What follows belongs to an exercise in optimizing a design on an open flow for small area; a production flow would make more cautious choices.
At most, simulation tests tie the RTL to the original design; equivalence was not proved.
Not every run is shown, and edits may drop behaviour that the tests do not exercise.
Only the layout flow was run in runs 3 and 4; the RTL was not checked for function there.

--- flow/design.v: outline only ---
// module weight_lut: 796 lines
// module HDR_4f: 2409 lines
module HDR_4f
#(
  parameter  C_DATA_WIDTH              = 24
)
(
  input  wire                    reset       ,
  input  wire                    clk         ,
  input  wire                    data_in_VS  ,
  input  wire                    data_in_HS  ,
  input  wire                    data_in_DE  ,
  input  wire [C_DATA_WIDTH-1:0] data_in_B   ,
  input  wire [C_DATA_WIDTH-1:0] data_in_MH  ,
  input  wire [C_DATA_WIDTH-1:0] data_in_ML  ,
  input  wire [C_DATA_WIDTH-1:0] data_in_D   ,
  output wire                    data_out_VS ,
  output wire                    data_out_HS ,
  output wire                    data_out_DE ,
  output wire [C_DATA_WIDTH+5:0] data_out
) ;
  localparam TOTAL_DELAY = 40;
  localparam NCOMP       = 22;
  localparam NDLY        = TOTAL_DELAY - NCOMP;
  genvar gi;
  function [11:0] rip11;
    input [10:0] a;
    input [10:0] bb;
    integer i;
    reg cy;
    begin
      cy = 1'b1;
      for (i = 0; i < 11; i = i + 1)
      begin
        rip11[i] = a[i] ^ bb[i] ^ cy;
        cy       = (a[i] & bb[i]) | (a[i] & cy) | (bb[i] & cy);
  // ...
==> flow/run.sh <==
#!/bin/bash
# synth_recipe.tcl (not shown) runs the flow's synth.tcl, then flattens the netlist and writes it again
# the make line also repeats each setting of config.mk as NAME=value (left out here)
make -C /OpenROAD-flow-scripts/flow DESIGN_CONFIG=/design/flow/config.mk WORK_HOME=/design/flow/orfs CLKGATE_MAP_FILE= SYNTH_SCRIPT=/design/flow/synth_recipe.tcl finish
==> flow/config.mk <==
export PLATFORM = sky130hd
export DESIGN_NAME = HDR_4f
export DESIGN_NICKNAME = HDR_4f
export VERILOG_FILES = /design/flow/design.v
export SDC_FILE = /design/flow/constraint.sdc
export NUM_CORES = 4
export LEC_CHECK = 0
export CAP_MARGIN = 20
export CORE_MARGIN = 2
export CORE_UTILIZATION = 40
export PLACE_DENSITY = 0.6
export SLEW_MARGIN = 20
==> flow/constraint.sdc <==
create_clock -name core_clock -period 5.0 [get_ports {clk}]
set_input_delay 1.0000 -clock core_clock [delete_from_list [all_inputs] [get_ports {clk}]]
set_output_delay 1.0000 -clock core_clock [all_outputs]
set_load 0.01 [all_outputs]
Fig. 1: run 1, routing congestion map
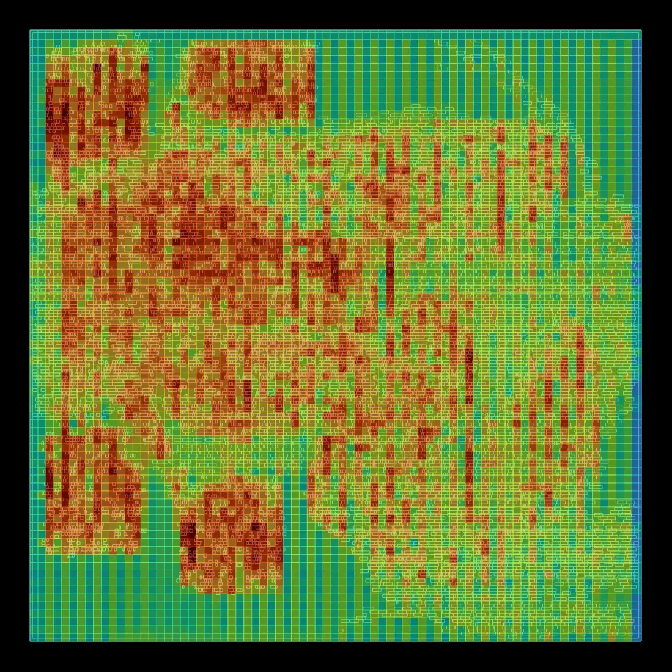
grt met2 use: 0.374
GRT busiest layer: met2

Fig. 2: run 1, the routed nets
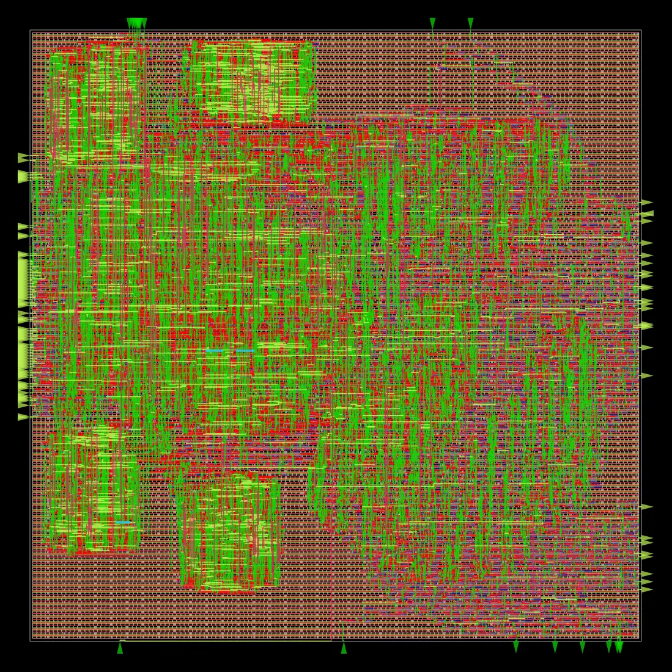
gr usage total: 0.224
WL per Instance: 21.4 µm
Vias: 75500
wire length on met3: 19.6 mm
highest routed layer: met5

Fig. 3: run 1, sequential cells coloured by netlist name
Other sequential cells in the stronger grey, the rest of the logic in the fainter grey.
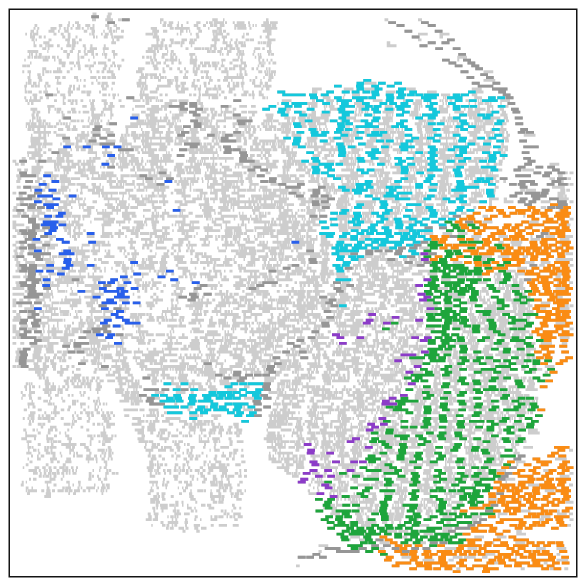
- `g_d1.r`: cyan (sequential cells 518)
- `dly`: orange (sequential cells 540)
- `g_nr.r`: green (sequential cells 642)
- `z_12`: purple (sequential cells 62)
- `ch_2`: blue (sequential cells 96; where middle left)
- not coloured: 422
Seq/total area: 0.354
utilization after layout: 0.463

Fig. 4: run 1, nets reached from selected ports
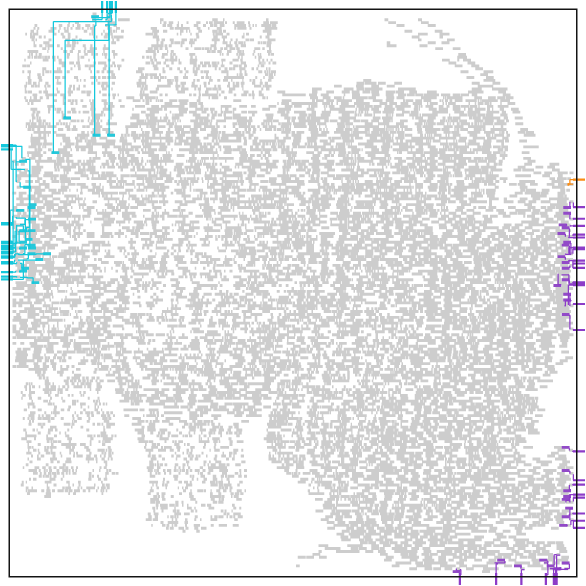
- `reset`: orange (bits 1; direction input; edge right; end cells 1; wire 15.0 µm)
- `data_in_D`: cyan (bits 24; direction input; edge 19 left, 5 top; end cells 24; wire 1330 µm)
- `data_out`: purple (bits 30; direction output; edge 23 right, 7 bottom; end cells 30; wire 452 µm)
PortBufs: 133
Ports: 134

==> impl_metrics.json, run 1 <==
{
  "synth_edf_count": 0,
  "async_reset_ff_frac": 0.00263,
  "grt-ovfl-total": 0,
  "buffers": 702,
  "root_buffer": "clkbuf_16",
  "syn-cell-area_um2": 112000,
  "synthAdderAreaFrac": 0.287,
  "drc_errors": 0,
  "required_ns": 5.68,
  "clkbuf_count": 304,
  "final_cell_mix": "dfxtp_1, inv_1, fa_1, nand2_1, and2_1",
  "synth_compound_area_frac": 0.0934,
  "cts_setup_buffers": 0,
  "hold_viol_final": 0,
  "fp.dieH_um": 533,
  "largest_reg_flops": 642,
  "timing.reg2reg.setup_slack_ns": 0.07,
  "critical_path_arrival_ns": 5.61,
  "seq_cells": 2280,
  "largest_class": "multi-input combinational cells",
  "placed_cells": 14500,
  "synth.area.mux_share": 0.0206,
  "inv_count": 1399,
  "fill_cells": 25800,
  "post-place-ws_ns": -0.0950,
  "tns_ns": 0,
  "ant_nets": 0,
  "core-area_um2": 279000,
  "fin_area_um2": 129000,
  "whs_ns": 0.257,
  "placementRows": 194,
  "skew_ns": 0.129,
  "yosys.area_share.simple": 0.112,
  "gr-usage-met3": 0.0305,
  "drive_above_1_share": 0.113,
  "die_area_um2": 284000,
  "cts_hold_buf": 0,
  "status": "complete, no violations",
  "tap_cells": 3724,
  "tightest_slew_ns": 1.11,
  "wl_mm": 319,
  "synth_top_family_by_area": "adder cells",
  "cts-resized-gates": 8,
  "die_w_um": 533,
  "htree_levels": 4,
  "worst_r2r_path_depth": 11,
  "clock_area_frac": 0.0622,
  "antenna_found_initial": 8,
  "critical_path.top_delay_family": "adder cells",
  "first_iter_violations": 5983,
  "firstDrtPassIters": 6,
  "seq_area_um2": 45700,
  "placed_area_um2": 121000,
  "grt_max_degree": 76,
  "multi_input_area_um2": 59200,
  "critical_path_class": "flip-flop to flip-flop",
  "cts-buffers-inserted": 225,
  "fmax_mhz": 203,
  "relSlewSlack": 0.254,
  "grt_pass1_wl_mm": 492,
  "yosys.area.top_type": "dfxtp_1",
  "multi_input_area_share": 0.459,
  "fin_crit_ns": 4.93,
  "hold-path-cell-count": 0,
  "clk_pin_slew_ns": 0.06,
  "synth_top_area_share": 0.407,
  "wl_met2_mm": 151,
  "path_depth": 11,
  "ys_seq_area_frac": 0.408,
  "avgSynthCellArea_um2": 10.6,
  "hpwl_mm": 249,
  "vias_per_cell": 5.07,
  "cp_slowest_cell": "dfxtp_1",
  "fin_cells": 14900,
  "cts_tree": "done",
  "multi_input_cells": 6367,
  "diodes": 5,
  "synth_cell_types": 93,
  "cp_common_cell": "fa_1",
  "period_share": 0.986,
  "clk_latency_ns": 0.93,
  "crit_fanout": 11,
  "area_growth_pct": 15.4,
  "wl_met1_mm": 133,
  "synth_area_leaders": "dfxtp_1, fa_1, inv_1",
  "grt_pass1_vias": 80700,
  "synthFlopType": "dfxtp_1",
  "worstPathCellList": "buf_4, and2_1, fa_1, inv_1, fa_1, fa_1, fa_1, fa_1, fa_1, inv_1, fa_1",
  "final-nonclk-buf-share": 0.0475,
  "ys_ff_latch": 2280,
  "grtUsageMet1": 0.291,
  "worst_slack_ns": 0.0713,
  "maxSlewViolCount": 0,
  "synth_xor_area_frac": 0.0145,
  "cap_violations": 0,
  "final_net_count": 12800,
  "start_util": 0.401
}
run 1: Yosys cell counts, types with 19 or more instances:
| cell type | count |
|---|---|
| nor2b_1 | 75 |
| nand3_1 | 79 |
| inv_1 | 1397 |
| o21bai_1 | 21 |
| o21a_1 | 36 |
| mux2_2 | 191 |
| o21ai_0 | 303 |
| nor2_1 | 404 |
| a21oi_1 | 524 |
| ha_1 | 361 |
| nor4_1 | 24 |
| o211ai_1 | 62 |
| o31ai_1 | 42 |
| maj3_1 | 21 |
| buf_2 | 34 |
| fa_1 | 1368 |
| buf_1 | 25 |
| o22ai_1 | 79 |
| and2_1 | 783 |
| a31oi_1 | 61 |
| buf_4 | 30 |
| a211o_1 | 25 |
| o221ai_1 | 29 |
| or3_1 | 20 |
| a311oi_1 | 19 |
| a221oi_1 | 42 |
| a21o_1 | 45 |
| a211oi_1 | 69 |
| nand2_1 | 1035 |
| o2111ai_1 | 23 |
| a22oi_1 | 31 |
| dfxtp_1 | 2274 |
| nor3_1 | 103 |
| clkbuf_1 | 367 |
| xnor2_1 | 145 |
| o32ai_1 | 20 |
| xor2_1 | 40 |
| a2111oi_0 | 24 |
Fig. 5: run 1, met1 routing
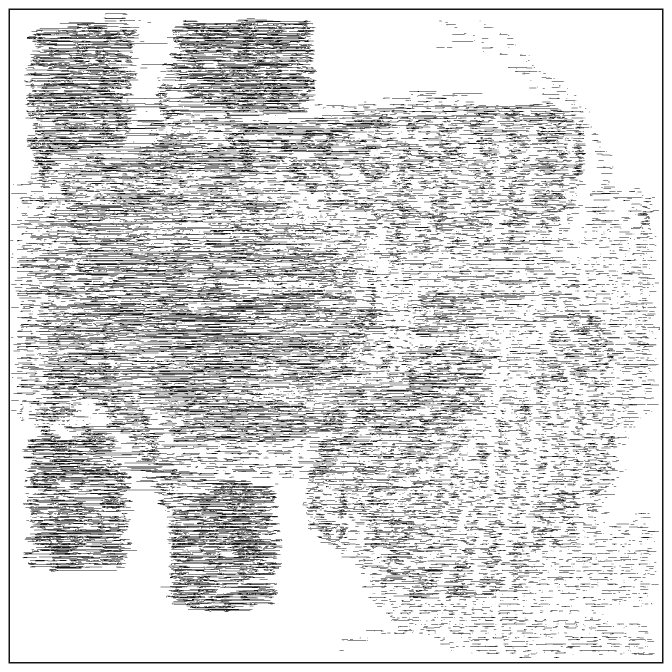

==> inputs of run 2 (changes only) <==
--- a/flow/config.mk
+++ b/flow/config.mk
@@ -7,6 +7,6 @@
 export LEC_CHECK = 0
 export CAP_MARGIN = 20
 export CORE_MARGIN = 2
-export CORE_UTILIZATION = 40
-export PLACE_DENSITY = 0.6
+export CORE_UTILIZATION = 65
+export PLACE_DENSITY = 0.75
 export SLEW_MARGIN = 20
Fig. 6: run 2, met1 routing
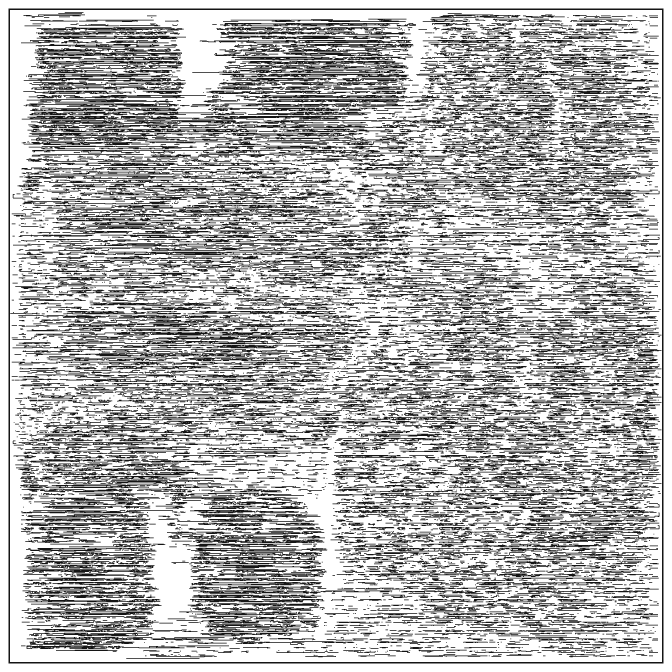
- longest straight run: 107 µm
- nets with wire on the layer: 12134
- main direction: horizontal
- wire length on this layer: 132 mm
detailed-route wire length: 390 mm
met1 Track Usage GR: 0.486

Fig. 7: run 2, the routed nets
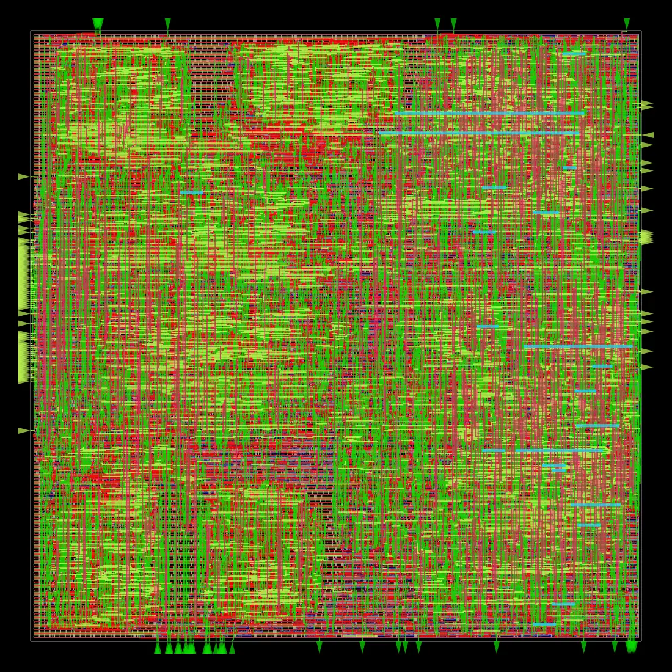
gr usage total: 0.410
Met1 Routed Length: 132 mm
WL met2: 176 mm

Fig. 8: run 2, sequential cells coloured by netlist name
Other sequential cells in the stronger grey, the rest of the logic in the fainter grey.
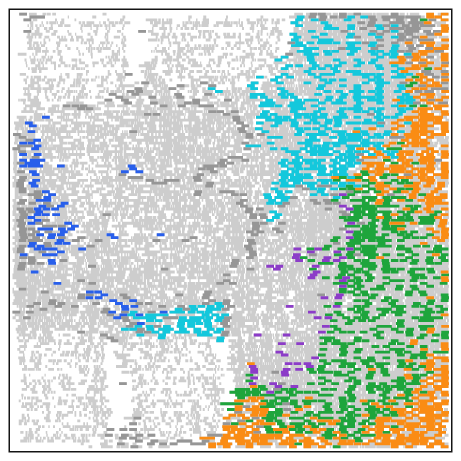
- `z_12`: purple (sequential cells 62)
- `ch_2`: blue (sequential cells 96; where middle left)
- `g_d1.r`: cyan (sequential cells 518)
- `dly`: orange (sequential cells 540)
- `g_nr.r`: green (sequential cells 642)
- not coloured: 422
register area: 45700 µm²
Seq/total area: 0.359
utilization after layout: 0.743

==> run 2 against run 1 <==
Synthesized cell count did not move; die area fell by 38%; highest routed layer unchanged; synthesized area did not move; sequential share of layout area rose by 0.49 points; now fails the layout checks on capacitance limit, slew limit, setup timing; worst hold slack improved by 0.027 ns; final cell count fell by 9.6%; maximum frequency fell by 14%; non-clock buffer count rose by 2; register-to-register slack got worse by 0.80 ns.
==> impl_metrics.json, run 2 <==
{
  "status": "failed layout checks",
  "failed_checks": "capacitance limit, slew limit, setup timing",
  "antenna_found_initial": 36,
  "grt_use_met2": 0.662,
  "timing.reg2reg.setup_slack_ns": -0.73,
  "fp.dieH_um": 419,
  "yosysMostFrequentCell": "dfxtp_1",
  "tightest_slew_ns": 2.50,
  "setup_viol": 129,
  "async_reset_ff_frac": 0.00263,
  "synth_area_leaders": "dfxtp_1, fa_1, inv_1",
  "synth_edf_count": 0,
  "start_kind": "flip-flop",
  "synth_cell_types": 93,
  "final_cell_mix": "dfxtp_1, inv_1, fa_1, nand2_1, and2_1",
  "hp-class": "flip-flop to flip-flop",
  "ys_ff_latch": 2280,
  "die_area_um2": 175000,
  "relSlewSlack": -0.676,
  "avgRoutedWirePerCell_um": 29.0,
  "area_growth_pct": 13.8,
  "tns_ns": -22.80,
  "syn-cell-area_um2": 112000,
  "grt-ovfl-total": 0,
  "fin_cells": 13500,
  "clock_path_buffers": 3,
  "skew_ns": 0.0696,
  "critical_path.top_delay_family": "adder cells",
  "cts-buffers-inserted": 206,
  "grt_pass1_wl_mm": 537,
  "clock-sinks": 2280,
  "core-area_um2": 171000,
  "synth_common_cells": "dfxtp_1, inv_1, fa_1, nand2_1, and2_1",
  "htree_levels": 4,
  "cts_tree": "done",
  "dr_wl_met3_mm": 45.0,
  "cpPeakStageDelay_ns": 0.48,
  "drc_errors": 0,
  "synthCells": 10500,
  "post-place-ws_ns": -0.253,
  "cp-end-kind": "flip-flop",
  "top_usage_layer": "met2",
  "period_share": 1.15,
  "clk_latency_ns": 0.89,
  "ant_nets": 0,
  "gr-usage-met3": 0.101,
  "drive_above_1_share": 0.122,
  "io_buffers": 133,
  "critical_path_arrival_ns": 6.51,
  "clk_pin_slew_ns": 0.08,
  "ys_seq_area_frac": 0.408,
  "hold_viol_final": 0,
  "whs_ns": 0.284,
  "yosys.area.top_type": "dfxtp_1",
  "fmax_mhz": 175,
  "hold-path-cell-count": 0,
  "placed_area_um2": 119000,
  "synthFlopType": "dfxtp_1",
  "root_buffer": "clkbuf_16",
  "final_net_count": 12800,
  "path_depth": 17,
  "hpwl_mm": 239,
  "routed.top_layer": "met5",
  "vias": 84400,
  "crit_fanout": 5,
  "start_util": 0.653,
  "gp_congestion": 0.990,
  "crit_buf_inv": 4,
  "placementRows": 152,
  "first_iter_violations": 9838,
  "final_common_cell": "dfxtp_1",
  "vias_per_cell": 6.27,
  "fin_area_um2": 127000,
  "grt_max_degree": 59,
  "fin_crit_ns": 5.73,
  "die_w_um": 419,
  "cp_slowest_cell": "fa_2",
  "largest_reg_flops": 642,
  "yosysWarningCount": 2,
  "maxSlewViolCount": 4,
  "required_ns": 5.79,
  "worst_r2r_path_depth": 17,
  "io_pins": 134,
  "cap_violations": 1,
  "placed_cells": 13100,
  "fill_cells": 10500,
  "avgSynthCellArea_um2": 10.6,
  "synth_top_area_share": 0.407,
  "worstPathCellList": "inv_1, ha_1, inv_1, fa_1, fa_1, fa_2, fa_1, fa_2, fa_2, inv_1, fa_2, ha_2, nor2b_4, xnor2_2, buf_4, nor2_1, a21oi_1",
  "critical_path_class": "flip-flop to flip-flop",
  "worst_slack_ns": -0.727,
  "firstDrtPassIters": 14,
  "cp_common_cell": "fa_2",
  "grt_pass1_vias": 87800
}
run 2: repair_timing:
action | in CTS | in global routing
gates resized for setup | 31 | 186
hold buffers | 0 | 0
gates cloned | 2 | 2
pin swaps | 0 | 16
setup buffers | 1 | 5
hold endpoints to repair | 0 | 0
endpoints found under the setup margin | 135 | 321
run 2: layout make-up:
type	instances	area, µm²	share of cell area
inverter	1399	5270	0.0414
multi-input combinational	6368	59900	0.471
timing repair inverter	3	22.5	0.000177
timing repair buffer	704	6030	0.0474
clock buffer	272	5760	0.0452
clock inverter	108	1610	0.0127
tap	2310	2890	0.0227
sequential	2280	45700	0.359
antenna	18	45.0	0.000354
run 2: kinds of logic (layout without fill, tap and decap cells):
logic type,Yosys count,after routing,share of synthesized area
simple gates,2602,2602,0.112
flops,2280,2280,0.408
buf+inv,1859,2486,0.0640
fa+ha+maj,1750,1750,0.287
compound gates,1621,1621,0.0934
mux,206,206,0.0206
xor+xnor,185,186,0.0145
other cells,1,21,0.0000335
Fig. 9: run 2, nets reached from selected ports
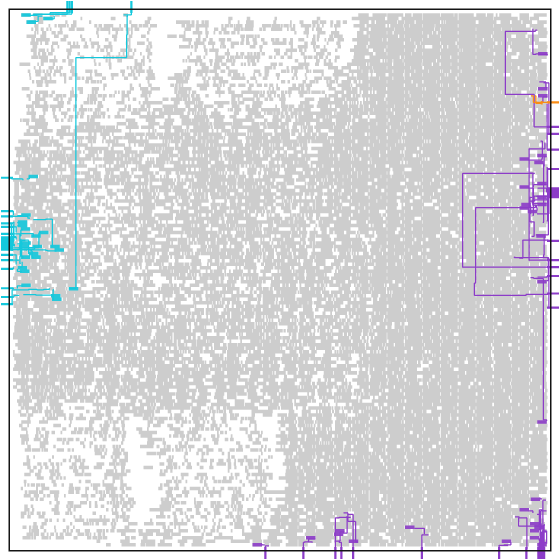

## Run 3: files that changed since run 2, shown whole
==> flow/design.v <==
module weight_sum_rom
(
  input  wire       clka ,
  input  wire [7:0] addra,
  output reg  [7:0] douta
);
  reg [7:0] rom_q;
  always @(*)
  begin
    case (addra)
      8'd0: rom_q = 8'h00;
      8'd1: rom_q = 8'h00;
      8'd2: rom_q = 8'h00;
      8'd3: rom_q = 8'h00;
      8'd4: rom_q = 8'h00;
      8'd5: rom_q = 8'h00;
      8'd6: rom_q = 8'h00;
      8'd7: rom_q = 8'h00;
      8'd8: rom_q = 8'h00;
      8'd9: rom_q = 8'h00;
      8'd10: rom_q = 8'h00;
      8'd11: rom_q = 8'h00;
      8'd12: rom_q = 8'h00;
      8'd13: rom_q = 8'h00;
      8'd14: rom_q = 8'h00;
      8'd15: rom_q = 8'h00;
      8'd16: rom_q = 8'h00;
      8'd17: rom_q = 8'h00;
      8'd18: rom_q = 8'h00;
      8'd19: rom_q = 8'h01;
      8'd20: rom_q = 8'h01;
      8'd21: rom_q = 8'h01;
      8'd22: rom_q = 8'h01;
      8'd23: rom_q = 8'h01;
      8'd24: rom_q = 8'h01;
      8'd25: rom_q = 8'h01;
      8'd26: rom_q = 8'h01;
      8'd27: rom_q = 8'h01;
      8'd28: rom_q = 8'h01;
      8'd29: rom_q = 8'h02;
      8'd30: rom_q = 8'h02;
      8'd31: rom_q = 8'h02;
      8'd32: rom_q = 8'h02;
      8'd33: rom_q = 8'h02;
      8'd34: rom_q = 8'h03;
      8'd35: rom_q = 8'h03;
      8'd36: rom_q = 8'h03;
      8'd37: rom_q = 8'h03;
      8'd38: rom_q = 8'h04;
      8'd39: rom_q = 8'h04;
      8'd40: rom_q = 8'h05;
      8'd41: rom_q = 8'h05;
      8'd42: rom_q = 8'h06;
      8'd43: rom_q = 8'h06;
      8'd44: rom_q = 8'h07;
      8'd45: rom_q = 8'h07;
      8'd46: rom_q = 8'h08;
      8'd47: rom_q = 8'h09;
      8'd48: rom_q = 8'h09;
      8'd49: rom_q = 8'h0A;
      8'd50: rom_q = 8'h0B;
      8'd51: rom_q = 8'h0C;
      8'd52: rom_q = 8'h0D;
      8'd53: rom_q = 8'h0E;
      8'd54: rom_q = 8'h0F;
      8'd55: rom_q = 8'h10;
      8'd56: rom_q = 8'h12;
      8'd57: rom_q = 8'h13;
      8'd58: rom_q = 8'h14;
      8'd59: rom_q = 8'h16;
      8'd60: rom_q = 8'h18;
      8'd61: rom_q = 8'h19;
      8'd62: rom_q = 8'h1B;
      8'd63: rom_q = 8'h1D;
      8'd64: rom_q = 8'h1F;
      8'd65: rom_q = 8'h21;
      8'd66: rom_q = 8'h24;
      8'd67: rom_q = 8'h26;
      8'd68: rom_q = 8'h28;
      8'd69: rom_q = 8'h2B;
      8'd70: rom_q = 8'h2E;
      8'd71: rom_q = 8'h30;
      8'd72: rom_q = 8'h33;
      8'd73: rom_q = 8'h36;
      8'd74: rom_q = 8'h3A;
      8'd75: rom_q = 8'h3D;
      8'd76: rom_q = 8'h40;
      8'd77: rom_q = 8'h44;
      8'd78: rom_q = 8'h47;
      8'd79: rom_q = 8'h4B;
      8'd80: rom_q = 8'h4F;
      8'd81: rom_q = 8'h53;
      8'd82: rom_q = 8'h57;
      8'd83: rom_q = 8'h5B;
      8'd84: rom_q = 8'h60;
      8'd85: rom_q = 8'h64;
      8'd86: rom_q = 8'h69;
      8'd87: rom_q = 8'h6D;
      8'd88: rom_q = 8'h72;
      8'd89: rom_q = 8'h77;
      8'd90: rom_q = 8'h7B;
      8'd91: rom_q = 8'h80;
      8'd92: rom_q = 8'h85;
      8'd93: rom_q = 8'h8A;
      8'd94: rom_q = 8'h8F;
      8'd95: rom_q = 8'h94;
      8'd96: rom_q = 8'h99;
      8'd97: rom_q = 8'h9E;
      8'd98: rom_q = 8'hA3;
      8'd99: rom_q = 8'hA8;
      8'd100: rom_q = 8'hAD;
      8'd101: rom_q = 8'hB2;
      8'd102: rom_q = 8'hB7;
      8'd103: rom_q = 8'hBC;
      8'd104: rom_q = 8'hC1;
      8'd105: rom_q = 8'hC5;
      8'd106: rom_q = 8'hCA;
      8'd107: rom_q = 8'hCE;
      8'd108: rom_q = 8'hD3;
      8'd109: rom_q = 8'hD7;
      8'd110: rom_q = 8'hDB;
      8'd111: rom_q = 8'hDF;
      8'd112: rom_q = 8'hE2;
      8'd113: rom_q = 8'hE6;
      8'd114: rom_q = 8'hE9;
      8'd115: rom_q = 8'hEC;
      8'd116: rom_q = 8'hEF;
      8'd117: rom_q = 8'hF2;
      8'd118: rom_q = 8'hF4;
      8'd119: rom_q = 8'hF6;
      8'd120: rom_q = 8'hF8;
      8'd121: rom_q = 8'hFA;
      8'd122: rom_q = 8'hFC;
      8'd123: rom_q = 8'hFD;
      8'd124: rom_q = 8'hFE;
      8'd125: rom_q = 8'hFE;
      8'd126: rom_q = 8'hFF;
      8'd127: rom_q = 8'hFF;
      8'd128: rom_q = 8'hFF;
      8'd129: rom_q = 8'hFE;
      8'd130: rom_q = 8'hFE;
      8'd131: rom_q = 8'hFD;
      8'd132: rom_q = 8'hFC;
      8'd133: rom_q = 8'hFA;
      8'd134: rom_q = 8'hF8;
      8'd135: rom_q = 8'hF6;
      8'd136: rom_q = 8'hF4;
      8'd137: rom_q = 8'hF2;
      8'd138: rom_q = 8'hEF;
      8'd139: rom_q = 8'hEC;
      8'd140: rom_q = 8'hE9;
      8'd141: rom_q = 8'hE6;
      8'd142: rom_q = 8'hE2;
      8'd143: rom_q = 8'hDF;
      8'd144: rom_q = 8'hDB;
      8'd145: rom_q = 8'hD7;
      8'd146: rom_q = 8'hD3;
      8'd147: rom_q = 8'hCE;
      8'd148: rom_q = 8'hCA;
      8'd149: rom_q = 8'hC5;
      8'd150: rom_q = 8'hC1;
      8'd151: rom_q = 8'hBC;
      8'd152: rom_q = 8'hB7;
      8'd153: rom_q = 8'hB2;
      8'd154: rom_q = 8'hAD;
      8'd155: rom_q = 8'hA8;
      8'd156: rom_q = 8'hA3;
      8'd157: rom_q = 8'h9E;
      8'd158: rom_q = 8'h99;
      8'd159: rom_q = 8'h94;
      8'd160: rom_q = 8'h8F;
      8'd161: rom_q = 8'h8A;
      8'd162: rom_q = 8'h85;
      8'd163: rom_q = 8'h80;
      8'd164: rom_q = 8'h7B;
      8'd165: rom_q = 8'h77;
      8'd166: rom_q = 8'h72;
      8'd167: rom_q = 8'h6D;
      8'd168: rom_q = 8'h69;
      8'd169: rom_q = 8'h64;
      8'd170: rom_q = 8'h60;
      8'd171: rom_q = 8'h5B;
      8'd172: rom_q = 8'h57;
      8'd173: rom_q = 8'h53;
      8'd174: rom_q = 8'h4F;
      8'd175: rom_q = 8'h4B;
      8'd176: rom_q = 8'h47;
      8'd177: rom_q = 8'h44;
      8'd178: rom_q = 8'h40;
      8'd179: rom_q = 8'h3D;
      8'd180: rom_q = 8'h3A;
      8'd181: rom_q = 8'h36;
      8'd182: rom_q = 8'h33;
      8'd183: rom_q = 8'h30;
      8'd184: rom_q = 8'h2E;
      8'd185: rom_q = 8'h2B;
      8'd186: rom_q = 8'h28;
      8'd187: rom_q = 8'h26;
      8'd188: rom_q = 8'h24;
      8'd189: rom_q = 8'h21;
      8'd190: rom_q = 8'h1F;
      8'd191: rom_q = 8'h1D;
      8'd192: rom_q = 8'h1B;
      8'd193: rom_q = 8'h19;
      8'd194: rom_q = 8'h18;
      8'd195: rom_q = 8'h16;
      8'd196: rom_q = 8'h14;
      8'd197: rom_q = 8'h13;
      8'd198: rom_q = 8'h12;
      8'd199: rom_q = 8'h10;
      8'd200: rom_q = 8'h0F;
      8'd201: rom_q = 8'h0E;
      8'd202: rom_q = 8'h0D;
      8'd203: rom_q = 8'h0C;
      8'd204: rom_q = 8'h0B;
      8'd205: rom_q = 8'h0A;
      8'd206: rom_q = 8'h09;
      8'd207: rom_q = 8'h09;
      8'd208: rom_q = 8'h08;
      8'd209: rom_q = 8'h07;
      8'd210: rom_q = 8'h07;
      8'd211: rom_q = 8'h06;
      8'd212: rom_q = 8'h06;
      8'd213: rom_q = 8'h05;
      8'd214: rom_q = 8'h05;
      8'd215: rom_q = 8'h04;
      8'd216: rom_q = 8'h04;
      8'd217: rom_q = 8'h03;
      8'd218: rom_q = 8'h03;
      8'd219: rom_q = 8'h03;
      8'd220: rom_q = 8'h03;
      8'd221: rom_q = 8'h02;
      8'd222: rom_q = 8'h02;
      8'd223: rom_q = 8'h02;
      8'd224: rom_q = 8'h02;
      8'd225: rom_q = 8'h02;
      8'd226: rom_q = 8'h01;
      8'd227: rom_q = 8'h01;
      8'd228: rom_q = 8'h01;
      8'd229: rom_q = 8'h01;
      8'd230: rom_q = 8'h01;
      8'd231: rom_q = 8'h01;
      8'd232: rom_q = 8'h01;
      8'd233: rom_q = 8'h01;
      8'd234: rom_q = 8'h01;
      8'd235: rom_q = 8'h01;
      8'd236: rom_q = 8'h00;
      8'd237: rom_q = 8'h00;
      8'd238: rom_q = 8'h00;
      8'd239: rom_q = 8'h00;
      8'd240: rom_q = 8'h00;
      8'd241: rom_q = 8'h00;
      8'd242: rom_q = 8'h00;
      8'd243: rom_q = 8'h00;
      8'd244: rom_q = 8'h00;
      8'd245: rom_q = 8'h00;
      8'd246: rom_q = 8'h00;
      8'd247: rom_q = 8'h00;
      8'd248: rom_q = 8'h00;
      8'd249: rom_q = 8'h00;
      8'd250: rom_q = 8'h00;
      8'd251: rom_q = 8'h00;
      8'd252: rom_q = 8'h00;
      8'd253: rom_q = 8'h00;
      8'd254: rom_q = 8'h00;
      8'd255: rom_q = 8'h00;
      default: rom_q = 8'h00;
    endcase
  end
  always @(posedge clka)
    douta <= rom_q;
endmodule
`timescale 1ns / 10ps
module div_uu(clk, ena, z, d, q, s, div0, ovf);
	parameter z_width = 16;
	parameter d_width = z_width /2;
	input clk;                
	input ena;                
	input  [z_width -1:0] z;  
	input  [d_width -1:0] d;  
	output [d_width -1:0] q;  
	output [d_width -1:0] s;  
	output div0;
	output ovf;
	reg [d_width-1:0] q;
	reg [d_width-1:0] s;
	reg div0;
	reg ovf;
	function [z_width:0] gen_s;
		input [z_width:0] si;
		input [z_width:0] di;
	begin
	  if(si[z_width])
	    gen_s = {si[z_width-1:0], 1'b0} + di;
	  else
	    gen_s = {si[z_width-1:0], 1'b0} - di;
	end
	endfunction
	function [d_width-1:0] gen_q;
		input [d_width-1:0] qi;
		input [z_width:0] si;
	begin
	  gen_q = {qi[d_width-2:0], ~si[z_width]};
	end
	endfunction
	function [d_width-1:0] assign_s;
		input [z_width:0] si;
		input [z_width:0] di;
		reg [z_width:0] tmp;
	begin
	  if(si[z_width])
	    tmp = si + di;
	  else
	    tmp = si;
	  assign_s = tmp[z_width-1:z_width-d_width];
	end
	endfunction
	wire [z_width:0] d_pipe [d_width:0];
	wire [z_width:0] s_pipe [d_width:0];
	wire [d_width-1:0] q_pipe [d_width-1:0];
	wire [d_width:0] div0_pipe, ovf_pipe;
	assign d_pipe[0] = {1'b0, d, {(z_width-d_width){1'b0}} };
	assign s_pipe[0] = {1'b0, z};
	assign q_pipe[0] = {d_width{1'b0}};
	assign ovf_pipe[0]  = !(z[z_width-1:d_width] < d);
	assign div0_pipe[0] = ~|d;
	genvar g;
	generate
	  for (g=1; g <= d_width; g=g+1)
	  begin: stage
	    reg [z_width:0] d_r;
	    reg [z_width:0] s_r;
	    reg             ovf_r, div0_r;
	    always @(posedge clk)
	      if(ena)
	      begin
	        d_r    <= d_pipe[g-1];
	        s_r    <= gen_s(s_pipe[g-1], d_pipe[g-1]);
	        ovf_r  <= ovf_pipe[g-1];
	        div0_r <= div0_pipe[g-1];
	      end
	    assign d_pipe[g]    = d_r;
	    assign s_pipe[g]    = s_r;
	    assign ovf_pipe[g]  = ovf_r;
	    assign div0_pipe[g] = div0_r;
	  end
	  for (g=1; g < d_width; g=g+1)
	  begin: qstage
	    reg [d_width-1:0] q_r;
	    always @(posedge clk)
	      if(ena)
	        q_r <= gen_q(q_pipe[g-1], s_pipe[g]);
	    assign q_pipe[g] = q_r;
	  end
	endgenerate
	always @(posedge clk)
	  if(ena)
	    ovf <= ovf_pipe[d_width];
	always @(posedge clk)
	  if(ena)
	    div0 <= div0_pipe[d_width];
	always @(posedge clk)
	  if(ena)
	    q <= gen_q(q_pipe[d_width-1], s_pipe[d_width]);
	always @(posedge clk)
	  if(ena)
	    s <= assign_s(s_pipe[d_width], d_pipe[d_width]);
endmodule
`timescale 1ns / 10ps
module div_su(clk, ena, z, d, q, s, div0, ovf);
	parameter z_width = 16;
	parameter d_width = z_width /2;
	input clk;               
	input ena;               
	input  [z_width-1:0] z;  
	input  [d_width-1:0] d;  
	output [d_width  :0] q;  
	output [d_width  :0] s;  
	output div0;
	output ovf;
	reg [d_width:0] q, s;
	reg div0;
	reg ovf;
	reg [z_width -1:0] iz;
	reg [d_width -1:0] id;
	reg [d_width +1:0] spipe;
	wire [d_width -1:0] iq, is;
	wire                idiv0, iovf;
	always @(posedge clk)
	  if (ena)
	    id <= d;
	always @(posedge clk)
	  if (ena)
	    if (z[z_width-1])
	       iz <= ~z +1'h1;
	    else
	       iz <= z;
	integer n;
	always @(posedge clk)
	  if(ena)
	  begin
	      spipe[0] <= z[z_width-1];
	      for(n=1; n <= d_width+1; n=n+1)
	         spipe[n] <= spipe[n-1];
	  end
	div_uu #(z_width, d_width)
	divider (
		.clk(clk),
		.ena(ena),
		.z(iz),
		.d(id),
		.q(iq),
		.s(is),
		.div0(idiv0),
		.ovf(iovf)
	);
	always @(posedge clk)
	  if(ena)
	    if(spipe[d_width+1])
	    begin
	        q <= (~iq) + 1'h1;
	        s <= (~is) + 1'h1;
	    end
	    else
	    begin
	        q <= {1'b0, iq};
	        s <= {1'b0, is};
	    end
	always @(posedge clk)
	  if(ena)
	  begin
	      div0 <= idiv0;
	      ovf  <= iovf;
	  end
endmodule
`timescale 1ps / 1ps
module HDR_4f  
#(
  parameter  C_DATA_WIDTH              = 24
)
(
  input  wire                    reset       , 
  input  wire                    clk         , 
  input  wire                    data_in_VS  , 
  input  wire                    data_in_HS  , 
  input  wire                    data_in_DE  , 
  input  wire [C_DATA_WIDTH-1:0] data_in_B   ,  
  input  wire [C_DATA_WIDTH-1:0] data_in_MH  , 
  input  wire [C_DATA_WIDTH-1:0] data_in_ML  ,
  input  wire [C_DATA_WIDTH-1:0] data_in_D   ,  
  output wire                    data_out_VS , 
  output wire                    data_out_HS , 
  output wire                    data_out_DE , 
  output wire [C_DATA_WIDTH+5:0] data_out    
) ;
	localparam PER_CH_DATA_W = C_DATA_WIDTH/3;
	localparam PERCENT30_1024  = 10'd341;
	wire [PER_CH_DATA_W-1:0] dataBr;
	wire [PER_CH_DATA_W-1:0] dataBg;
	wire [PER_CH_DATA_W-1:0] dataBb;
	wire [PER_CH_DATA_W-1:0] dataMHr;
	wire [PER_CH_DATA_W-1:0] dataMHg;
	wire [PER_CH_DATA_W-1:0] dataMHb;
	wire [PER_CH_DATA_W-1:0] dataMLr;
	wire [PER_CH_DATA_W-1:0] dataMLg;
	wire [PER_CH_DATA_W-1:0] dataMLb;
	wire [PER_CH_DATA_W-1:0] dataDr;
	wire [PER_CH_DATA_W-1:0] dataDg;
	wire [PER_CH_DATA_W-1:0] dataDb;
	reg  [PER_CH_DATA_W-1:0] dataBb_d ; 
  reg  [PER_CH_DATA_W-1:0] dataMHb_d; 
  reg  [PER_CH_DATA_W-1:0] dataMLb_d; 
  reg  [PER_CH_DATA_W-1:0] dataDb_d ; 
	reg  [C_DATA_WIDTH-1:0] data_B_d1 ;  
  reg  [C_DATA_WIDTH-1:0] data_MH_d1; 
  reg  [C_DATA_WIDTH-1:0] data_ML_d1;
  reg  [C_DATA_WIDTH-1:0] data_D_d1 ;  
  reg  [C_DATA_WIDTH-1:0] data_B_d2 ;  
  reg  [C_DATA_WIDTH-1:0] data_MH_d2; 
  reg  [C_DATA_WIDTH-1:0] data_ML_d2;
  reg  [C_DATA_WIDTH-1:0] data_D_d2 ;  
  reg  [C_DATA_WIDTH-1:0] data_B_d3 ;  
  reg  [C_DATA_WIDTH-1:0] data_MH_d3; 
  reg  [C_DATA_WIDTH-1:0] data_ML_d3;
  reg  [C_DATA_WIDTH-1:0] data_D_d3 ;  
  reg  [C_DATA_WIDTH-1:0] data_B_d4 ;  
  reg  [C_DATA_WIDTH-1:0] data_MH_d4; 
  reg  [C_DATA_WIDTH-1:0] data_ML_d4;
  reg  [C_DATA_WIDTH-1:0] data_D_d4 ;  
  reg  [C_DATA_WIDTH-1:0] data_B_d5 ;  
  reg  [C_DATA_WIDTH-1:0] data_MH_d5; 
  reg  [C_DATA_WIDTH-1:0] data_ML_d5;
  reg  [C_DATA_WIDTH-1:0] data_D_d5 ;  
  wire [PER_CH_DATA_W-1:0] dataBr_d5;
	wire [PER_CH_DATA_W-1:0] dataBg_d5;
	wire [PER_CH_DATA_W-1:0] dataBb_d5;
	wire [PER_CH_DATA_W-1:0] dataMHr_d5;
	wire [PER_CH_DATA_W-1:0] dataMHg_d5;
	wire [PER_CH_DATA_W-1:0] dataMHb_d5;
	wire [PER_CH_DATA_W-1:0] dataMLr_d5;
	wire [PER_CH_DATA_W-1:0] dataMLg_d5;
	wire [PER_CH_DATA_W-1:0] dataMLb_d5;
	wire [PER_CH_DATA_W-1:0] dataDr_d5;
	wire [PER_CH_DATA_W-1:0] dataDg_d5;
	wire [PER_CH_DATA_W-1:0] dataDb_d5;
	reg  [PER_CH_DATA_W  :0] dataBMr_t1;
	reg  [PER_CH_DATA_W  :0] dataBMg_t1;
	reg  [PER_CH_DATA_W  :0] dataBMb_t1;   
	reg  [PER_CH_DATA_W  :0] dataMDr_t1;
	reg  [PER_CH_DATA_W  :0] dataMDg_t1;
	reg  [PER_CH_DATA_W  :0] dataMDb_t1;   
	reg  [PER_CH_DATA_W+1:0] dataBMDr_t2;
	reg  [PER_CH_DATA_W+1:0] dataBMDg_t2;
	reg  [PER_CH_DATA_W+1:0] dataBMDb_t2;
	reg  [PER_CH_DATA_W+2:0] dataBMDrg_t3;
	reg  [PER_CH_DATA_W+1:0] dataBMDb_t3;
	reg  [PER_CH_DATA_W+3:0] dataBMDrgb_t4;
	reg  [PER_CH_DATA_W  :0] dataBrg ;
  reg  [PER_CH_DATA_W  :0] dataMHrg;
  reg  [PER_CH_DATA_W  :0] dataMLrg;
  reg  [PER_CH_DATA_W  :0] dataDrg ;
  reg  [PER_CH_DATA_W+1:0] dataBrgb ;
  reg  [PER_CH_DATA_W+1:0] dataMHrgb;
  reg  [PER_CH_DATA_W+1:0] dataMLrgb;
  reg  [PER_CH_DATA_W+1:0] dataDrgb ;
	reg  [PER_CH_DATA_W+13:0] L_HDR_t1;
	reg  [PER_CH_DATA_W+11:0] L_B_t1;
  reg  [PER_CH_DATA_W+11:0] L_MH_t1;
  reg  [PER_CH_DATA_W+11:0] L_ML_t1;
  reg  [PER_CH_DATA_W+11:0] L_D_t1;
  reg  [PER_CH_DATA_W+1:0] L_HDR_t2;
	reg  [PER_CH_DATA_W-1:0] L_B_t2;
  reg  [PER_CH_DATA_W-1:0] L_MH_t2;
  reg  [PER_CH_DATA_W-1:0] L_ML_t2;
  reg  [PER_CH_DATA_W-1:0] L_D_t2;
  wire [PER_CH_DATA_W-1:0] w_B_t1 ;
  wire [PER_CH_DATA_W-1:0] w_MH_t1;
  wire [PER_CH_DATA_W-1:0] w_ML_t1;
  wire [PER_CH_DATA_W-1:0] w_D_t1 ;
	assign dataBr  = data_in_B[C_DATA_WIDTH-1:2*PER_CH_DATA_W];
	assign dataBg  = data_in_B[2*PER_CH_DATA_W-1:PER_CH_DATA_W];
	assign dataBb  = data_in_B[PER_CH_DATA_W-1:0];
	assign dataMHr = data_in_MH[C_DATA_WIDTH-1:2*PER_CH_DATA_W]; 
	assign dataMHg = data_in_MH[2*PER_CH_DATA_W-1:PER_CH_DATA_W];
	assign dataMHb = data_in_MH[PER_CH_DATA_W-1:0];              
	assign dataMLr = data_in_ML[C_DATA_WIDTH-1:2*PER_CH_DATA_W]; 
	assign dataMLg = data_in_ML[2*PER_CH_DATA_W-1:PER_CH_DATA_W];
	assign dataMLb = data_in_ML[PER_CH_DATA_W-1:0];     
	assign dataDr  = data_in_D[C_DATA_WIDTH-1:2*PER_CH_DATA_W]; 
	assign dataDg  = data_in_D[2*PER_CH_DATA_W-1:PER_CH_DATA_W];
	assign dataDb  = data_in_D[PER_CH_DATA_W-1:0];   
  always@(posedge clk or posedge reset)
	begin
		if(reset)	
		begin
			data_B_d1   <= 0;
			data_MH_d1  <= 0;
			data_ML_d1  <= 0;
			data_D_d1   <= 0;
			data_B_d2   <= 0;
			data_MH_d2  <= 0;
			data_ML_d2  <= 0;
			data_D_d2   <= 0;
			data_B_d3   <= 0;
			data_MH_d3  <= 0;
			data_ML_d3  <= 0;
			data_D_d3   <= 0;
			data_B_d4   <= 0;
			data_MH_d4  <= 0;
			data_ML_d4  <= 0;
			data_D_d4   <= 0;
			data_B_d5   <= 0;
			data_MH_d5  <= 0;
			data_ML_d5  <= 0;
			data_D_d5   <= 0;
		end
		else
		begin
			data_B_d1   <= data_in_B ;
			data_MH_d1  <= data_in_MH;
			data_ML_d1  <= data_in_ML;
			data_D_d1   <= data_in_D ;
			data_B_d2   <= data_B_d1 ;
			data_MH_d2  <= data_MH_d1;
			data_ML_d2  <= data_ML_d1;
			data_D_d2   <= data_D_d1 ;
			data_B_d3   <= data_B_d2 ;
			data_MH_d3  <= data_MH_d2;
			data_ML_d3  <= data_ML_d2;
			data_D_d3   <= data_D_d2 ;
			data_B_d4   <= data_B_d3 ;
			data_MH_d4  <= data_MH_d3;
			data_ML_d4  <= data_ML_d3;
			data_D_d4   <= data_D_d3 ;
			data_B_d5   <= data_B_d4 ;
			data_MH_d5  <= data_MH_d4;
			data_ML_d5  <= data_ML_d4;
			data_D_d5   <= data_D_d4 ;
		end
	end
	assign dataBr_d5  = data_B_d5[C_DATA_WIDTH-1:2*PER_CH_DATA_W];
	assign dataBg_d5  = data_B_d5[2*PER_CH_DATA_W-1:PER_CH_DATA_W];
	assign dataBb_d5  = data_B_d5[PER_CH_DATA_W-1:0];
	assign dataMHr_d5 = data_MH_d5[C_DATA_WIDTH-1:2*PER_CH_DATA_W]; 
	assign dataMHg_d5 = data_MH_d5[2*PER_CH_DATA_W-1:PER_CH_DATA_W];
	assign dataMHb_d5 = data_MH_d5[PER_CH_DATA_W-1:0];              
	assign dataMLr_d5 = data_ML_d5[C_DATA_WIDTH-1:2*PER_CH_DATA_W]; 
	assign dataMLg_d5 = data_ML_d5[2*PER_CH_DATA_W-1:PER_CH_DATA_W];
	assign dataMLb_d5 = data_ML_d5[PER_CH_DATA_W-1:0];     
	assign dataDr_d5  = data_D_d5[C_DATA_WIDTH-1:2*PER_CH_DATA_W]; 
	assign dataDg_d5  = data_D_d5[2*PER_CH_DATA_W-1:PER_CH_DATA_W];
	assign dataDb_d5  = data_D_d5[PER_CH_DATA_W-1:0];
	always@(posedge clk or posedge reset)
	begin
		if(reset)	
		begin
			dataBMr_t1  <= 0;
			dataBMg_t1  <= 0;
			dataBMb_t1  <= 0;
			dataMDr_t1  <= 0;
			dataMDg_t1  <= 0;
			dataMDb_t1  <= 0; 
		end
		else
		begin
			dataBMr_t1  <= dataBr + dataMHr;
			dataBMg_t1  <= dataBg + dataMHg;
			dataBMb_t1  <= dataBb + dataMHb;
			dataMDr_t1  <= dataMLr + dataDr;
			dataMDg_t1  <= dataMLg + dataDg;
			dataMDb_t1  <= dataMLb + dataDb;  
		end
	end
	always@(posedge clk or posedge reset)
	begin
		if(reset)	
		begin
			dataBMDr_t2  <= 0;
			dataBMDg_t2  <= 0;
			dataBMDb_t2  <= 0;
		end
		else
		begin
			dataBMDr_t2  <= dataBMr_t1 + dataMDr_t1;
			dataBMDg_t2  <= dataBMg_t1 + dataMDg_t1;
			dataBMDb_t2  <= dataBMb_t1 + dataMDb_t1;
		end
	end
	always@(posedge clk or posedge reset)
	begin
		if(reset)	
		begin
			dataBMDrg_t3 <= 0;
			dataBMDb_t3  <= 0;
			dataBMDrgb_t4 <= 0;
			L_HDR_t1 <= 0;
			L_HDR_t2 <= 0;
		end
		else
		begin
			dataBMDrg_t3 <= dataBMDr_t2 + dataBMDg_t2;
			dataBMDb_t3  <= dataBMDb_t2;
			dataBMDrgb_t4  <= dataBMDrg_t3 + dataBMDb_t3;
			L_HDR_t1 <= dataBMDrgb_t4 * PERCENT30_1024;
			L_HDR_t2 <= L_HDR_t1[19:10] + L_HDR_t1[9];
		end
	end
	localparam L_HDR_delay = 17;
	reg  [L_HDR_delay-1:0] L_HDR_shift [PER_CH_DATA_W+1:0];
  wire [PER_CH_DATA_W+1:0] L_HDR_d15;
	genvar i;
  generate
     for (i=0; i<PER_CH_DATA_W+2; i=i+1) 
     begin: L_HDR_d
        always @(posedge clk or posedge reset)
        begin
        	if(reset)
        	begin
        		L_HDR_shift[i] <= {L_HDR_delay{1'b0}};
        	end
        	else
        	begin
        		L_HDR_shift[i] <= {L_HDR_shift[i][L_HDR_delay-2:0], L_HDR_t2[i]};
        	end              
        end
        assign L_HDR_d15[i] = L_HDR_shift[i][L_HDR_delay-1];
     end
  endgenerate
	always@(posedge clk or posedge reset)
	begin
		if(reset)	
		begin
			dataBrg  <= 0;
			dataMHrg <= 0;
			dataMLrg <= 0;
			dataDrg  <= 0;
			dataBb_d  <= 0;
			dataMHb_d <= 0;
			dataMLb_d <= 0;
			dataDb_d  <= 0;
		end
		else
		begin
			dataBrg  <= dataBr  + dataBg;
			dataMHrg <= dataMHr + dataMHg;
			dataMLrg <= dataMLr + dataMLg;
			dataDrg  <= dataDr  + dataDg;
			dataBb_d   <= dataBb ;
			dataMHb_d  <= dataMHb;
			dataMLb_d  <= dataMLb;
			dataDb_d   <= dataDb ;
		end
	end
	always@(posedge clk or posedge reset)
	begin
		if(reset)	
		begin
			dataBrgb  <= 0;
			dataMHrgb <= 0;
			dataMLrgb <= 0;
			dataDrgb  <= 0;
			L_B_t1    <= 0;
  		L_MH_t1   <= 0;
  		L_ML_t1   <= 0;
  		L_D_t1    <= 0;
  		L_B_t2    <= 0;
  		L_MH_t2   <= 0;
  		L_ML_t2   <= 0;
  		L_D_t2    <= 0;
		end
		else
		begin
			dataBrgb  <= dataBrg  + dataBb_d;
			dataMHrgb <= dataMHrg + dataMHb_d;
			dataMLrgb <= dataMLrg + dataMLb_d;
			dataDrgb  <= dataDrg  + dataDb_d;
			L_B_t1    <= dataBrgb  * PERCENT30_1024;
  		L_MH_t1   <= dataMHrgb * PERCENT30_1024;
  		L_ML_t1   <= dataMLrgb * PERCENT30_1024;
  		L_D_t1    <= dataDrgb  * PERCENT30_1024;
  		L_B_t2    <= L_B_t1[17:10]  + L_B_t1[9];
  		L_MH_t2   <= L_MH_t1[17:10] + L_MH_t1[9];
  		L_ML_t2   <= L_ML_t1[17:10] + L_ML_t1[9];
  		L_D_t2    <= L_D_t1[17:10]  + L_D_t1[9];
		end
	end
	weight_sum_rom
	uB_weight_sum_rom
	(
  	.clka (clk   ),  
  	.addra(L_B_t2),  
  	.douta(w_B_t1)  
	);
	weight_sum_rom
	uMH_weight_sum_rom
	(
  	.clka (clk   ),  
  	.addra(L_MH_t2),  
  	.douta(w_MH_t1)  
	);
	weight_sum_rom
	uML_weight_sum_rom
	(
  	.clka (clk   ),  
  	.addra(L_ML_t2),  
  	.douta(w_ML_t1)  
	);
	weight_sum_rom
	uD_weight_sum_rom
	(
  	.clka (clk   ),  
  	.addra(L_D_t2),  
  	.douta(w_D_t1)  
	);
	reg  [PER_CH_DATA_W+8-1:0] w_B_r ;
	reg  [PER_CH_DATA_W+8-1:0] w_MH_r;
	reg  [PER_CH_DATA_W+8-1:0] w_ML_r;
	reg  [PER_CH_DATA_W+8-1:0] w_D_r ;
	reg  [PER_CH_DATA_W+8-1:0] w_B_g ;
	reg  [PER_CH_DATA_W+8-1:0] w_MH_g;
	reg  [PER_CH_DATA_W+8-1:0] w_ML_g;
	reg  [PER_CH_DATA_W+8-1:0] w_D_g ;
	reg  [PER_CH_DATA_W+8-1:0] w_B_b ;
	reg  [PER_CH_DATA_W+8-1:0] w_MH_b;
	reg  [PER_CH_DATA_W+8-1:0] w_ML_b;
	reg  [PER_CH_DATA_W+8-1:0] w_D_b ;
	reg  [PER_CH_DATA_W+8  :0] w_BM_r ;
	reg  [PER_CH_DATA_W+8  :0] w_MD_r ;
	reg  [PER_CH_DATA_W+8+1:0] w_BMD_r;
	reg  [PER_CH_DATA_W+8+2:0] w_BMD_rp;
	reg  [PER_CH_DATA_W+8  :0] w_BM_g ;
	reg  [PER_CH_DATA_W+8  :0] w_MD_g ;
	reg  [PER_CH_DATA_W+8+1:0] w_BMD_g;
	reg  [PER_CH_DATA_W+8+2:0] w_BMD_gp;
	reg  [PER_CH_DATA_W+8  :0] w_BM_b ;
	reg  [PER_CH_DATA_W+8  :0] w_MD_b ;
	reg  [PER_CH_DATA_W+8+1:0] w_BMD_b;
	reg  [PER_CH_DATA_W+8+2:0] w_BMD_bp;
	reg  [7+1:0] w_BM ;
	reg  [7+1:0] w_MD ;
	reg  [7+2:0] w_BMD;
	reg  [7+2:0] w_BMD_d1;
	reg  [7+2:0] w_BMD_d2;
	always@(posedge clk or posedge reset)
	begin
		if(reset)
		begin
			w_B_r  <= 0;
			w_MH_r <= 0;
			w_ML_r <= 0;
			w_D_r  <= 0;
			w_B_g  <= 0;
			w_MH_g <= 0;
			w_ML_g <= 0;
			w_D_g  <= 0;
			w_B_b  <= 0;
			w_MH_b <= 0;
			w_ML_b <= 0;
			w_D_b  <= 0;
			w_BM_r <= 0;
			w_MD_r <= 0;
			w_BMD_r<= 0;
			w_BMD_rp<= 0;
			w_BM_g <= 0;
			w_MD_g <= 0;
			w_BMD_g<= 0;
			w_BMD_gp<= 0;
			w_BM_b <= 0;
			w_MD_b <= 0;
			w_BMD_b<= 0;
			w_BMD_bp<= 0;
			w_BM   <= 0;
			w_MD   <= 0;
			w_BMD  <= 0;
			w_BMD_d1 <= 0;
			w_BMD_d2 <= 0;
		end
		else
		begin
			w_B_r  <= w_B_t1 *dataBr_d5 ;
			w_MH_r <= w_MH_t1*dataMHr_d5;
			w_ML_r <= w_ML_t1*dataMLr_d5;
			w_D_r  <= w_D_t1 *dataDr_d5 ;
			w_B_g  <= w_B_t1 *dataBg_d5 ;
			w_MH_g <= w_MH_t1*dataMHg_d5;
			w_ML_g <= w_ML_t1*dataMLg_d5;
			w_D_g  <= w_D_t1 *dataDg_d5 ;
			w_B_b  <= w_B_t1 *dataBb_d5 ;
			w_MH_b <= w_MH_t1*dataMHb_d5;
			w_ML_b <= w_ML_t1*dataMLb_d5;
			w_D_b  <= w_D_t1 *dataDb_d5 ;
			w_BM_r <= w_B_r +w_MH_r;
			w_MD_r <= w_ML_r+w_D_r ;
			w_BMD_r<= w_BM_r+w_MD_r;
			w_BMD_rp<= w_BMD_r; 
			w_BM_g <= w_B_g +w_MH_g;
			w_MD_g <= w_ML_g+w_D_g ;
			w_BMD_g<= w_BM_g+w_MD_g;
			w_BMD_gp<= w_BMD_g; 
			w_BM_b <= w_B_b +w_MH_b;
			w_MD_b <= w_ML_b+w_D_b ;
			w_BMD_b<= w_BM_b+w_MD_b;
			w_BMD_bp<= w_BMD_b; 
			w_BM   <= w_B_t1+w_MH_t1;
			w_MD   <= w_ML_t1+w_D_t1;
			w_BMD  <= w_BM+w_MD;
			w_BMD_d1 <= w_BMD;
			w_BMD_d2 <= w_BMD_d1;
		end
	end
	wire [PER_CH_DATA_W+2:0] Rc_t;
	wire [PER_CH_DATA_W+2:0] Gc_t;
	wire [PER_CH_DATA_W+2:0] Bc_t;
	reg  [PER_CH_DATA_W-1:0] Rc;
	reg  [PER_CH_DATA_W-1:0] Gc;
	reg  [PER_CH_DATA_W-1:0] Bc;
	div_su  
	#(
		.z_width(2*(PER_CH_DATA_W+2)),
		.d_width(PER_CH_DATA_W+2)
	)
	u_div_R 
	(
		.clk    (clk           ),
		.ena    (1'b1          ),
		.z      ({1'd0,w_BMD_rp}), 
		.d      (w_BMD_d2      ),  
		.q      (Rc_t          ),
		.s      (              ),
		.div0   (              ),
		.ovf    (              )
	);
	div_su  
	#(
		.z_width(2*(PER_CH_DATA_W+2)),
		.d_width(PER_CH_DATA_W+2)
	)
	u_div_G 
	(
		.clk    (clk           ),
		.ena    (1'b1          ),
		.z      ({1'd0,w_BMD_gp}), 
		.d      (w_BMD_d2      ),  
		.q      (Gc_t          ),
		.s      (              ),
		.div0   (              ),
		.ovf    (              )
	);
	div_su  
	#(
		.z_width(2*(PER_CH_DATA_W+2)),
		.d_width(PER_CH_DATA_W+2)
	)
	u_div_B 
	(
		.clk    (clk           ),
		.ena    (1'b1          ),
		.z      ({1'd0,w_BMD_bp}), 
		.d      (w_BMD_d2      ),  
		.q      (Bc_t          ),
		.s      (              ),
		.div0   (              ),
		.ovf    (              )
	);
	always@(posedge clk or posedge reset)
	begin
		if(reset)
		begin
			Rc <= 0;
			Gc <= 0;
			Bc <= 0;
		end
		else
		begin
			if(Rc_t[PER_CH_DATA_W])
			begin
				Rc <= {PER_CH_DATA_W{1'b1}};
			end
			else
			begin
				Rc <= Rc_t[PER_CH_DATA_W+1:0];
			end
			if(Gc_t[PER_CH_DATA_W])
			begin
				Gc <= {PER_CH_DATA_W{1'b1}};
			end
			else
			begin
				Gc <= Gc_t[PER_CH_DATA_W+1:0];
			end
			if(Bc_t[PER_CH_DATA_W])
			begin
				Bc <= {PER_CH_DATA_W{1'b1}};
			end
			else
			begin
				Bc <= Bc_t[PER_CH_DATA_W+1:0];
			end
		end
	end
	reg  [PER_CH_DATA_W+9:0] RcLhdr_t1;
	reg  [PER_CH_DATA_W+9:0] GcLhdr_t1;
	reg  [PER_CH_DATA_W+9:0] BcLhdr_t1;
	reg  [PER_CH_DATA_W+9:0] RcLhdr_t2;
	reg  [PER_CH_DATA_W+9:0] GcLhdr_t2;
	reg  [PER_CH_DATA_W+9:0] BcLhdr_t2;
	reg  [PER_CH_DATA_W+9:0] RcLhdr_t3;
	reg  [PER_CH_DATA_W+9:0] GcLhdr_t3;
	reg  [PER_CH_DATA_W+9:0] BcLhdr_t3;
	reg  [PER_CH_DATA_W+9:0] RcLhdr_t4;
	reg  [PER_CH_DATA_W+9:0] GcLhdr_t4;
	reg  [PER_CH_DATA_W+9:0] BcLhdr_t4;
	always@(posedge clk or posedge reset)
	begin
		if(reset)
		begin
			RcLhdr_t1 <= 0;
			GcLhdr_t1 <= 0;
			BcLhdr_t1 <= 0;
			RcLhdr_t2 <= 0;
			GcLhdr_t2 <= 0;
			BcLhdr_t2 <= 0;
			RcLhdr_t3 <= 0;
			GcLhdr_t3 <= 0;
			BcLhdr_t3 <= 0;
			RcLhdr_t4 <= 0;
			GcLhdr_t4 <= 0;
			BcLhdr_t4 <= 0;
		end
		else
		begin
			RcLhdr_t1 <= Rc*L_HDR_d15;
			GcLhdr_t1 <= Gc*L_HDR_d15;
			BcLhdr_t1 <= Bc*L_HDR_d15;
			RcLhdr_t2 <= RcLhdr_t1;
			GcLhdr_t2 <= GcLhdr_t1;
			BcLhdr_t2 <= BcLhdr_t1;
			RcLhdr_t3 <= RcLhdr_t2;
			GcLhdr_t3 <= GcLhdr_t2;
			BcLhdr_t3 <= BcLhdr_t2;
			RcLhdr_t4 <= RcLhdr_t3;
			GcLhdr_t4 <= GcLhdr_t3;
			BcLhdr_t4 <= BcLhdr_t3;
		end
	end
	reg  [PER_CH_DATA_W  :0] L_c_rg;
	reg  [PER_CH_DATA_W-1:0] L_c_b_d;
	reg  [PER_CH_DATA_W+1:0] L_c_rgb;
	reg  [PER_CH_DATA_W+11:0] L_c_rgb_t1;
	reg  [PER_CH_DATA_W-1:0]  L_c_rgb_t2;
	always@(posedge clk or posedge reset)
	begin
		if(reset)	
		begin
			L_c_rg   <= 0;
			L_c_b_d  <= 0;
			L_c_rgb  <= 0;
			L_c_rgb_t1 <= 0;
			L_c_rgb_t2 <= 0;
		end
		else
		begin
			L_c_rg  <= Rc+Gc;
			L_c_b_d <= Bc;
			L_c_rgb <= L_c_rg+L_c_b_d;
			L_c_rgb_t1 <= L_c_rgb * PERCENT30_1024;
			L_c_rgb_t2 <= L_c_rgb_t1[17:10] + L_c_rgb_t1[9];
		end
	end
	wire [PER_CH_DATA_W+2:0] Rt_t;
	wire [PER_CH_DATA_W+2:0] Gt_t;
	wire [PER_CH_DATA_W+2:0] Bt_t;
	wire [PER_CH_DATA_W+1:0] Rt;
	wire [PER_CH_DATA_W+1:0] Gt;
	wire [PER_CH_DATA_W+1:0] Bt;
	div_su  
	#(
		.z_width(2*(PER_CH_DATA_W+2)),
		.d_width(PER_CH_DATA_W+2)
	)
	u_div_Rc
	(
		.clk    (clk              ),
		.ena    (1'b1             ),
		.z      ({2'd0,RcLhdr_t4} ),
		.d      ({2'd0,L_c_rgb_t2}),
		.q      (Rt_t             ),
		.s      (                 ),
		.div0   (                 ),
		.ovf    (                 )
	);
	div_su  
	#(
		.z_width(2*(PER_CH_DATA_W+2)),
		.d_width(PER_CH_DATA_W+2)
	)
	u_div_Gc
	(
		.clk    (clk              ),
		.ena    (1'b1             ),
		.z      ({2'd0,GcLhdr_t4} ),
		.d      ({2'd0,L_c_rgb_t2}),
		.q      (Gt_t             ),
		.s      (                 ),
		.div0   (                 ),
		.ovf    (                 )
	);
	div_su  
	#(
		.z_width(2*(PER_CH_DATA_W+2)),
		.d_width(PER_CH_DATA_W+2)
	)
	u_div_Bc
	(
		.clk    (clk              ),
		.ena    (1'b1             ),
		.z      ({2'd0,BcLhdr_t4} ),
		.d      ({2'd0,L_c_rgb_t2}),
		.q      (Bt_t             ),
		.s      (                 ),
		.div0   (                 ),
		.ovf    (                 )
	);
	assign Rt = Rt_t[PER_CH_DATA_W+1:0];
	assign Gt = Gt_t[PER_CH_DATA_W+1:0];
	assign Bt = Bt_t[PER_CH_DATA_W+1:0];
	localparam total_delay = 40;
	reg  [total_delay-1:0] VS_d;
	reg  [total_delay-1:0] HS_d;
	reg  [total_delay-1:0] DE_d;
	always@(posedge clk or posedge reset)
	begin
		if(reset)
		begin
			VS_d <= {total_delay{1'b1}};
			HS_d <= {total_delay{1'b1}};
			DE_d <= 0;
		end
		else
		begin
			VS_d <= {VS_d[total_delay-2:0],data_in_VS};
			HS_d <= {HS_d[total_delay-2:0],data_in_HS};
			DE_d <= {DE_d[total_delay-2:0],data_in_DE};
		end
	end
	assign data_out_VS = VS_d[total_delay-1];                     
	assign data_out_HS = HS_d[total_delay-1];                     
	assign data_out_DE = DE_d[total_delay-1];                     
	assign data_out    = {Rt,Gt,Bt};
endmodule
==> flow/config.mk <==
export PLATFORM = sky130hd
export DESIGN_NAME = HDR_4f
export DESIGN_NICKNAME = HDR_4f
export VERILOG_FILES = /design/flow/design.v
export SDC_FILE = /design/flow/constraint.sdc
export NUM_CORES = 4
export LEC_CHECK = 0
export CAP_MARGIN = 20
export CORE_MARGIN = 2
export CORE_UTILIZATION = 40
export PLACE_DENSITY = 0.6
export SLEW_MARGIN = 20
Fig. 10: run 3, nets reached from selected ports
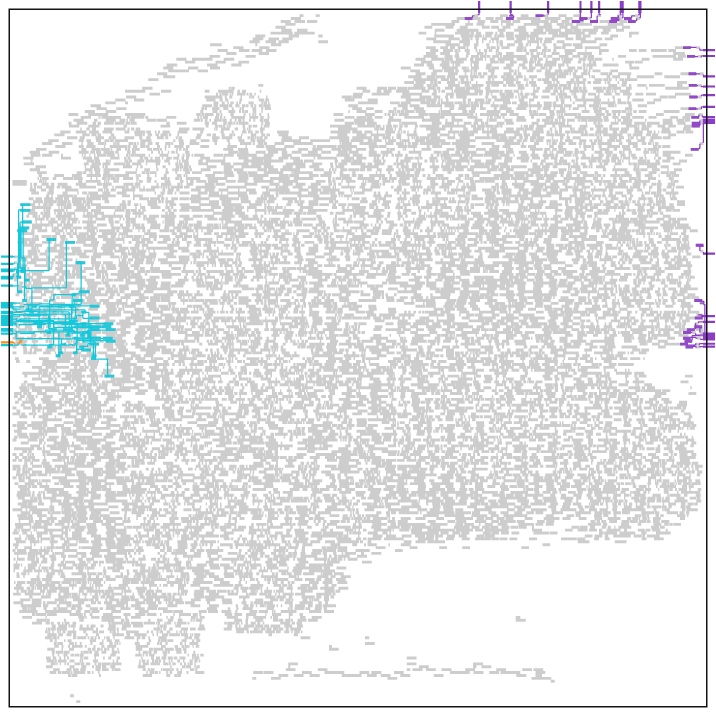
- `data_in_D`: cyan (bits 24; direction input; edge left; end cells 59; wire 2390 µm)
- `reset`: orange (bits 1; direction input; edge left; end cells 1; wire 8.20 µm)
- `data_out`: purple (bits 30; direction output; edge 20 right, 10 top; end cells 30; wire 342 µm)

Fig. 11: run 3, signal wires on met4
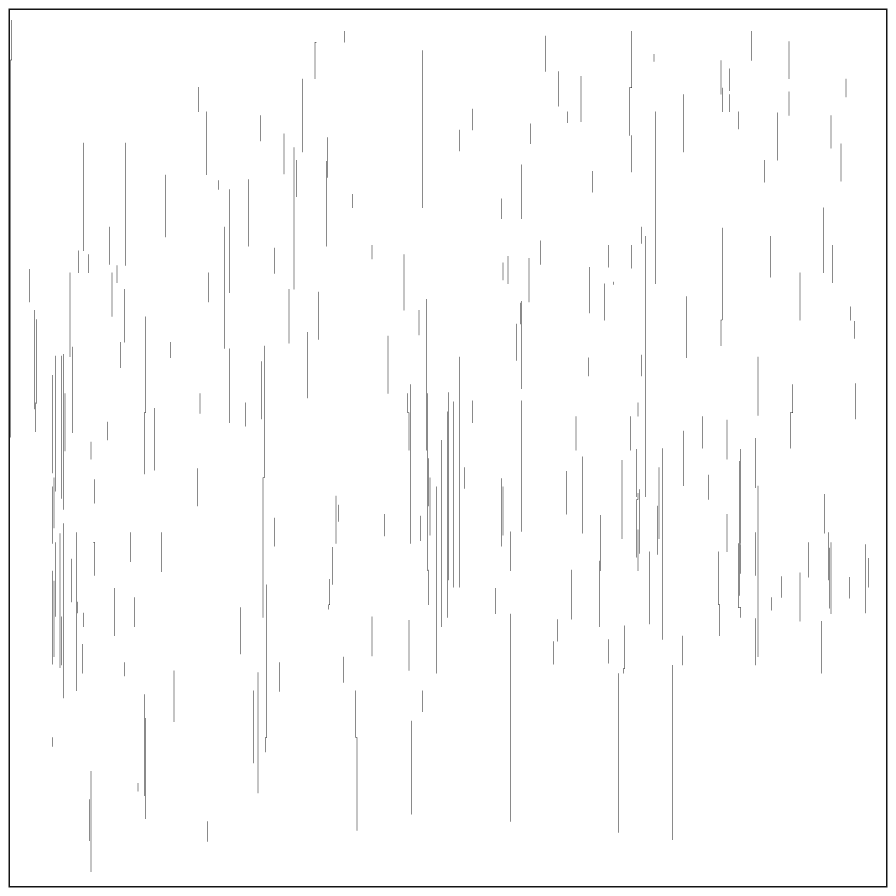
- main direction: vertical
- longest straight run: 281 µm
- nets with wire on the layer: 122
- wire length on this layer: 10700 µm
detailed-route wire length: 349 mm
Vias: 102000

Fig. 12: run 3, the routed nets
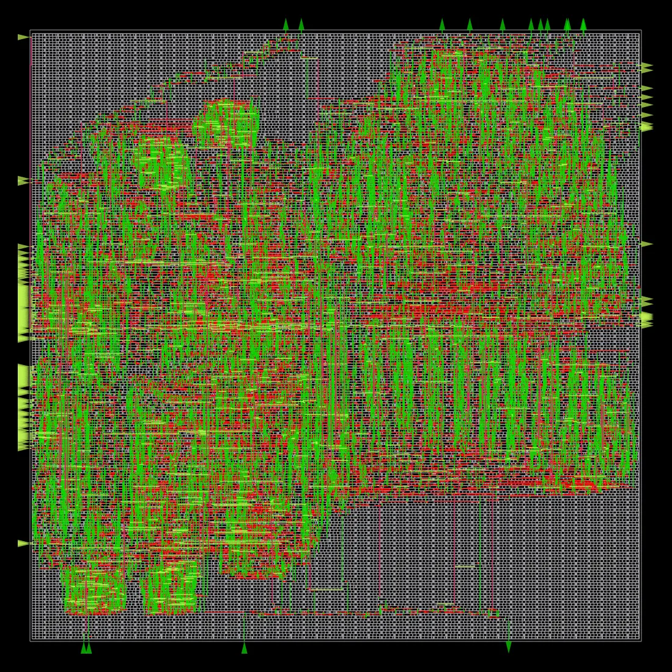
highest routed layer: met4
gr usage total: 0.166

==> run 3 against run 2 <==
Now clean on timing, DRC and antenna; synthesized cell count is 45% higher; final cell count is 58% higher; first-iteration DRC count is 42% lower; global-route usage is 24 points lower; sequential cell count is 1050 higher; highest routed layer is now met4.
==> impl_metrics.json, run 3 <==
{
  "core-area_um2": 417000,
  "critical_path.top_delay_family": "adder cells",
  "crit_fanout": 16,
  "yosysMostFrequentCell": "ha_1",
  "setup_viol": 0,
  "hpwl_mm": 270,
  "vias_per_cell": 4.79,
  "synth_edf_count": 0,
  "synthFlopType": "dfrtp_1",
  "placed_area_um2": 176000,
  "io_pins": 134,
  "final_common_cell": "ha_1",
  "synthCells": 15200,
  "ys_ff_latch": 3330,
  "die_w_um": 651,
  "worst_slack_ns": 0.262,
  "maxSlewViolCount": 0,
  "wl_met1_mm": 165,
  "avgRoutedWirePerCell_um": 16.4,
  "die_area_um2": 424000,
  "root_buffer": "clkbuf_16",
  "grt_setup_unrepaired": "false",
  "post-place-ws_ns": 0.171,
  "clock-sinks": 3330,
  "cpPeakStageDelay_ns": 0.50,
  "fmax_mhz": 211,
  "wl_met2_mm": 162,
  "synth_area_leaders": "dfrtp_1, dfxtp_1, ha_1",
  "htree_levels": 5,
  "largest_reg_flops": 170,
  "async_reset_ff_frac": 0.536,
  "cts_setup_buffers": 0,
  "synth_cell_types": 99,
  "crit_buf_inv": 3,
  "skew_ns": 0.0578,
  "start_kind": "flip-flop",
  "cts-buffers-inserted": 349,
  "avgSynthCellArea_um2": 11.0,
  "grt-ovfl-total": 0,
  "cp_slowest_cell": "dfrtp_1",
  "cts_hold_buf": 0,
  "io_buffers": 133,
  "grt_max_degree": 119,
  "area_growth_pct": 12.2,
  "antenna_found_initial": 29,
  "path_depth": 15,
  "drc_errors": 0,
  "hold-path-cell-count": 0,
  "yosysWarningCount": 5,
  "clock_path_buffers": 4,
  "cp_common_cell": "fa_1",
  "ys_seq_area_frac": 0.452,
  "cts_tree": "done",
  "start_util": 0.402,
  "cp-end-kind": "flip-flop",
  "fin_cells": 21300,
  "firstDrtPassIters": 5,
  "dr_wl_met3_mm": 11.7,
  "first_iter_violations": 5686,
  "placed_cells": 20600,
  "critical_path_arrival_ns": 5.56,
  "cap_violations": 0,
  "placementRows": 237,
  "synth_common_cells": "ha_1, dfrtp_1, inv_1, dfxtp_1, nor2_1",
  "syn-cell-area_um2": 168000,
  "final_util": 0.451,
  "synth_top_area_share": 0.255,
  "yosys.area.top_type": "dfrtp_1",
  "worstPathCellList": "buf_12, and2_1, fa_1, fa_1, inv_1, fa_1, fa_1, inv_1, ha_1, o21ai_0, a21boi_0, o211ai_1, nor2b_1, o311ai_1, xnor2_1",
  "ant_nets": 0,
  "status": "complete, no violations",
  "final_net_count": 18200,
  "final_cell_mix": "ha_1, dfrtp_1, inv_1, dfxtp_1, nor2_1",
  "cts-resized-gates": 0,
  "period_share": 0.948,
  "tightest_slew_ns": 1.02,
  "fp.dieH_um": 651,
  "clk_pin_slew_ns": 0.06,
  "grt_pass1_vias": 105000,
  "fin_crit_ns": 4.74,
  "required_ns": 5.82,
  "clk_latency_ns": 0.94,
  "worst_r2r_path_depth": 15,
  "hp-class": "flip-flop to flip-flop",
  "drive_above_1_share": 0.0678,
  "timing.reg2reg.setup_slack_ns": 0.26,
  "critical_path_class": "flip-flop to flip-flop",
  "tns_ns": 0,
  "gp_congestion": 0.873,
  "grt_pass1_wl_mm": 569,
  "fin_area_um2": 188000,
  "whs_ns": 0.280,
  "relSlewSlack": 0.318,
  "hold_viol_final": 0
}
## run 3: final cells by class
cell class / instances / area (µm²)
clock inverters: 191 / 2680
diodes: 3 / 7.51
clock buffers: 451 / 9540
inverters: 1574 / 5910
multi-input cells: 9940 / 84500
repair buffers: 287 / 2800
fillers: 38500 / 229000
well taps: 5497 / 6880
flip-flops and latches: 3330 / 75700
## run 3: cells by family after synthesis
| family | Yosys count | share of synthesized area |
|---|---|---|
| multiplexers | 100 | 0.00745 |
| XOR/XNOR | 1391 | 0.0727 |
| flip-flops | 3330 | 0.452 |
| buffers and inverters | 1942 | 0.0440 |
| AO/OA/AOI/OAI | 2266 | 0.0882 |
| AND/OR/NAND/NOR | 3585 | 0.107 |
| adder cells (fa/ha/maj) | 2598 | 0.228 |
## run 3: layer usage
metal,global-route usage,up-vias
li1,-,50700
met1,0.229,49100
met2,0.275,1564
met3,0.0182,549
met4,0.0498,0
met5,0,-
Fig. 13: run 3, routing congestion map
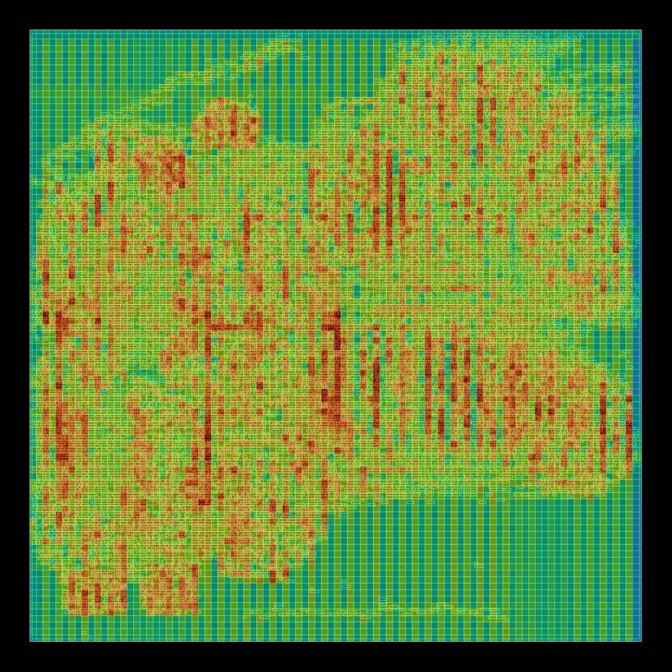

## Run 4: large edit since run 3, in outline
flow/design.v: 1110 -> 3175 lines; modules unchanged: 0
  weight_lut: new, 796 lines
  hdr_fa: new, 11 lines
  hdr_ha: new, 10 lines
  hdr_d1step: new, 24 lines
  hdr_nrstep: new, 27 lines
  HDR_4f: edited, 674 -> 2307 lines
  removed: weight_sum_rom, div_uu, div_su
==> module hdr_nrstep as of run 4 <==
module hdr_nrstep
(
  input  wire [10:0] sh,
  input  wire [7:0]  nd,
  output wire        qb,
  output wire [9:0]  wn
);
  wire [11:0] cy;
  wire [10:0] t;
  assign cy[0] = 1'b1;
  assign t[0]  = ~(sh[0] ^ nd[0]);
  assign cy[1] = sh[0] | nd[0];
  genvar i;
  generate
    for (i = 1; i < 8; i = i + 1)
    begin: g_fa
      hdr_fa u_fa (.a(sh[i]), .b(nd[i]), .c(cy[i]), .s(t[i]), .co(cy[i+1]));
    end
    for (i = 8; i < 11; i = i + 1)
    begin: g_inc
      assign t[i]    = ~(sh[i] ^ cy[i]);
      assign cy[i+1] = sh[i] | cy[i];
    end
  endgenerate
  assign qb = ~t[10];
  assign wn = qb ? t[9:0] : sh[9:0];
endmodule
==> module hdr_fa as of run 4 <==
module hdr_fa
(
  input  wire a,
  input  wire b,
  input  wire c,
  output wire s,
  output wire co
);
  assign s  = a ^ b ^ c;
  assign co = (a & b) | (a & c) | (b & c);
endmodule
==> module hdr_d1step as of run 4 <==
module hdr_d1step
(
  input  wire [10:0] sh,
  input  wire [9:0]  nws,
  output wire        qb,
  output wire [9:0]  rn
);
  wire [11:0] cy;
  wire [10:0] t;
  assign t[0]  = ~(sh[0] ^ nws[0]);
  assign cy[1] = sh[0] | nws[0];
  genvar i;
  generate
    for (i = 1; i < 10; i = i + 1)
    begin: g_fa
      hdr_fa u_fa (.a(sh[i]), .b(nws[i]), .c(cy[i]), .s(t[i]), .co(cy[i+1]));
    end
  endgenerate
  assign t[10]  = ~(sh[10] ^ cy[10]);
  assign cy[11] = sh[10] | cy[10];
  assign cy[0]  = 1'b1;
  assign qb = cy[11];
  assign rn = qb ? t[9:0] : sh[9:0];
endmodule
==> module hdr_ha as of run 4 <==
module hdr_ha
(
  input  wire a,
  input  wire b,
  output wire s,
  output wire co
);
  assign s  = a ^ b;
  assign co = a & b;
endmodule
--- a/flow/config.mk
+++ b/flow/config.mk
@@ -9,4 +9,8 @@
 export CORE_MARGIN = 2
 export CORE_UTILIZATION = 40
+export CTS_CLUSTER_DIAMETER = 100
+export CTS_CLUSTER_SIZE = 20
 export PLACE_DENSITY = 0.6
 export SLEW_MARGIN = 20
+export SYNTH_HIERARCHICAL = 1
+export SYNTH_MINIMUM_KEEP_SIZE = 0
Fig. 14: run 4, routing congestion map
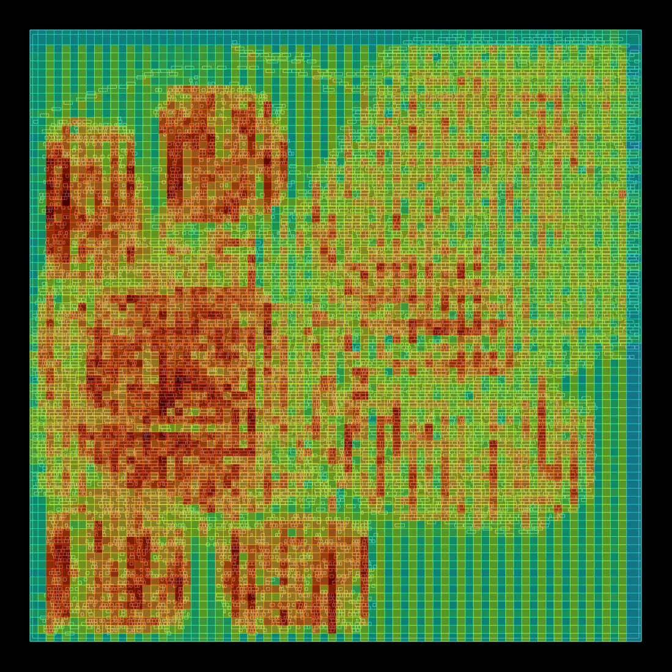
gr usage total: 0.226
met3 Resource Use GR: 0.0561
met1 Track Usage GR: 0.303
WL per Instance: 22.8 µm

Fig. 15: run 4, signal wires on met4
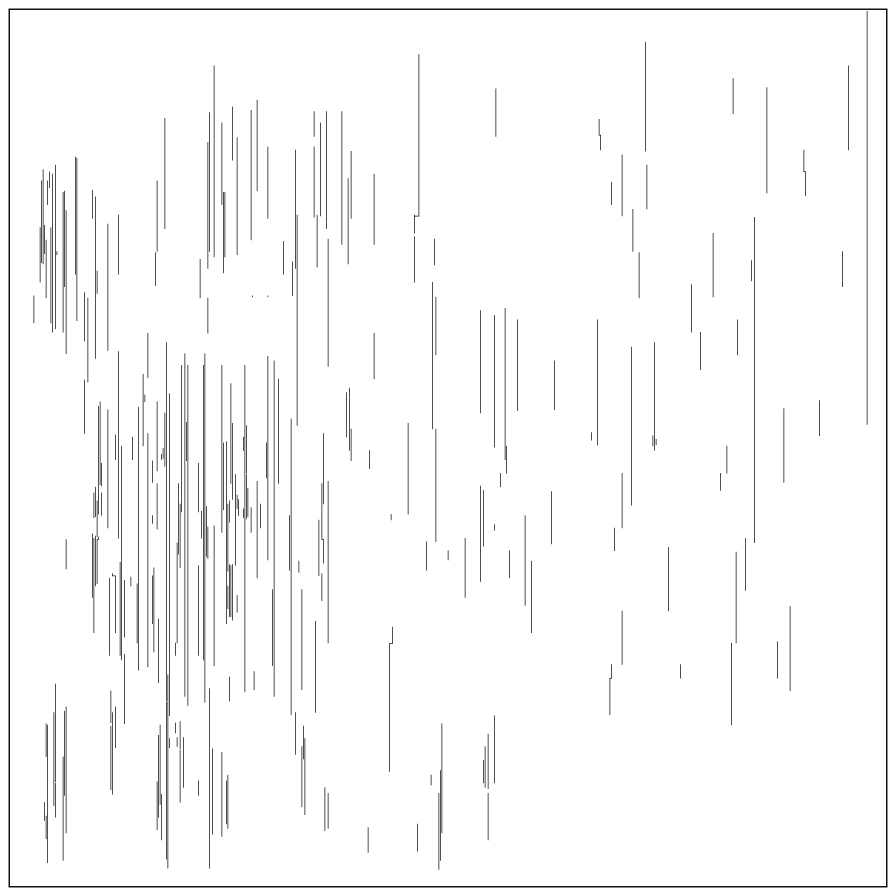
- wire length on this layer: 12900 µm
- longest straight run: 247 µm
- nets with wire on the layer: 202
- main direction: vertical
- share of all routed wire: 4.2%
detailed-route wire length: 308 mm
Vias: 70800

==> run 4 against run 3 <==
Critical path type unchanged; non-clock buffer count is 905 higher; clock skew is 0.039 ns higher; maximum frequency is 3.2% lower; synthesized cell count is 40% lower; setup slack worse by 0.16 ns; first-iteration DRC count is 2.9% lower; count of clock-buffer cells in the layout is 307 lower; largest cell class unchanged; sequential share of layout area is 4.5 points lower; synthesized area is 36% lower; still clean on timing, DRC and antenna; worst hold slack worse by 0.0017 ns.
==> impl_metrics.json, run 4 <==
{
  "hold_viol_final": 0,
  "final_cell_mix": "dfxtp_1, fa_1, nand2_1, buf_4, inv_1",
  "syn-cell-area_um2": 108000,
  "tns_ns": 0,
  "firstDrtPassIters": 8,
  "yosysWarningCount": 8,
  "placed_area_um2": 120000,
  "fmax_mhz": 204,
  "status": "complete, no violations",
  "fp.dieH_um": 523,
  "ant_nets": 0,
  "worst_r2r_path_depth": 15,
  "fin_crit_ns": 4.89,
  "clock-sinks": 2226,
  "final_net_count": 11800,
  "hold-path-cell-count": 0,
  "clock_path_buffers": 3,
  "tightest_slew_ns": 0.863,
  "maxSlewViolCount": 0,
  "antenna_found_initial": 11,
  "core-area_um2": 268000,
  "placementRows": 190,
  "fin_area_um2": 125000,
  "cts_tree": "done",
  "crit_fanout": 10,
  "post-place-ws_ns": -0.751,
  "hp-class": "flip-flop to flip-flop",
  "relSlewSlack": 0.420,
  "cts-buffers-inserted": 139,
  "clk_pin_slew_ns": 0.09,
  "grt_setup_unrepaired": "false",
  "vias_per_cell": 5.23,
  "area_growth_pct": 15.6,
  "gp_congestion": 0.945,
  "required_ns": 5.66,
  "grt_pass1_wl_mm": 470
}
Fig. 16: run 4, sequential cells coloured by netlist name
Other sequential cells in the stronger grey, the rest of the logic in the fainter grey.
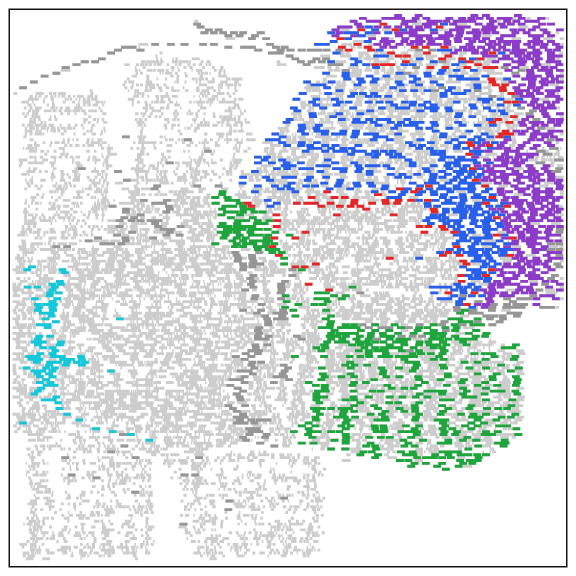
- `g_nr.r`: blue (sequential cells 574)
- `d1_st`: green (sequential cells 528)
- `ch_2`: cyan (sequential cells 96)
- `dly`: purple (sequential cells 570)
- `g_nr.cur`: red (sequential cells 130)
- not coloured: 328
utilization after layout: 0.465

-- run 4: area by class of cell --
type                       count  area [µm²]
timing repair buffer        1192       10300
inverter                     522        1960
sequential                  2226       44600
multi-input combinational   5874       59200
antenna                        4        10.0
fill                       24400      143000
clock inverter                33         687
clock buffer                 144        3500
tap                         3552        4440
-- run 4: per-layer routing --
metal | track usage | routed length (µm) | up-vias
li1 | - | - | 31700
met1 | 0.303 | 133000 | 35600
met2 | 0.353 | 137000 | 2901
met3 | 0.0561 | 26000 | 612
met4 | 0.0853 | 12900 | 4
met5 | 0 | 23 | -
-- run 4: critical path: stages, from the launching register on --
cell	delay, ns
dfxtp_1	0.34
inv_1	0.06
ha_1	0.17
inv_1	0.06
fa_1	0.38
fa_1	0.40
fa_2	0.37
fa_1	0.39
fa_1	0.39
fa_1	0.40
fa_1	0.40
fa_1	0.39
fa_2	0.38
nor2_4	0.11
buf_12	0.14
mux2_2	0.36
-- run 4: repair_timing --
action | in CTS | in global routing
cloned | 2 | 5
gates resized for setup | 13 | 61
setup buffers | 5 | 2
setup endpoints to repair | 124 | 180
pin swaps | 10 | 16
Fig. 17: run 4, met1 routing
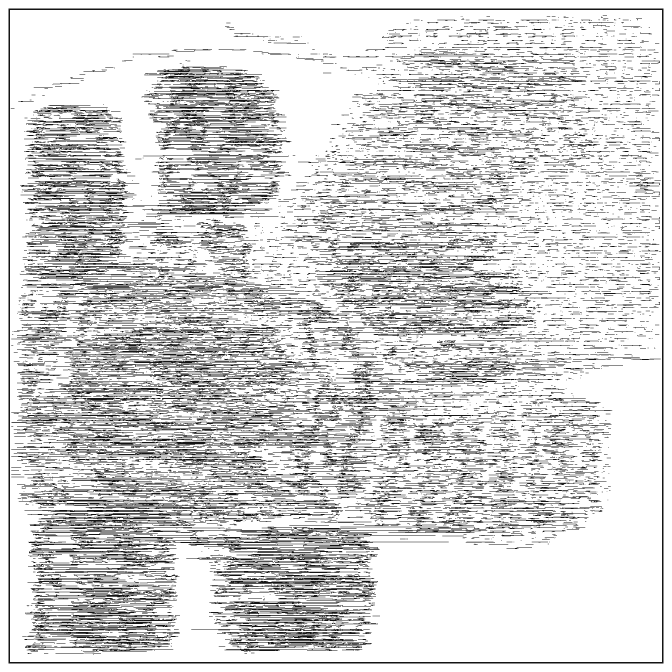

==> inputs of run 5 (changes only) <==
--- a/flow/design.v
+++ b/flow/design.v
@@ -886,7 +886,7 @@
   output wire [C_DATA_WIDTH+5:0] data_out
 ) ;
   localparam TOTAL_DELAY = 40;
-  localparam NCOMP       = 21;
+  localparam NCOMP       = 22;
   localparam NDLY        = TOTAL_DELAY - NCOMP;
   genvar gi;
   reg [TOTAL_DELAY-1:0] VS_d;
@@ -910,11 +910,13 @@
   assign data_out_VS = VS_d[TOTAL_DELAY-1] | ~out_ok;
   assign data_out_HS = HS_d[TOTAL_DELAY-1] | ~out_ok;
   assign data_out_DE = DE_d[TOTAL_DELAY-1] &  out_ok;
-  wire [95:0] ch_in = {data_in_B, data_in_MH, data_in_ML, data_in_D};
-  wire [9:0]  s_B  = ch_in[95:88] + ch_in[87:80] + ch_in[79:72];
-  wire [9:0]  s_MH = ch_in[71:64] + ch_in[63:56] + ch_in[55:48];
-  wire [9:0]  s_ML = ch_in[47:40] + ch_in[39:32] + ch_in[31:24];
-  wire [9:0]  s_D  = ch_in[23:16] + ch_in[15:8]  + ch_in[7:0];
+  reg [95:0] ch_1;
+  always @(posedge clk)
+    ch_1 <= {data_in_B, data_in_MH, data_in_ML, data_in_D};
+  wire [9:0]  s_B  = ch_1[95:88] + ch_1[87:80] + ch_1[79:72];
+  wire [9:0]  s_MH = ch_1[71:64] + ch_1[63:56] + ch_1[55:48];
+  wire [9:0]  s_ML = ch_1[47:40] + ch_1[39:32] + ch_1[31:24];
+  wire [9:0]  s_D  = ch_1[23:16] + ch_1[15:8]  + ch_1[7:0];
   wire [7:0]  wl_B, wl_MH, wl_ML, wl_D;
   weight_lut u_lut_B  (.s(s_B ), .w(wl_B ));
   weight_lut u_lut_MH (.s(s_MH), .w(wl_MH));
@@ -962,17 +964,16 @@
   hdr_fa u_ts_fa60 (.a(s_D[9]), .b(ts_n26), .c(ts_n28), .s(ts_n58), .co(ts_n59));
   wire [11:0] ts_a = {1'b0, ts_n29, ts_n56, ts_n53, ts_n50, ts_n47, ts_n44, ts_n41, ts_n38, ts_n35, ts_n32, ts_n1};
   wire [11:0] ts_b = {1'b0, ts_n59, ts_n58, ts_n55, ts_n52, ts_n49, ts_n46, ts_n43, ts_n40, ts_n37, ts_n34, ts_n31};
+  wire [11:0] t_sum = ts_a + ts_b;
   reg [95:0] ch_2;
   reg [31:0] w_2;
-  reg [11:0] ta_2, tb_2;
+  reg [11:0] t_2;
   always @(posedge clk)
   begin
-    ch_2 <= ch_in;
+    ch_2 <= ch_1;
     w_2  <= {wl_B, wl_MH, wl_ML, wl_D};
-    ta_2 <= ts_a;
-    tb_2 <= ts_b;
+    t_2  <= t_sum;
   end
-  wire [11:0] t_2 = ta_2 + tb_2;
   wire [7:0] w_B  = w_2[31:24];
   wire [7:0] w_MH = w_2[23:16];
   wire [7:0] w_ML = w_2[15:8];
@@ -2519,46 +2520,30 @@
   wire [9:0] ws_a = {1'b0, ws_n23, ws_n44, ws_n41, ws_n38, ws_n35, ws_n32, ws_n29, ws_n26, ws_n1};
   wire [9:0] ws_b = {1'b0, ws_n47, ws_n46, ws_n43, ws_n40, ws_n37, ws_n34, ws_n31, ws_n28, ws_n25};
   wire [9:0]  w_sum = ws_a + ws_b;
-  reg [17:0] zr_a_3, zr_b_3, zg_a_3, zg_b_3, zb_a_3, zb_b_3;
-  reg [10:0] nws_3;
-  reg [11:0] t_3;
-  always @(posedge clk)
-  begin
-    zr_a_3 <= mac_r_a;  zr_b_3 <= mac_r_b;
-    zg_a_3 <= mac_g_a;  zg_b_3 <= mac_g_b;
-    zb_a_3 <= mac_b_a;  zb_b_3 <= mac_b_b;
-    nws_3  <= ~{1'b0, w_sum};
-    t_3    <= t_2;
-  end
-  localparam D1W = 3*26 + 21;
-  wire [D1W-1:0] d1_st [0:8];
-  wire [17:0] z_r = ~(zr_a_3 + zr_b_3 + 18'd1);
-  wire [17:0] z_g = ~(zg_a_3 + zg_b_3 + 18'd1);
-  wire [17:0] z_b = ~(zb_a_3 + zb_b_3 + 18'd1);
   wire lh_n1, lh_n2;
-  hdr_ha u_lh_ha3 (.a(t_3[8]), .b(t_3[6]), .s(lh_n1), .co(lh_n2));
+  hdr_ha u_lh_ha3 (.a(t_2[8]), .b(t_2[6]), .s(lh_n1), .co(lh_n2));
   wire lh_n4, lh_n5;
-  hdr_fa u_lh_fa6 (.a(t_3[9]), .b(t_3[7]), .c(t_3[5]), .s(lh_n4), .co(lh_n5));
+  hdr_fa u_lh_fa6 (.a(t_2[9]), .b(t_2[7]), .c(t_2[5]), .s(lh_n4), .co(lh_n5));
   wire lh_n7, lh_n8;
-  hdr_ha u_lh_ha9 (.a(t_3[3]), .b(t_3[1]), .s(lh_n7), .co(lh_n8));
+  hdr_ha u_lh_ha9 (.a(t_2[3]), .b(t_2[1]), .s(lh_n7), .co(lh_n8));
   wire lh_n10, lh_n11;
-  hdr_fa u_lh_fa12 (.a(t_3[10]), .b(t_3[8]), .c(t_3[6]), .s(lh_n10), .co(lh_n11));
+  hdr_fa u_lh_fa12 (.a(t_2[10]), .b(t_2[8]), .c(t_2[6]), .s(lh_n10), .co(lh_n11));
   wire lh_n13, lh_n14;
-  hdr_ha u_lh_ha15 (.a(t_3[4]), .b(t_3[2]), .s(lh_n13), .co(lh_n14));
+  hdr_ha u_lh_ha15 (.a(t_2[4]), .b(t_2[2]), .s(lh_n13), .co(lh_n14));
   wire lh_n16, lh_n17;
-  hdr_fa u_lh_fa18 (.a(t_3[11]), .b(t_3[9]), .c(t_3[7]), .s(lh_n16), .co(lh_n17));
+  hdr_fa u_lh_fa18 (.a(t_2[11]), .b(t_2[9]), .c(t_2[7]), .s(lh_n16), .co(lh_n17));
   wire lh_n19, lh_n20;
-  hdr_ha u_lh_ha21 (.a(t_3[5]), .b(t_3[3]), .s(lh_n19), .co(lh_n20));
+  hdr_ha u_lh_ha21 (.a(t_2[5]), .b(t_2[3]), .s(lh_n19), .co(lh_n20));
   wire lh_n22, lh_n23;
-  hdr_fa u_lh_fa24 (.a(t_3[10]), .b(t_3[8]), .c(t_3[6]), .s(lh_n22), .co(lh_n23));
+  hdr_fa u_lh_fa24 (.a(t_2[10]), .b(t_2[8]), .c(t_2[6]), .s(lh_n22), .co(lh_n23));
   wire lh_n25, lh_n26;
-  hdr_ha u_lh_ha27 (.a(t_3[11]), .b(t_3[9]), .s(lh_n25), .co(lh_n26));
+  hdr_ha u_lh_ha27 (.a(t_2[11]), .b(t_2[9]), .s(lh_n25), .co(lh_n26));
   wire lh_n28, lh_n29;
-  hdr_ha u_lh_ha30 (.a(t_3[6]), .b(t_3[4]), .s(lh_n28), .co(lh_n29));
+  hdr_ha u_lh_ha30 (.a(t_2[6]), .b(t_2[4]), .s(lh_n28), .co(lh_n29));
   wire lh_n31, lh_n32;
-  hdr_fa u_lh_fa33 (.a(t_3[7]), .b(t_3[5]), .c(t_3[3]), .s(lh_n31), .co(lh_n32));
+  hdr_fa u_lh_fa33 (.a(t_2[7]), .b(t_2[5]), .c(t_2[3]), .s(lh_n31), .co(lh_n32));
   wire lh_n34, lh_n35;
-  hdr_fa u_lh_fa36 (.a(t_3[4]), .b(t_3[2]), .c(t_3[0]), .s(lh_n34), .co(lh_n35));
+  hdr_fa u_lh_fa36 (.a(t_2[4]), .b(t_2[2]), .c(t_2[0]), .s(lh_n34), .co(lh_n35));
   wire lh_n37, lh_n38;
   assign lh_n37 = ~(lh_n2 ^ lh_n4);
   assign lh_n38 = lh_n2 | lh_n4;
@@ -2567,21 +2552,21 @@
   wire lh_n42, lh_n43;
   hdr_fa u_lh_fa44 (.a(lh_n11), .b(lh_n14), .c(lh_n16), .s(lh_n42), .co(lh_n43));
   wire lh_n45, lh_n46;
-  hdr_fa u_lh_fa47 (.a(t_3[4]), .b(lh_n17), .c(lh_n20), .s(lh_n45), .co(lh_n46));
+  hdr_fa u_lh_fa47 (.a(t_2[4]), .b(lh_n17), .c(lh_n20), .s(lh_n45), .co(lh_n46));
   wire lh_n48, lh_n49;
-  hdr_fa u_lh_fa50 (.a(t_3[7]), .b(t_3[5]), .c(lh_n23), .s(lh_n48), .co(lh_n49));
+  hdr_fa u_lh_fa50 (.a(t_2[7]), .b(t_2[5]), .c(lh_n23), .s(lh_n48), .co(lh_n49));
   wire lh_n51, lh_n52;
-  hdr_fa u_lh_fa53 (.a(t_3[10]), .b(t_3[8]), .c(t_3[6]), .s(lh_n51), .co(lh_n52));
+  hdr_fa u_lh_fa53 (.a(t_2[10]), .b(t_2[8]), .c(t_2[6]), .s(lh_n51), .co(lh_n52));
   wire lh_n54, lh_n55;
-  hdr_ha u_lh_ha56 (.a(t_3[11]), .b(t_3[9]), .s(lh_n54), .co(lh_n55));
+  hdr_ha u_lh_ha56 (.a(t_2[11]), .b(t_2[9]), .s(lh_n54), .co(lh_n55));
   wire lh_n57, lh_n58;
-  hdr_ha u_lh_ha59 (.a(t_3[4]), .b(t_3[2]), .s(lh_n57), .co(lh_n58));
+  hdr_ha u_lh_ha59 (.a(t_2[4]), .b(t_2[2]), .s(lh_n57), .co(lh_n58));
   wire lh_n60, lh_n61;
-  hdr_fa u_lh_fa62 (.a(t_3[5]), .b(t_3[3]), .c(t_3[1]), .s(lh_n60), .co(lh_n61));
+  hdr_fa u_lh_fa62 (.a(t_2[5]), .b(t_2[3]), .c(t_2[1]), .s(lh_n60), .co(lh_n61));
   wire lh_n63, lh_n64;
-  hdr_fa u_lh_fa65 (.a(t_3[2]), .b(t_3[0]), .c(lh_n28), .s(lh_n63), .co(lh_n64));
+  hdr_fa u_lh_fa65 (.a(t_2[2]), .b(t_2[0]), .c(lh_n28), .s(lh_n63), .co(lh_n64));
   wire lh_n66, lh_n67;
-  hdr_fa u_lh_fa68 (.a(t_3[1]), .b(lh_n29), .c(lh_n31), .s(lh_n66), .co(lh_n67));
+  hdr_fa u_lh_fa68 (.a(t_2[1]), .b(lh_n29), .c(lh_n31), .s(lh_n66), .co(lh_n67));
   wire lh_n69, lh_n70;
   hdr_fa u_lh_fa71 (.a(lh_n1), .b(lh_n32), .c(lh_n34), .s(lh_n69), .co(lh_n70));
   wire lh_n72, lh_n73;
@@ -2597,15 +2582,30 @@
   wire lh_n87, lh_n88;
   hdr_fa u_lh_fa89 (.a(lh_n26), .b(lh_n49), .c(lh_n51), .s(lh_n87), .co(lh_n88));
   wire lh_n90, lh_n91;
-  hdr_fa u_lh_fa92 (.a(t_3[7]), .b(lh_n52), .c(lh_n54), .s(lh_n90), .co(lh_n91));
+  hdr_fa u_lh_fa92 (.a(t_2[7]), .b(lh_n52), .c(lh_n54), .s(lh_n90), .co(lh_n91));
   wire lh_n93, lh_n94;
-  hdr_fa u_lh_fa95 (.a(t_3[10]), .b(t_3[8]), .c(lh_n55), .s(lh_n93), .co(lh_n94));
+  hdr_fa u_lh_fa95 (.a(t_2[10]), .b(t_2[8]), .c(lh_n55), .s(lh_n93), .co(lh_n94));
   wire lh_n96, lh_n97;
-  hdr_ha u_lh_ha98 (.a(t_3[11]), .b(t_3[9]), .s(lh_n96), .co(lh_n97));
-  wire [21:0] lh_a = {1'b0, 1'b0, t_3[11], t_3[10], lh_n94, lh_n91, lh_n88, lh_n85, lh_n82, lh_n79, lh_n76, lh_n73, lh_n70, lh_n67, lh_n64, lh_n61, lh_n58, t_3[0], t_3[3], t_3[2], t_3[1], t_3[0]};
-  wire [21:0] lh_b = {1'b0, 1'b0, 1'b0, lh_n97, lh_n96, lh_n93, lh_n90, lh_n87, lh_n84, lh_n81, lh_n78, lh_n75, lh_n72, lh_n69, lh_n66, lh_n63, lh_n60, lh_n57, t_3[1], t_3[0], 1'b0, 1'b0};
+  hdr_ha u_lh_ha98 (.a(t_2[11]), .b(t_2[9]), .s(lh_n96), .co(lh_n97));
+  wire [21:0] lh_a = {1'b0, 1'b0, t_2[11], t_2[10], lh_n94, lh_n91, lh_n88, lh_n85, lh_n82, lh_n79, lh_n76, lh_n73, lh_n70, lh_n67, lh_n64, lh_n61, lh_n58, t_2[0], t_2[3], t_2[2], t_2[1], t_2[0]};
+  wire [21:0] lh_b = {1'b0, 1'b0, 1'b0, lh_n97, lh_n96, lh_n93, lh_n90, lh_n87, lh_n84, lh_n81, lh_n78, lh_n75, lh_n72, lh_n69, lh_n66, lh_n63, lh_n60, lh_n57, t_2[1], t_2[0], 1'b0, 1'b0};
   wire [21:0] lh_s = lh_a + lh_b;
-  wire [9:0]  l_3  = lh_s[19:10];
+  reg [17:0] zr_a_3, zr_b_3, zg_a_3, zg_b_3, zb_a_3, zb_b_3;
+  reg [10:0] nws_3;
+  reg [9:0]  l_3;
+  always @(posedge clk)
+  begin
+    zr_a_3 <= mac_r_a;  zr_b_3 <= mac_r_b;
+    zg_a_3 <= mac_g_a;  zg_b_3 <= mac_g_b;
+    zb_a_3 <= mac_b_a;  zb_b_3 <= mac_b_b;
+    nws_3  <= ~{1'b0, w_sum};
+    l_3    <= lh_s[19:10];
+  end
+  localparam D1W = 3*26 + 21;
+  wire [D1W-1:0] d1_st [0:8];
+  wire [17:0] z_r = ~(zr_a_3 + zr_b_3 + 18'd1);
+  wire [17:0] z_g = ~(zg_a_3 + zg_b_3 + 18'd1);
+  wire [17:0] z_b = ~(zb_a_3 + zb_b_3 + 18'd1);
   assign d1_st[0] = {nws_3, l_3, z_b, 8'd0, z_g, 8'd0, z_r, 8'd0};
   generate
     for (gi = 1; gi <= 8; gi = gi + 1)
--- a/flow/config.mk
+++ b/flow/config.mk
@@ -8,8 +8,8 @@
 export CAP_MARGIN = 20
 export CORE_MARGIN = 2
 export CORE_UTILIZATION = 40
-export CTS_CLUSTER_DIAMETER = 100
-export CTS_CLUSTER_SIZE = 20
+export CTS_CLUSTER_DIAMETER = 80
+export CTS_CLUSTER_SIZE = 26
 export PLACE_DENSITY = 0.6
 export SLEW_MARGIN = 20
 export SYNTH_HIERARCHICAL = 1
Fig. 18: run 5, met1 routing
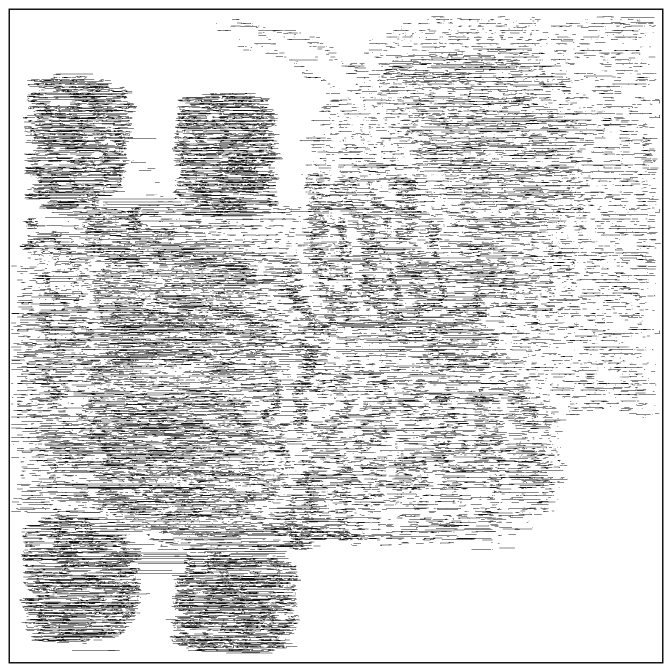
- wire length on this layer: 123 mm
- longest straight run: 158 µm
- nets with wire on the layer: 10457
- main direction: horizontal
- share of all routed wire: 44%
met1 Track Usage GR: 0.276
detailed-route wire length: 282 mm

Fig. 19: run 5, the routed nets
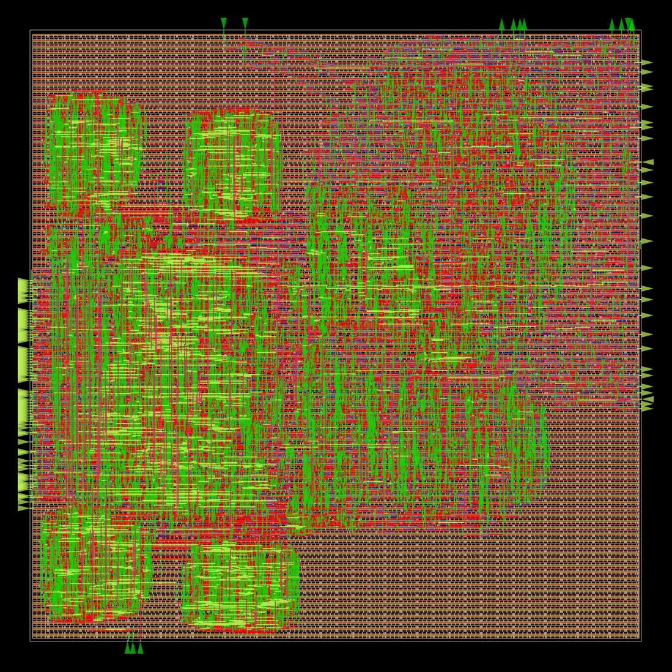
WL per Instance: 21.8 µm
Met1 Routed Length: 123 mm
WL met2: 129 mm
wire length on met3: 19.1 mm

==> run 5 against run 4 <==
Global-route usage down 2.4 points; still clean on timing, DRC and antenna; die area grew 1.1%.
==> impl_metrics.json, run 5 <==
{
  "cp-end-kind": "flip-flop",
  "hpwl_mm": 213,
  "core-area_um2": 271000,
  "hold-path-cell-count": 0,
  "path_depth": 14,
  "cp_common_cell": "fa_1",
  "fp.dieH_um": 526,
  "maxSlewViolCount": 0,
  "critical_path.top_delay_family": "adder cells",
  "placed_area_um2": 115000,
  "clock_path_buffers": 3,
  "crit_fanout": 5,
  "groute.usage.overall": 0.202,
  "cts_hold_buf": 0,
  "placed_cells": 12700,
  "worstPathCellList": "inv_1, ha_1, inv_1, fa_1, fa_2, fa_1, fa_2, fa_1, fa_1, fa_1, fa_2, fa_2, nor2_4, mux2_2",
  "post-place-ws_ns": -0.0146,
  "period_share": 0.975,
  "cp_slowest_cell": "fa_2",
  "vias_per_cell": 5.26,
  "io_pins": 134,
  "synthCells": 9198,
  "skew_ns": 0.0735,
  "required_ns": 5.67,
  "vias": 68000,
  "syn-cell-area_um2": 109000,
  "drc_errors": 0,
  "area_growth_pct": 9.39,
  "critical_path_arrival_ns": 5.55,
  "setup_viol": 0,
  "grt_max_degree": 85,
  "timing.reg2reg.setup_slack_ns": 0.12,
  "critical_path_class": "flip-flop to flip-flop",
  "drive_above_1_share": 0.123,
  "hold_viol_final": 0,
  "first_iter_violations": 5851,
  "start_kind": "flip-flop",
  "fin_area_um2": 119000,
  "cap_violations": 0,
  "antenna_found_initial": 7,
  "firstDrtPassIters": 7,
  "cpPeakStageDelay_ns": 0.46,
  "grt_pass1_vias": 72200,
  "status": "complete, no violations",
  "avgSynthCellArea_um2": 11.9,
  "worst_r2r_path_depth": 14,
  "tightest_slew_ns": 1.04,
  "final_cell_mix": "dfxtp_1, fa_1, nand2_1, inv_1, mux2_2",
  "whs_ns": 0.282
}
Fig. 20: run 5, sequential cells coloured by netlist name
Other sequential cells in the stronger grey, the rest of the logic in the fainter grey.
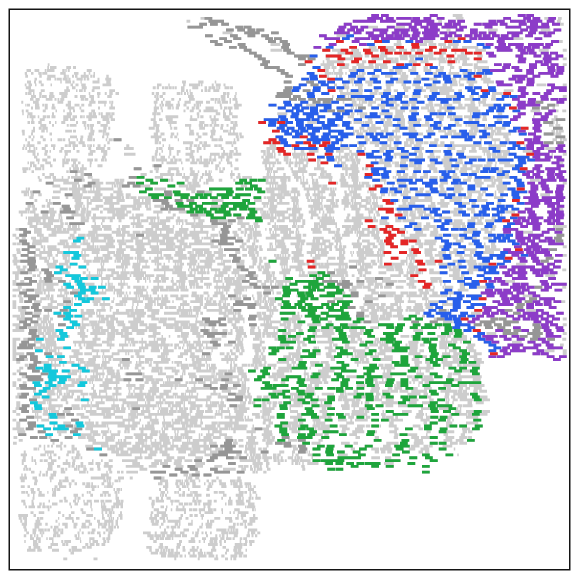
- `d1_st`: green (sequential cells 528)
- `g_nr.cur`: red (sequential cells 130)
- `dly`: purple (sequential cells 540)
- `g_nr.r`: blue (sequential cells 574)
- `ch_2`: cyan (sequential cells 96; where middle left)
- not coloured: 412
Seq/total area: 0.383
utilization after layout: 0.440

run 5: cell count changes in the layout (fill, tap and decap cells not counted), moves of 10 or more:
cell / change
buf_4: -680
dfxtp_1: +54
buf_12: -44
fa_1: +29
fa_2: -29
clkbuf_16: -27
nand2_1: +16
o21ai_0: +14
nand2b_1: +12
nor2b_1: +10
run 5: layout make-up:
cell class                      instances  area, µm²  share of cell area
Multi-Input combinational cell       5923      59400               0.498
Sequential cell                      2280      45700               0.383
Tap cell                             3570       4470              0.0375
Timing Repair Buffer                  468       4350              0.0364
Clock buffer                          117       2830              0.0237
Inverter                              518       1940              0.0163
Clock inverter                         33        603             0.00506
Antenna cell                            5       12.5            0.000105
run 5: worst register-to-register path, delay by kind of cell, from the launching register on:
family / cells / cell delay [ns]
buffers and inverters: 2 / 0.13
DFF: 1 / 0.36
adders and majority gates: 10 / 3.70
and+or+nand+nor: 1 / 0.22
muxes: 1 / 0.38
run 5: what timing repair did:
action	CTS	global route
gates resized for setup	0	72
pin swaps	5	25
gates cloned	0	15
buffers inserted	1	9
setup endpoints to repair	27	185
Fig. 21: run 5, signal wires on met4
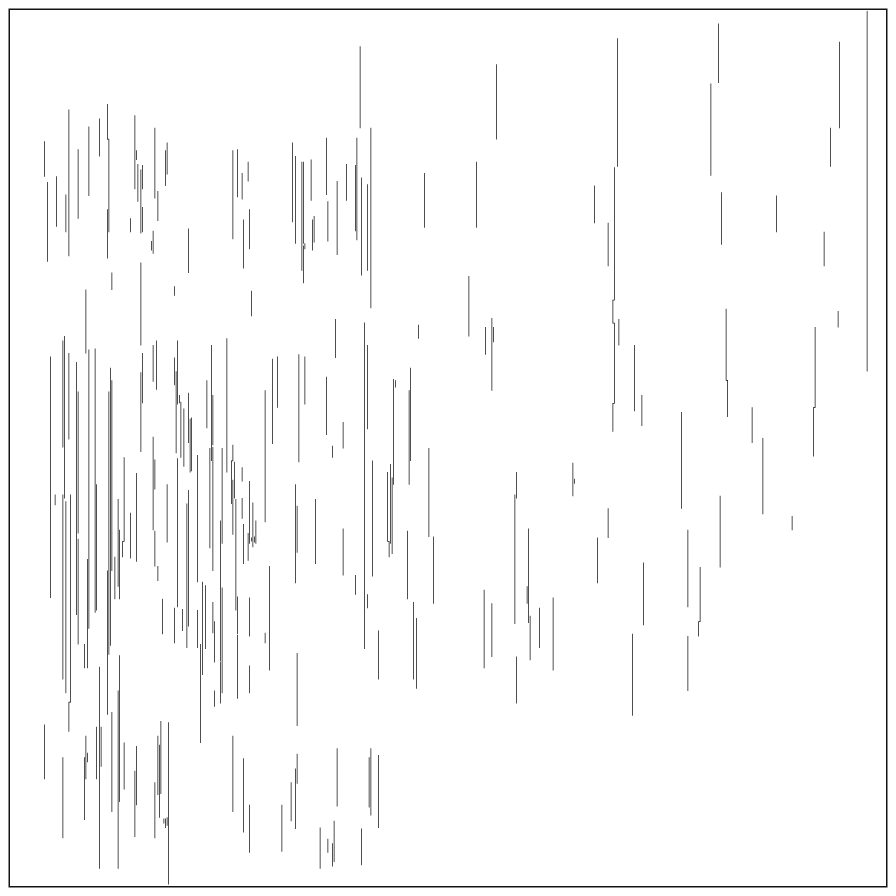

==> inputs of run 6 (changes only) <==
--- a/flow/config.mk
+++ b/flow/config.mk
@@ -8,8 +8,8 @@
 export CAP_MARGIN = 20
 export CORE_MARGIN = 2
 export CORE_UTILIZATION = 40
-export CTS_CLUSTER_DIAMETER = 80
-export CTS_CLUSTER_SIZE = 26
+export CTS_CLUSTER_DIAMETER = 100
+export CTS_CLUSTER_SIZE = 20
 export PLACE_DENSITY = 0.6
 export SLEW_MARGIN = 20
 export SYNTH_HIERARCHICAL = 1
Fig. 22: run 6, signal wires on met4
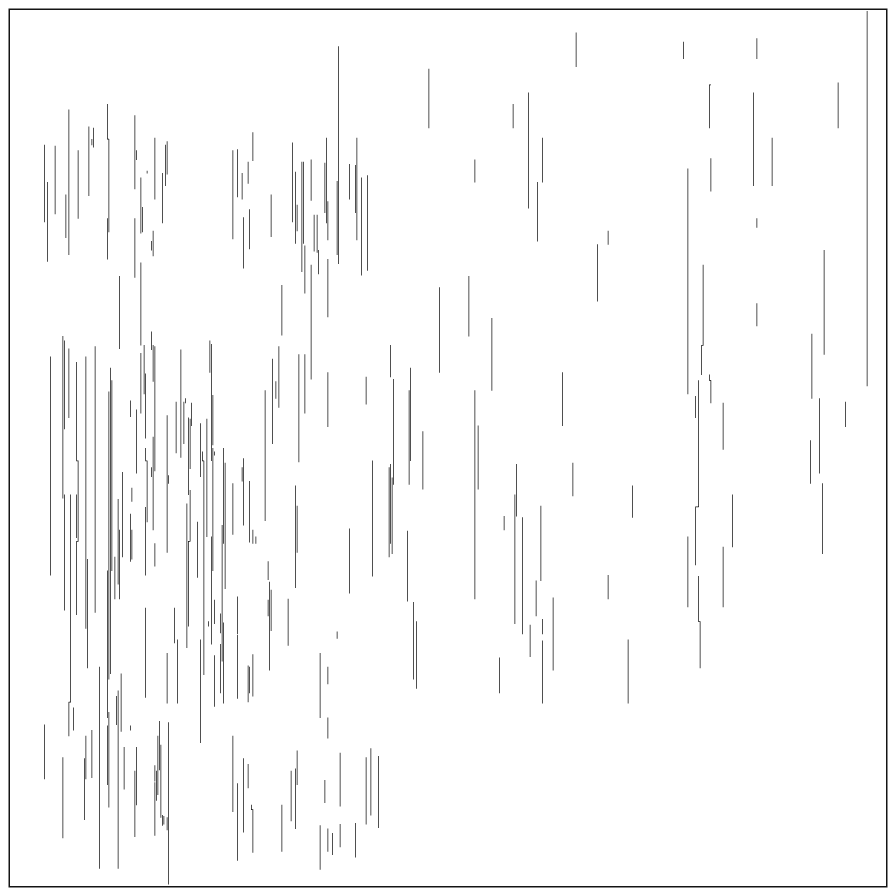
- longest straight run: 225 µm
- nets with wire on the layer: 206
- main direction: vertical
detailed-route wire length: 284 mm
Vias: 68200

Fig. 23: run 6, nets reached from selected ports
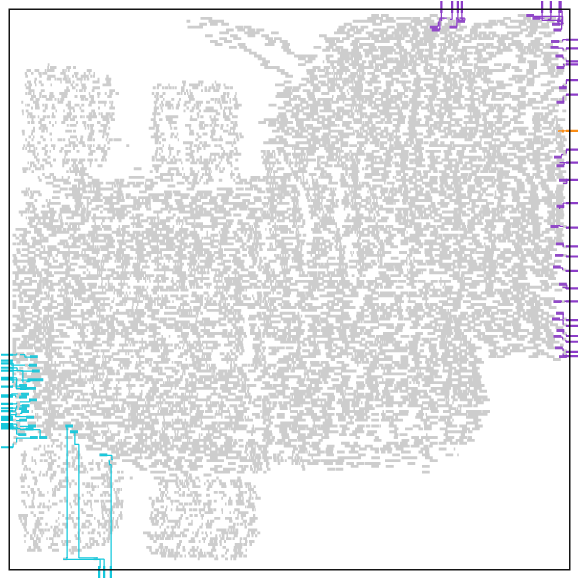
- `reset`: orange (bits 1; direction input; edge right; end cells 1; wire 10.6 µm)
- `data_in_D`: cyan (bits 24; direction input; edge 21 left, 3 bottom; end cells 24; wire 832 µm)
- `data_out`: purple (bits 30; direction output; edge 22 right, 8 top; end cells 30; wire 380 µm)

==> run 6 against run 5 <==
Synthesized area is the same; core utilization grew 0.20 points; sequential share of layout area shrank 0.17 points; clock skew shrank 0.0092 ns; count of clock-buffer cells in the layout grew 39; design area grew 0.46%; critical path type unchanged; highest routed layer unchanged.
==> impl_metrics.json, run 6 <==
{
  "cpPeakStageDelay_ns": 0.44,
  "clock-sinks": 2280,
  "clk_latency_ns": 0.83,
  "final_common_cell": "dfxtp_1",
  "setup_viol": 0,
  "area_growth_pct": 9.88,
  "required_ns": 5.70,
  "final_net_count": 11200,
  "firstDrtPassIters": 8,
  "hold-path-cell-count": 0,
  "core-area_um2": 271000,
  "critical_path_arrival_ns": 5.59,
  "start_util": 0.402,
  "grt_pass1_vias": 72500,
  "ant_nets": 0,
  "relSlewSlack": 0.297,
  "fin_crit_ns": 4.89,
  "fill_cells": 24900,
  "worst_slack_ns": 0.110,
  "critical_path.top_delay_family": "adder cells",
  "first_iter_violations": 5871,
  "largest_reg_flops": 574,
  "worstPathCellList": "inv_1, ha_1, inv_1, fa_1, fa_1, fa_1, fa_1, fa_1, fa_1, fa_1, fa_1, fa_1, nor2_4, buf_12, mux2_2",
  "period_share": 0.978,
  "placed_cells": 12700,
  "fmax_mhz": 205,
  "grt_pass1_wl_mm": 439,
  "tightest_slew_ns": 1.05,
  "cp-end-kind": "flip-flop",
  "drc_errors": 0,
  "cap_violations": 0,
  "maxSlewViolCount": 0,
  "timing.reg2reg.setup_slack_ns": 0.11,
  "groute.usage.overall": 0.204,
  "status": "complete, no violations",
  "root_buffer": "clkbuf_16",
  "cts_hold_buf": 0,
  "htree_levels": 4,
  "antenna_found_initial": 6,
  "start_kind": "flip-flop",
  "whs_ns": 0.305,
  "crit_buf_inv": 3,
  "avgRoutedWirePerCell_um": 22.0,
  "fin_area_um2": 120000,
  "io_pins": 134,
  "clk_pin_slew_ns": 0.08
}
Fig. 24: run 6, sequential cells coloured by netlist name
Other sequential cells in the stronger grey, the rest of the logic in the fainter grey.
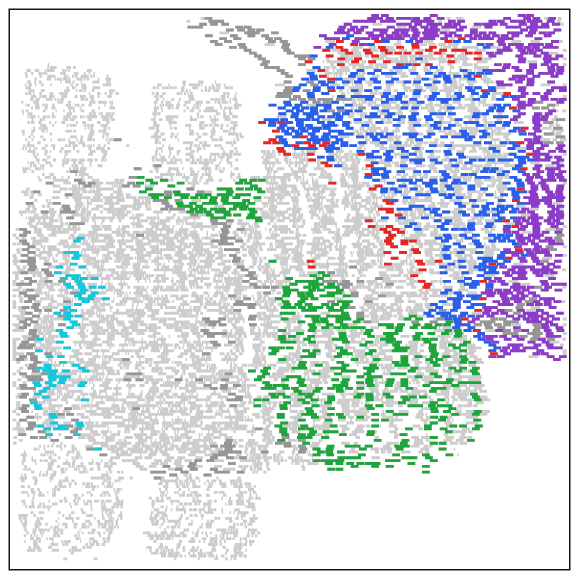
- `ch_2`: cyan (sequential cells 96; where middle left)
- `d1_st`: green (sequential cells 528)
- `dly`: purple (sequential cells 540)
- `g_nr.r`: blue (sequential cells 574)
- `g_nr.cur`: red (sequential cells 130)
- not coloured: 412
utilization after layout: 0.442
Seq/total area: 0.381
register area: 45700 µm²

run 6: routing by layer:
metal / global-route usage / up-vias / routed length, µm
li1: - / 30600 / -
met1: 0.277 / 34300 / 124000
met2: 0.327 / 2700 / 130000
met3: 0.0351 / 616 / 19600
met4: 0.0718 / 0 / 11100
met5: 0 / - / 0
run 6: what timing repair did:
action                                  CTS  global route
endpoints found under the setup margin   51           185
cloned                                    0            15
resized for setup                         1            75
pin swaps                                 8            29
buffers inserted                          1            10
run 6: final cells by class:
cell class                      count  share of cell area
Antenna cell                        3           0.0000627
Inverter                          518              0.0162
Clock buffer                      156              0.0315
Clock inverter                     15             0.00161
Multi-Input combinational cell   5923               0.496
Tap cell                         3570              0.0373
Sequential cell                  2280               0.381
Timing Repair Buffer              469              0.0363

==> notes/layouts.md <==
Pictures saved along the way, in no particular order.

Routing congestion map.
picture 1
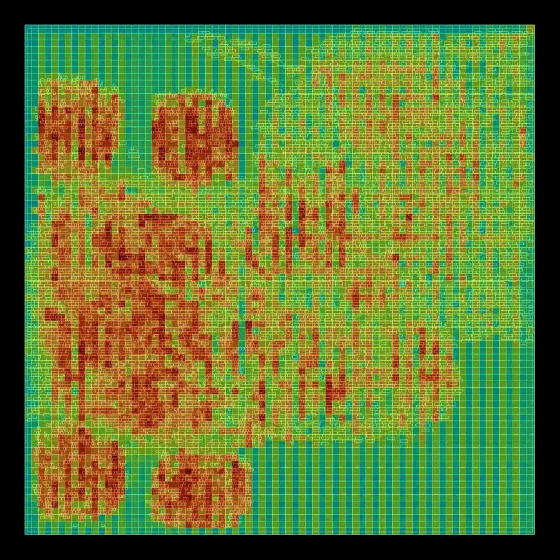
picture 2
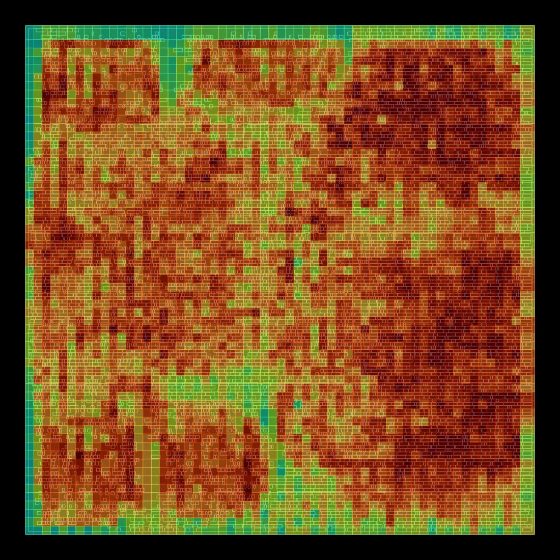
The one with the highest track usage is picture 2.
run 2: picture 2
run 5: picture 1

[re-timing with driven ports]
The flow's constraints put no driver on any port. The routed layouts listed below were extracted and timed again, unchanged, in two steps.
Step 1 sets driving cells, clkbuf_16 on the clock port and buf_2 on the other inputs (assumed; they add their load-dependent delay and slew).
Step 2, shift: input delay + t, output delay - t, t = (earliest + latest rising clock arrival at the registers) / 2. This alone moves slack from input paths to output paths.
a / b / c = no drivers / after step 1 / after step 2; a / b = the first two.
run | t (ns) | setup slack, ns | worst register clock-pin slew, ns
run 1 | 0.946 | 0.071 / 0.071 / 0.071 | 0.07 / 0.07
run 2 | 0.970 | -0.727 / -0.727 / -0.727 | 0.11 / 0.11
run 3 | 1.029 | 0.262 / 0.262 / 0.262 | 0.07 / 0.07
run 4 | 0.889 | 0.105 / 0.105 / -0.652 | 0.09 / 0.09
run 5 | 0.839 | 0.123 / 0.123 / 0.123 | 0.10 / 0.10
run 6 | 0.893 | 0.110 / 0.110 / 0.110 | 0.09 / 0.09
Met with ideal ports but missed after step 2: setup timing in run 4. For run 4, which loses most, drivers alone change the setup slack by 0.000 ns; drivers and shift together by -0.757 ns.
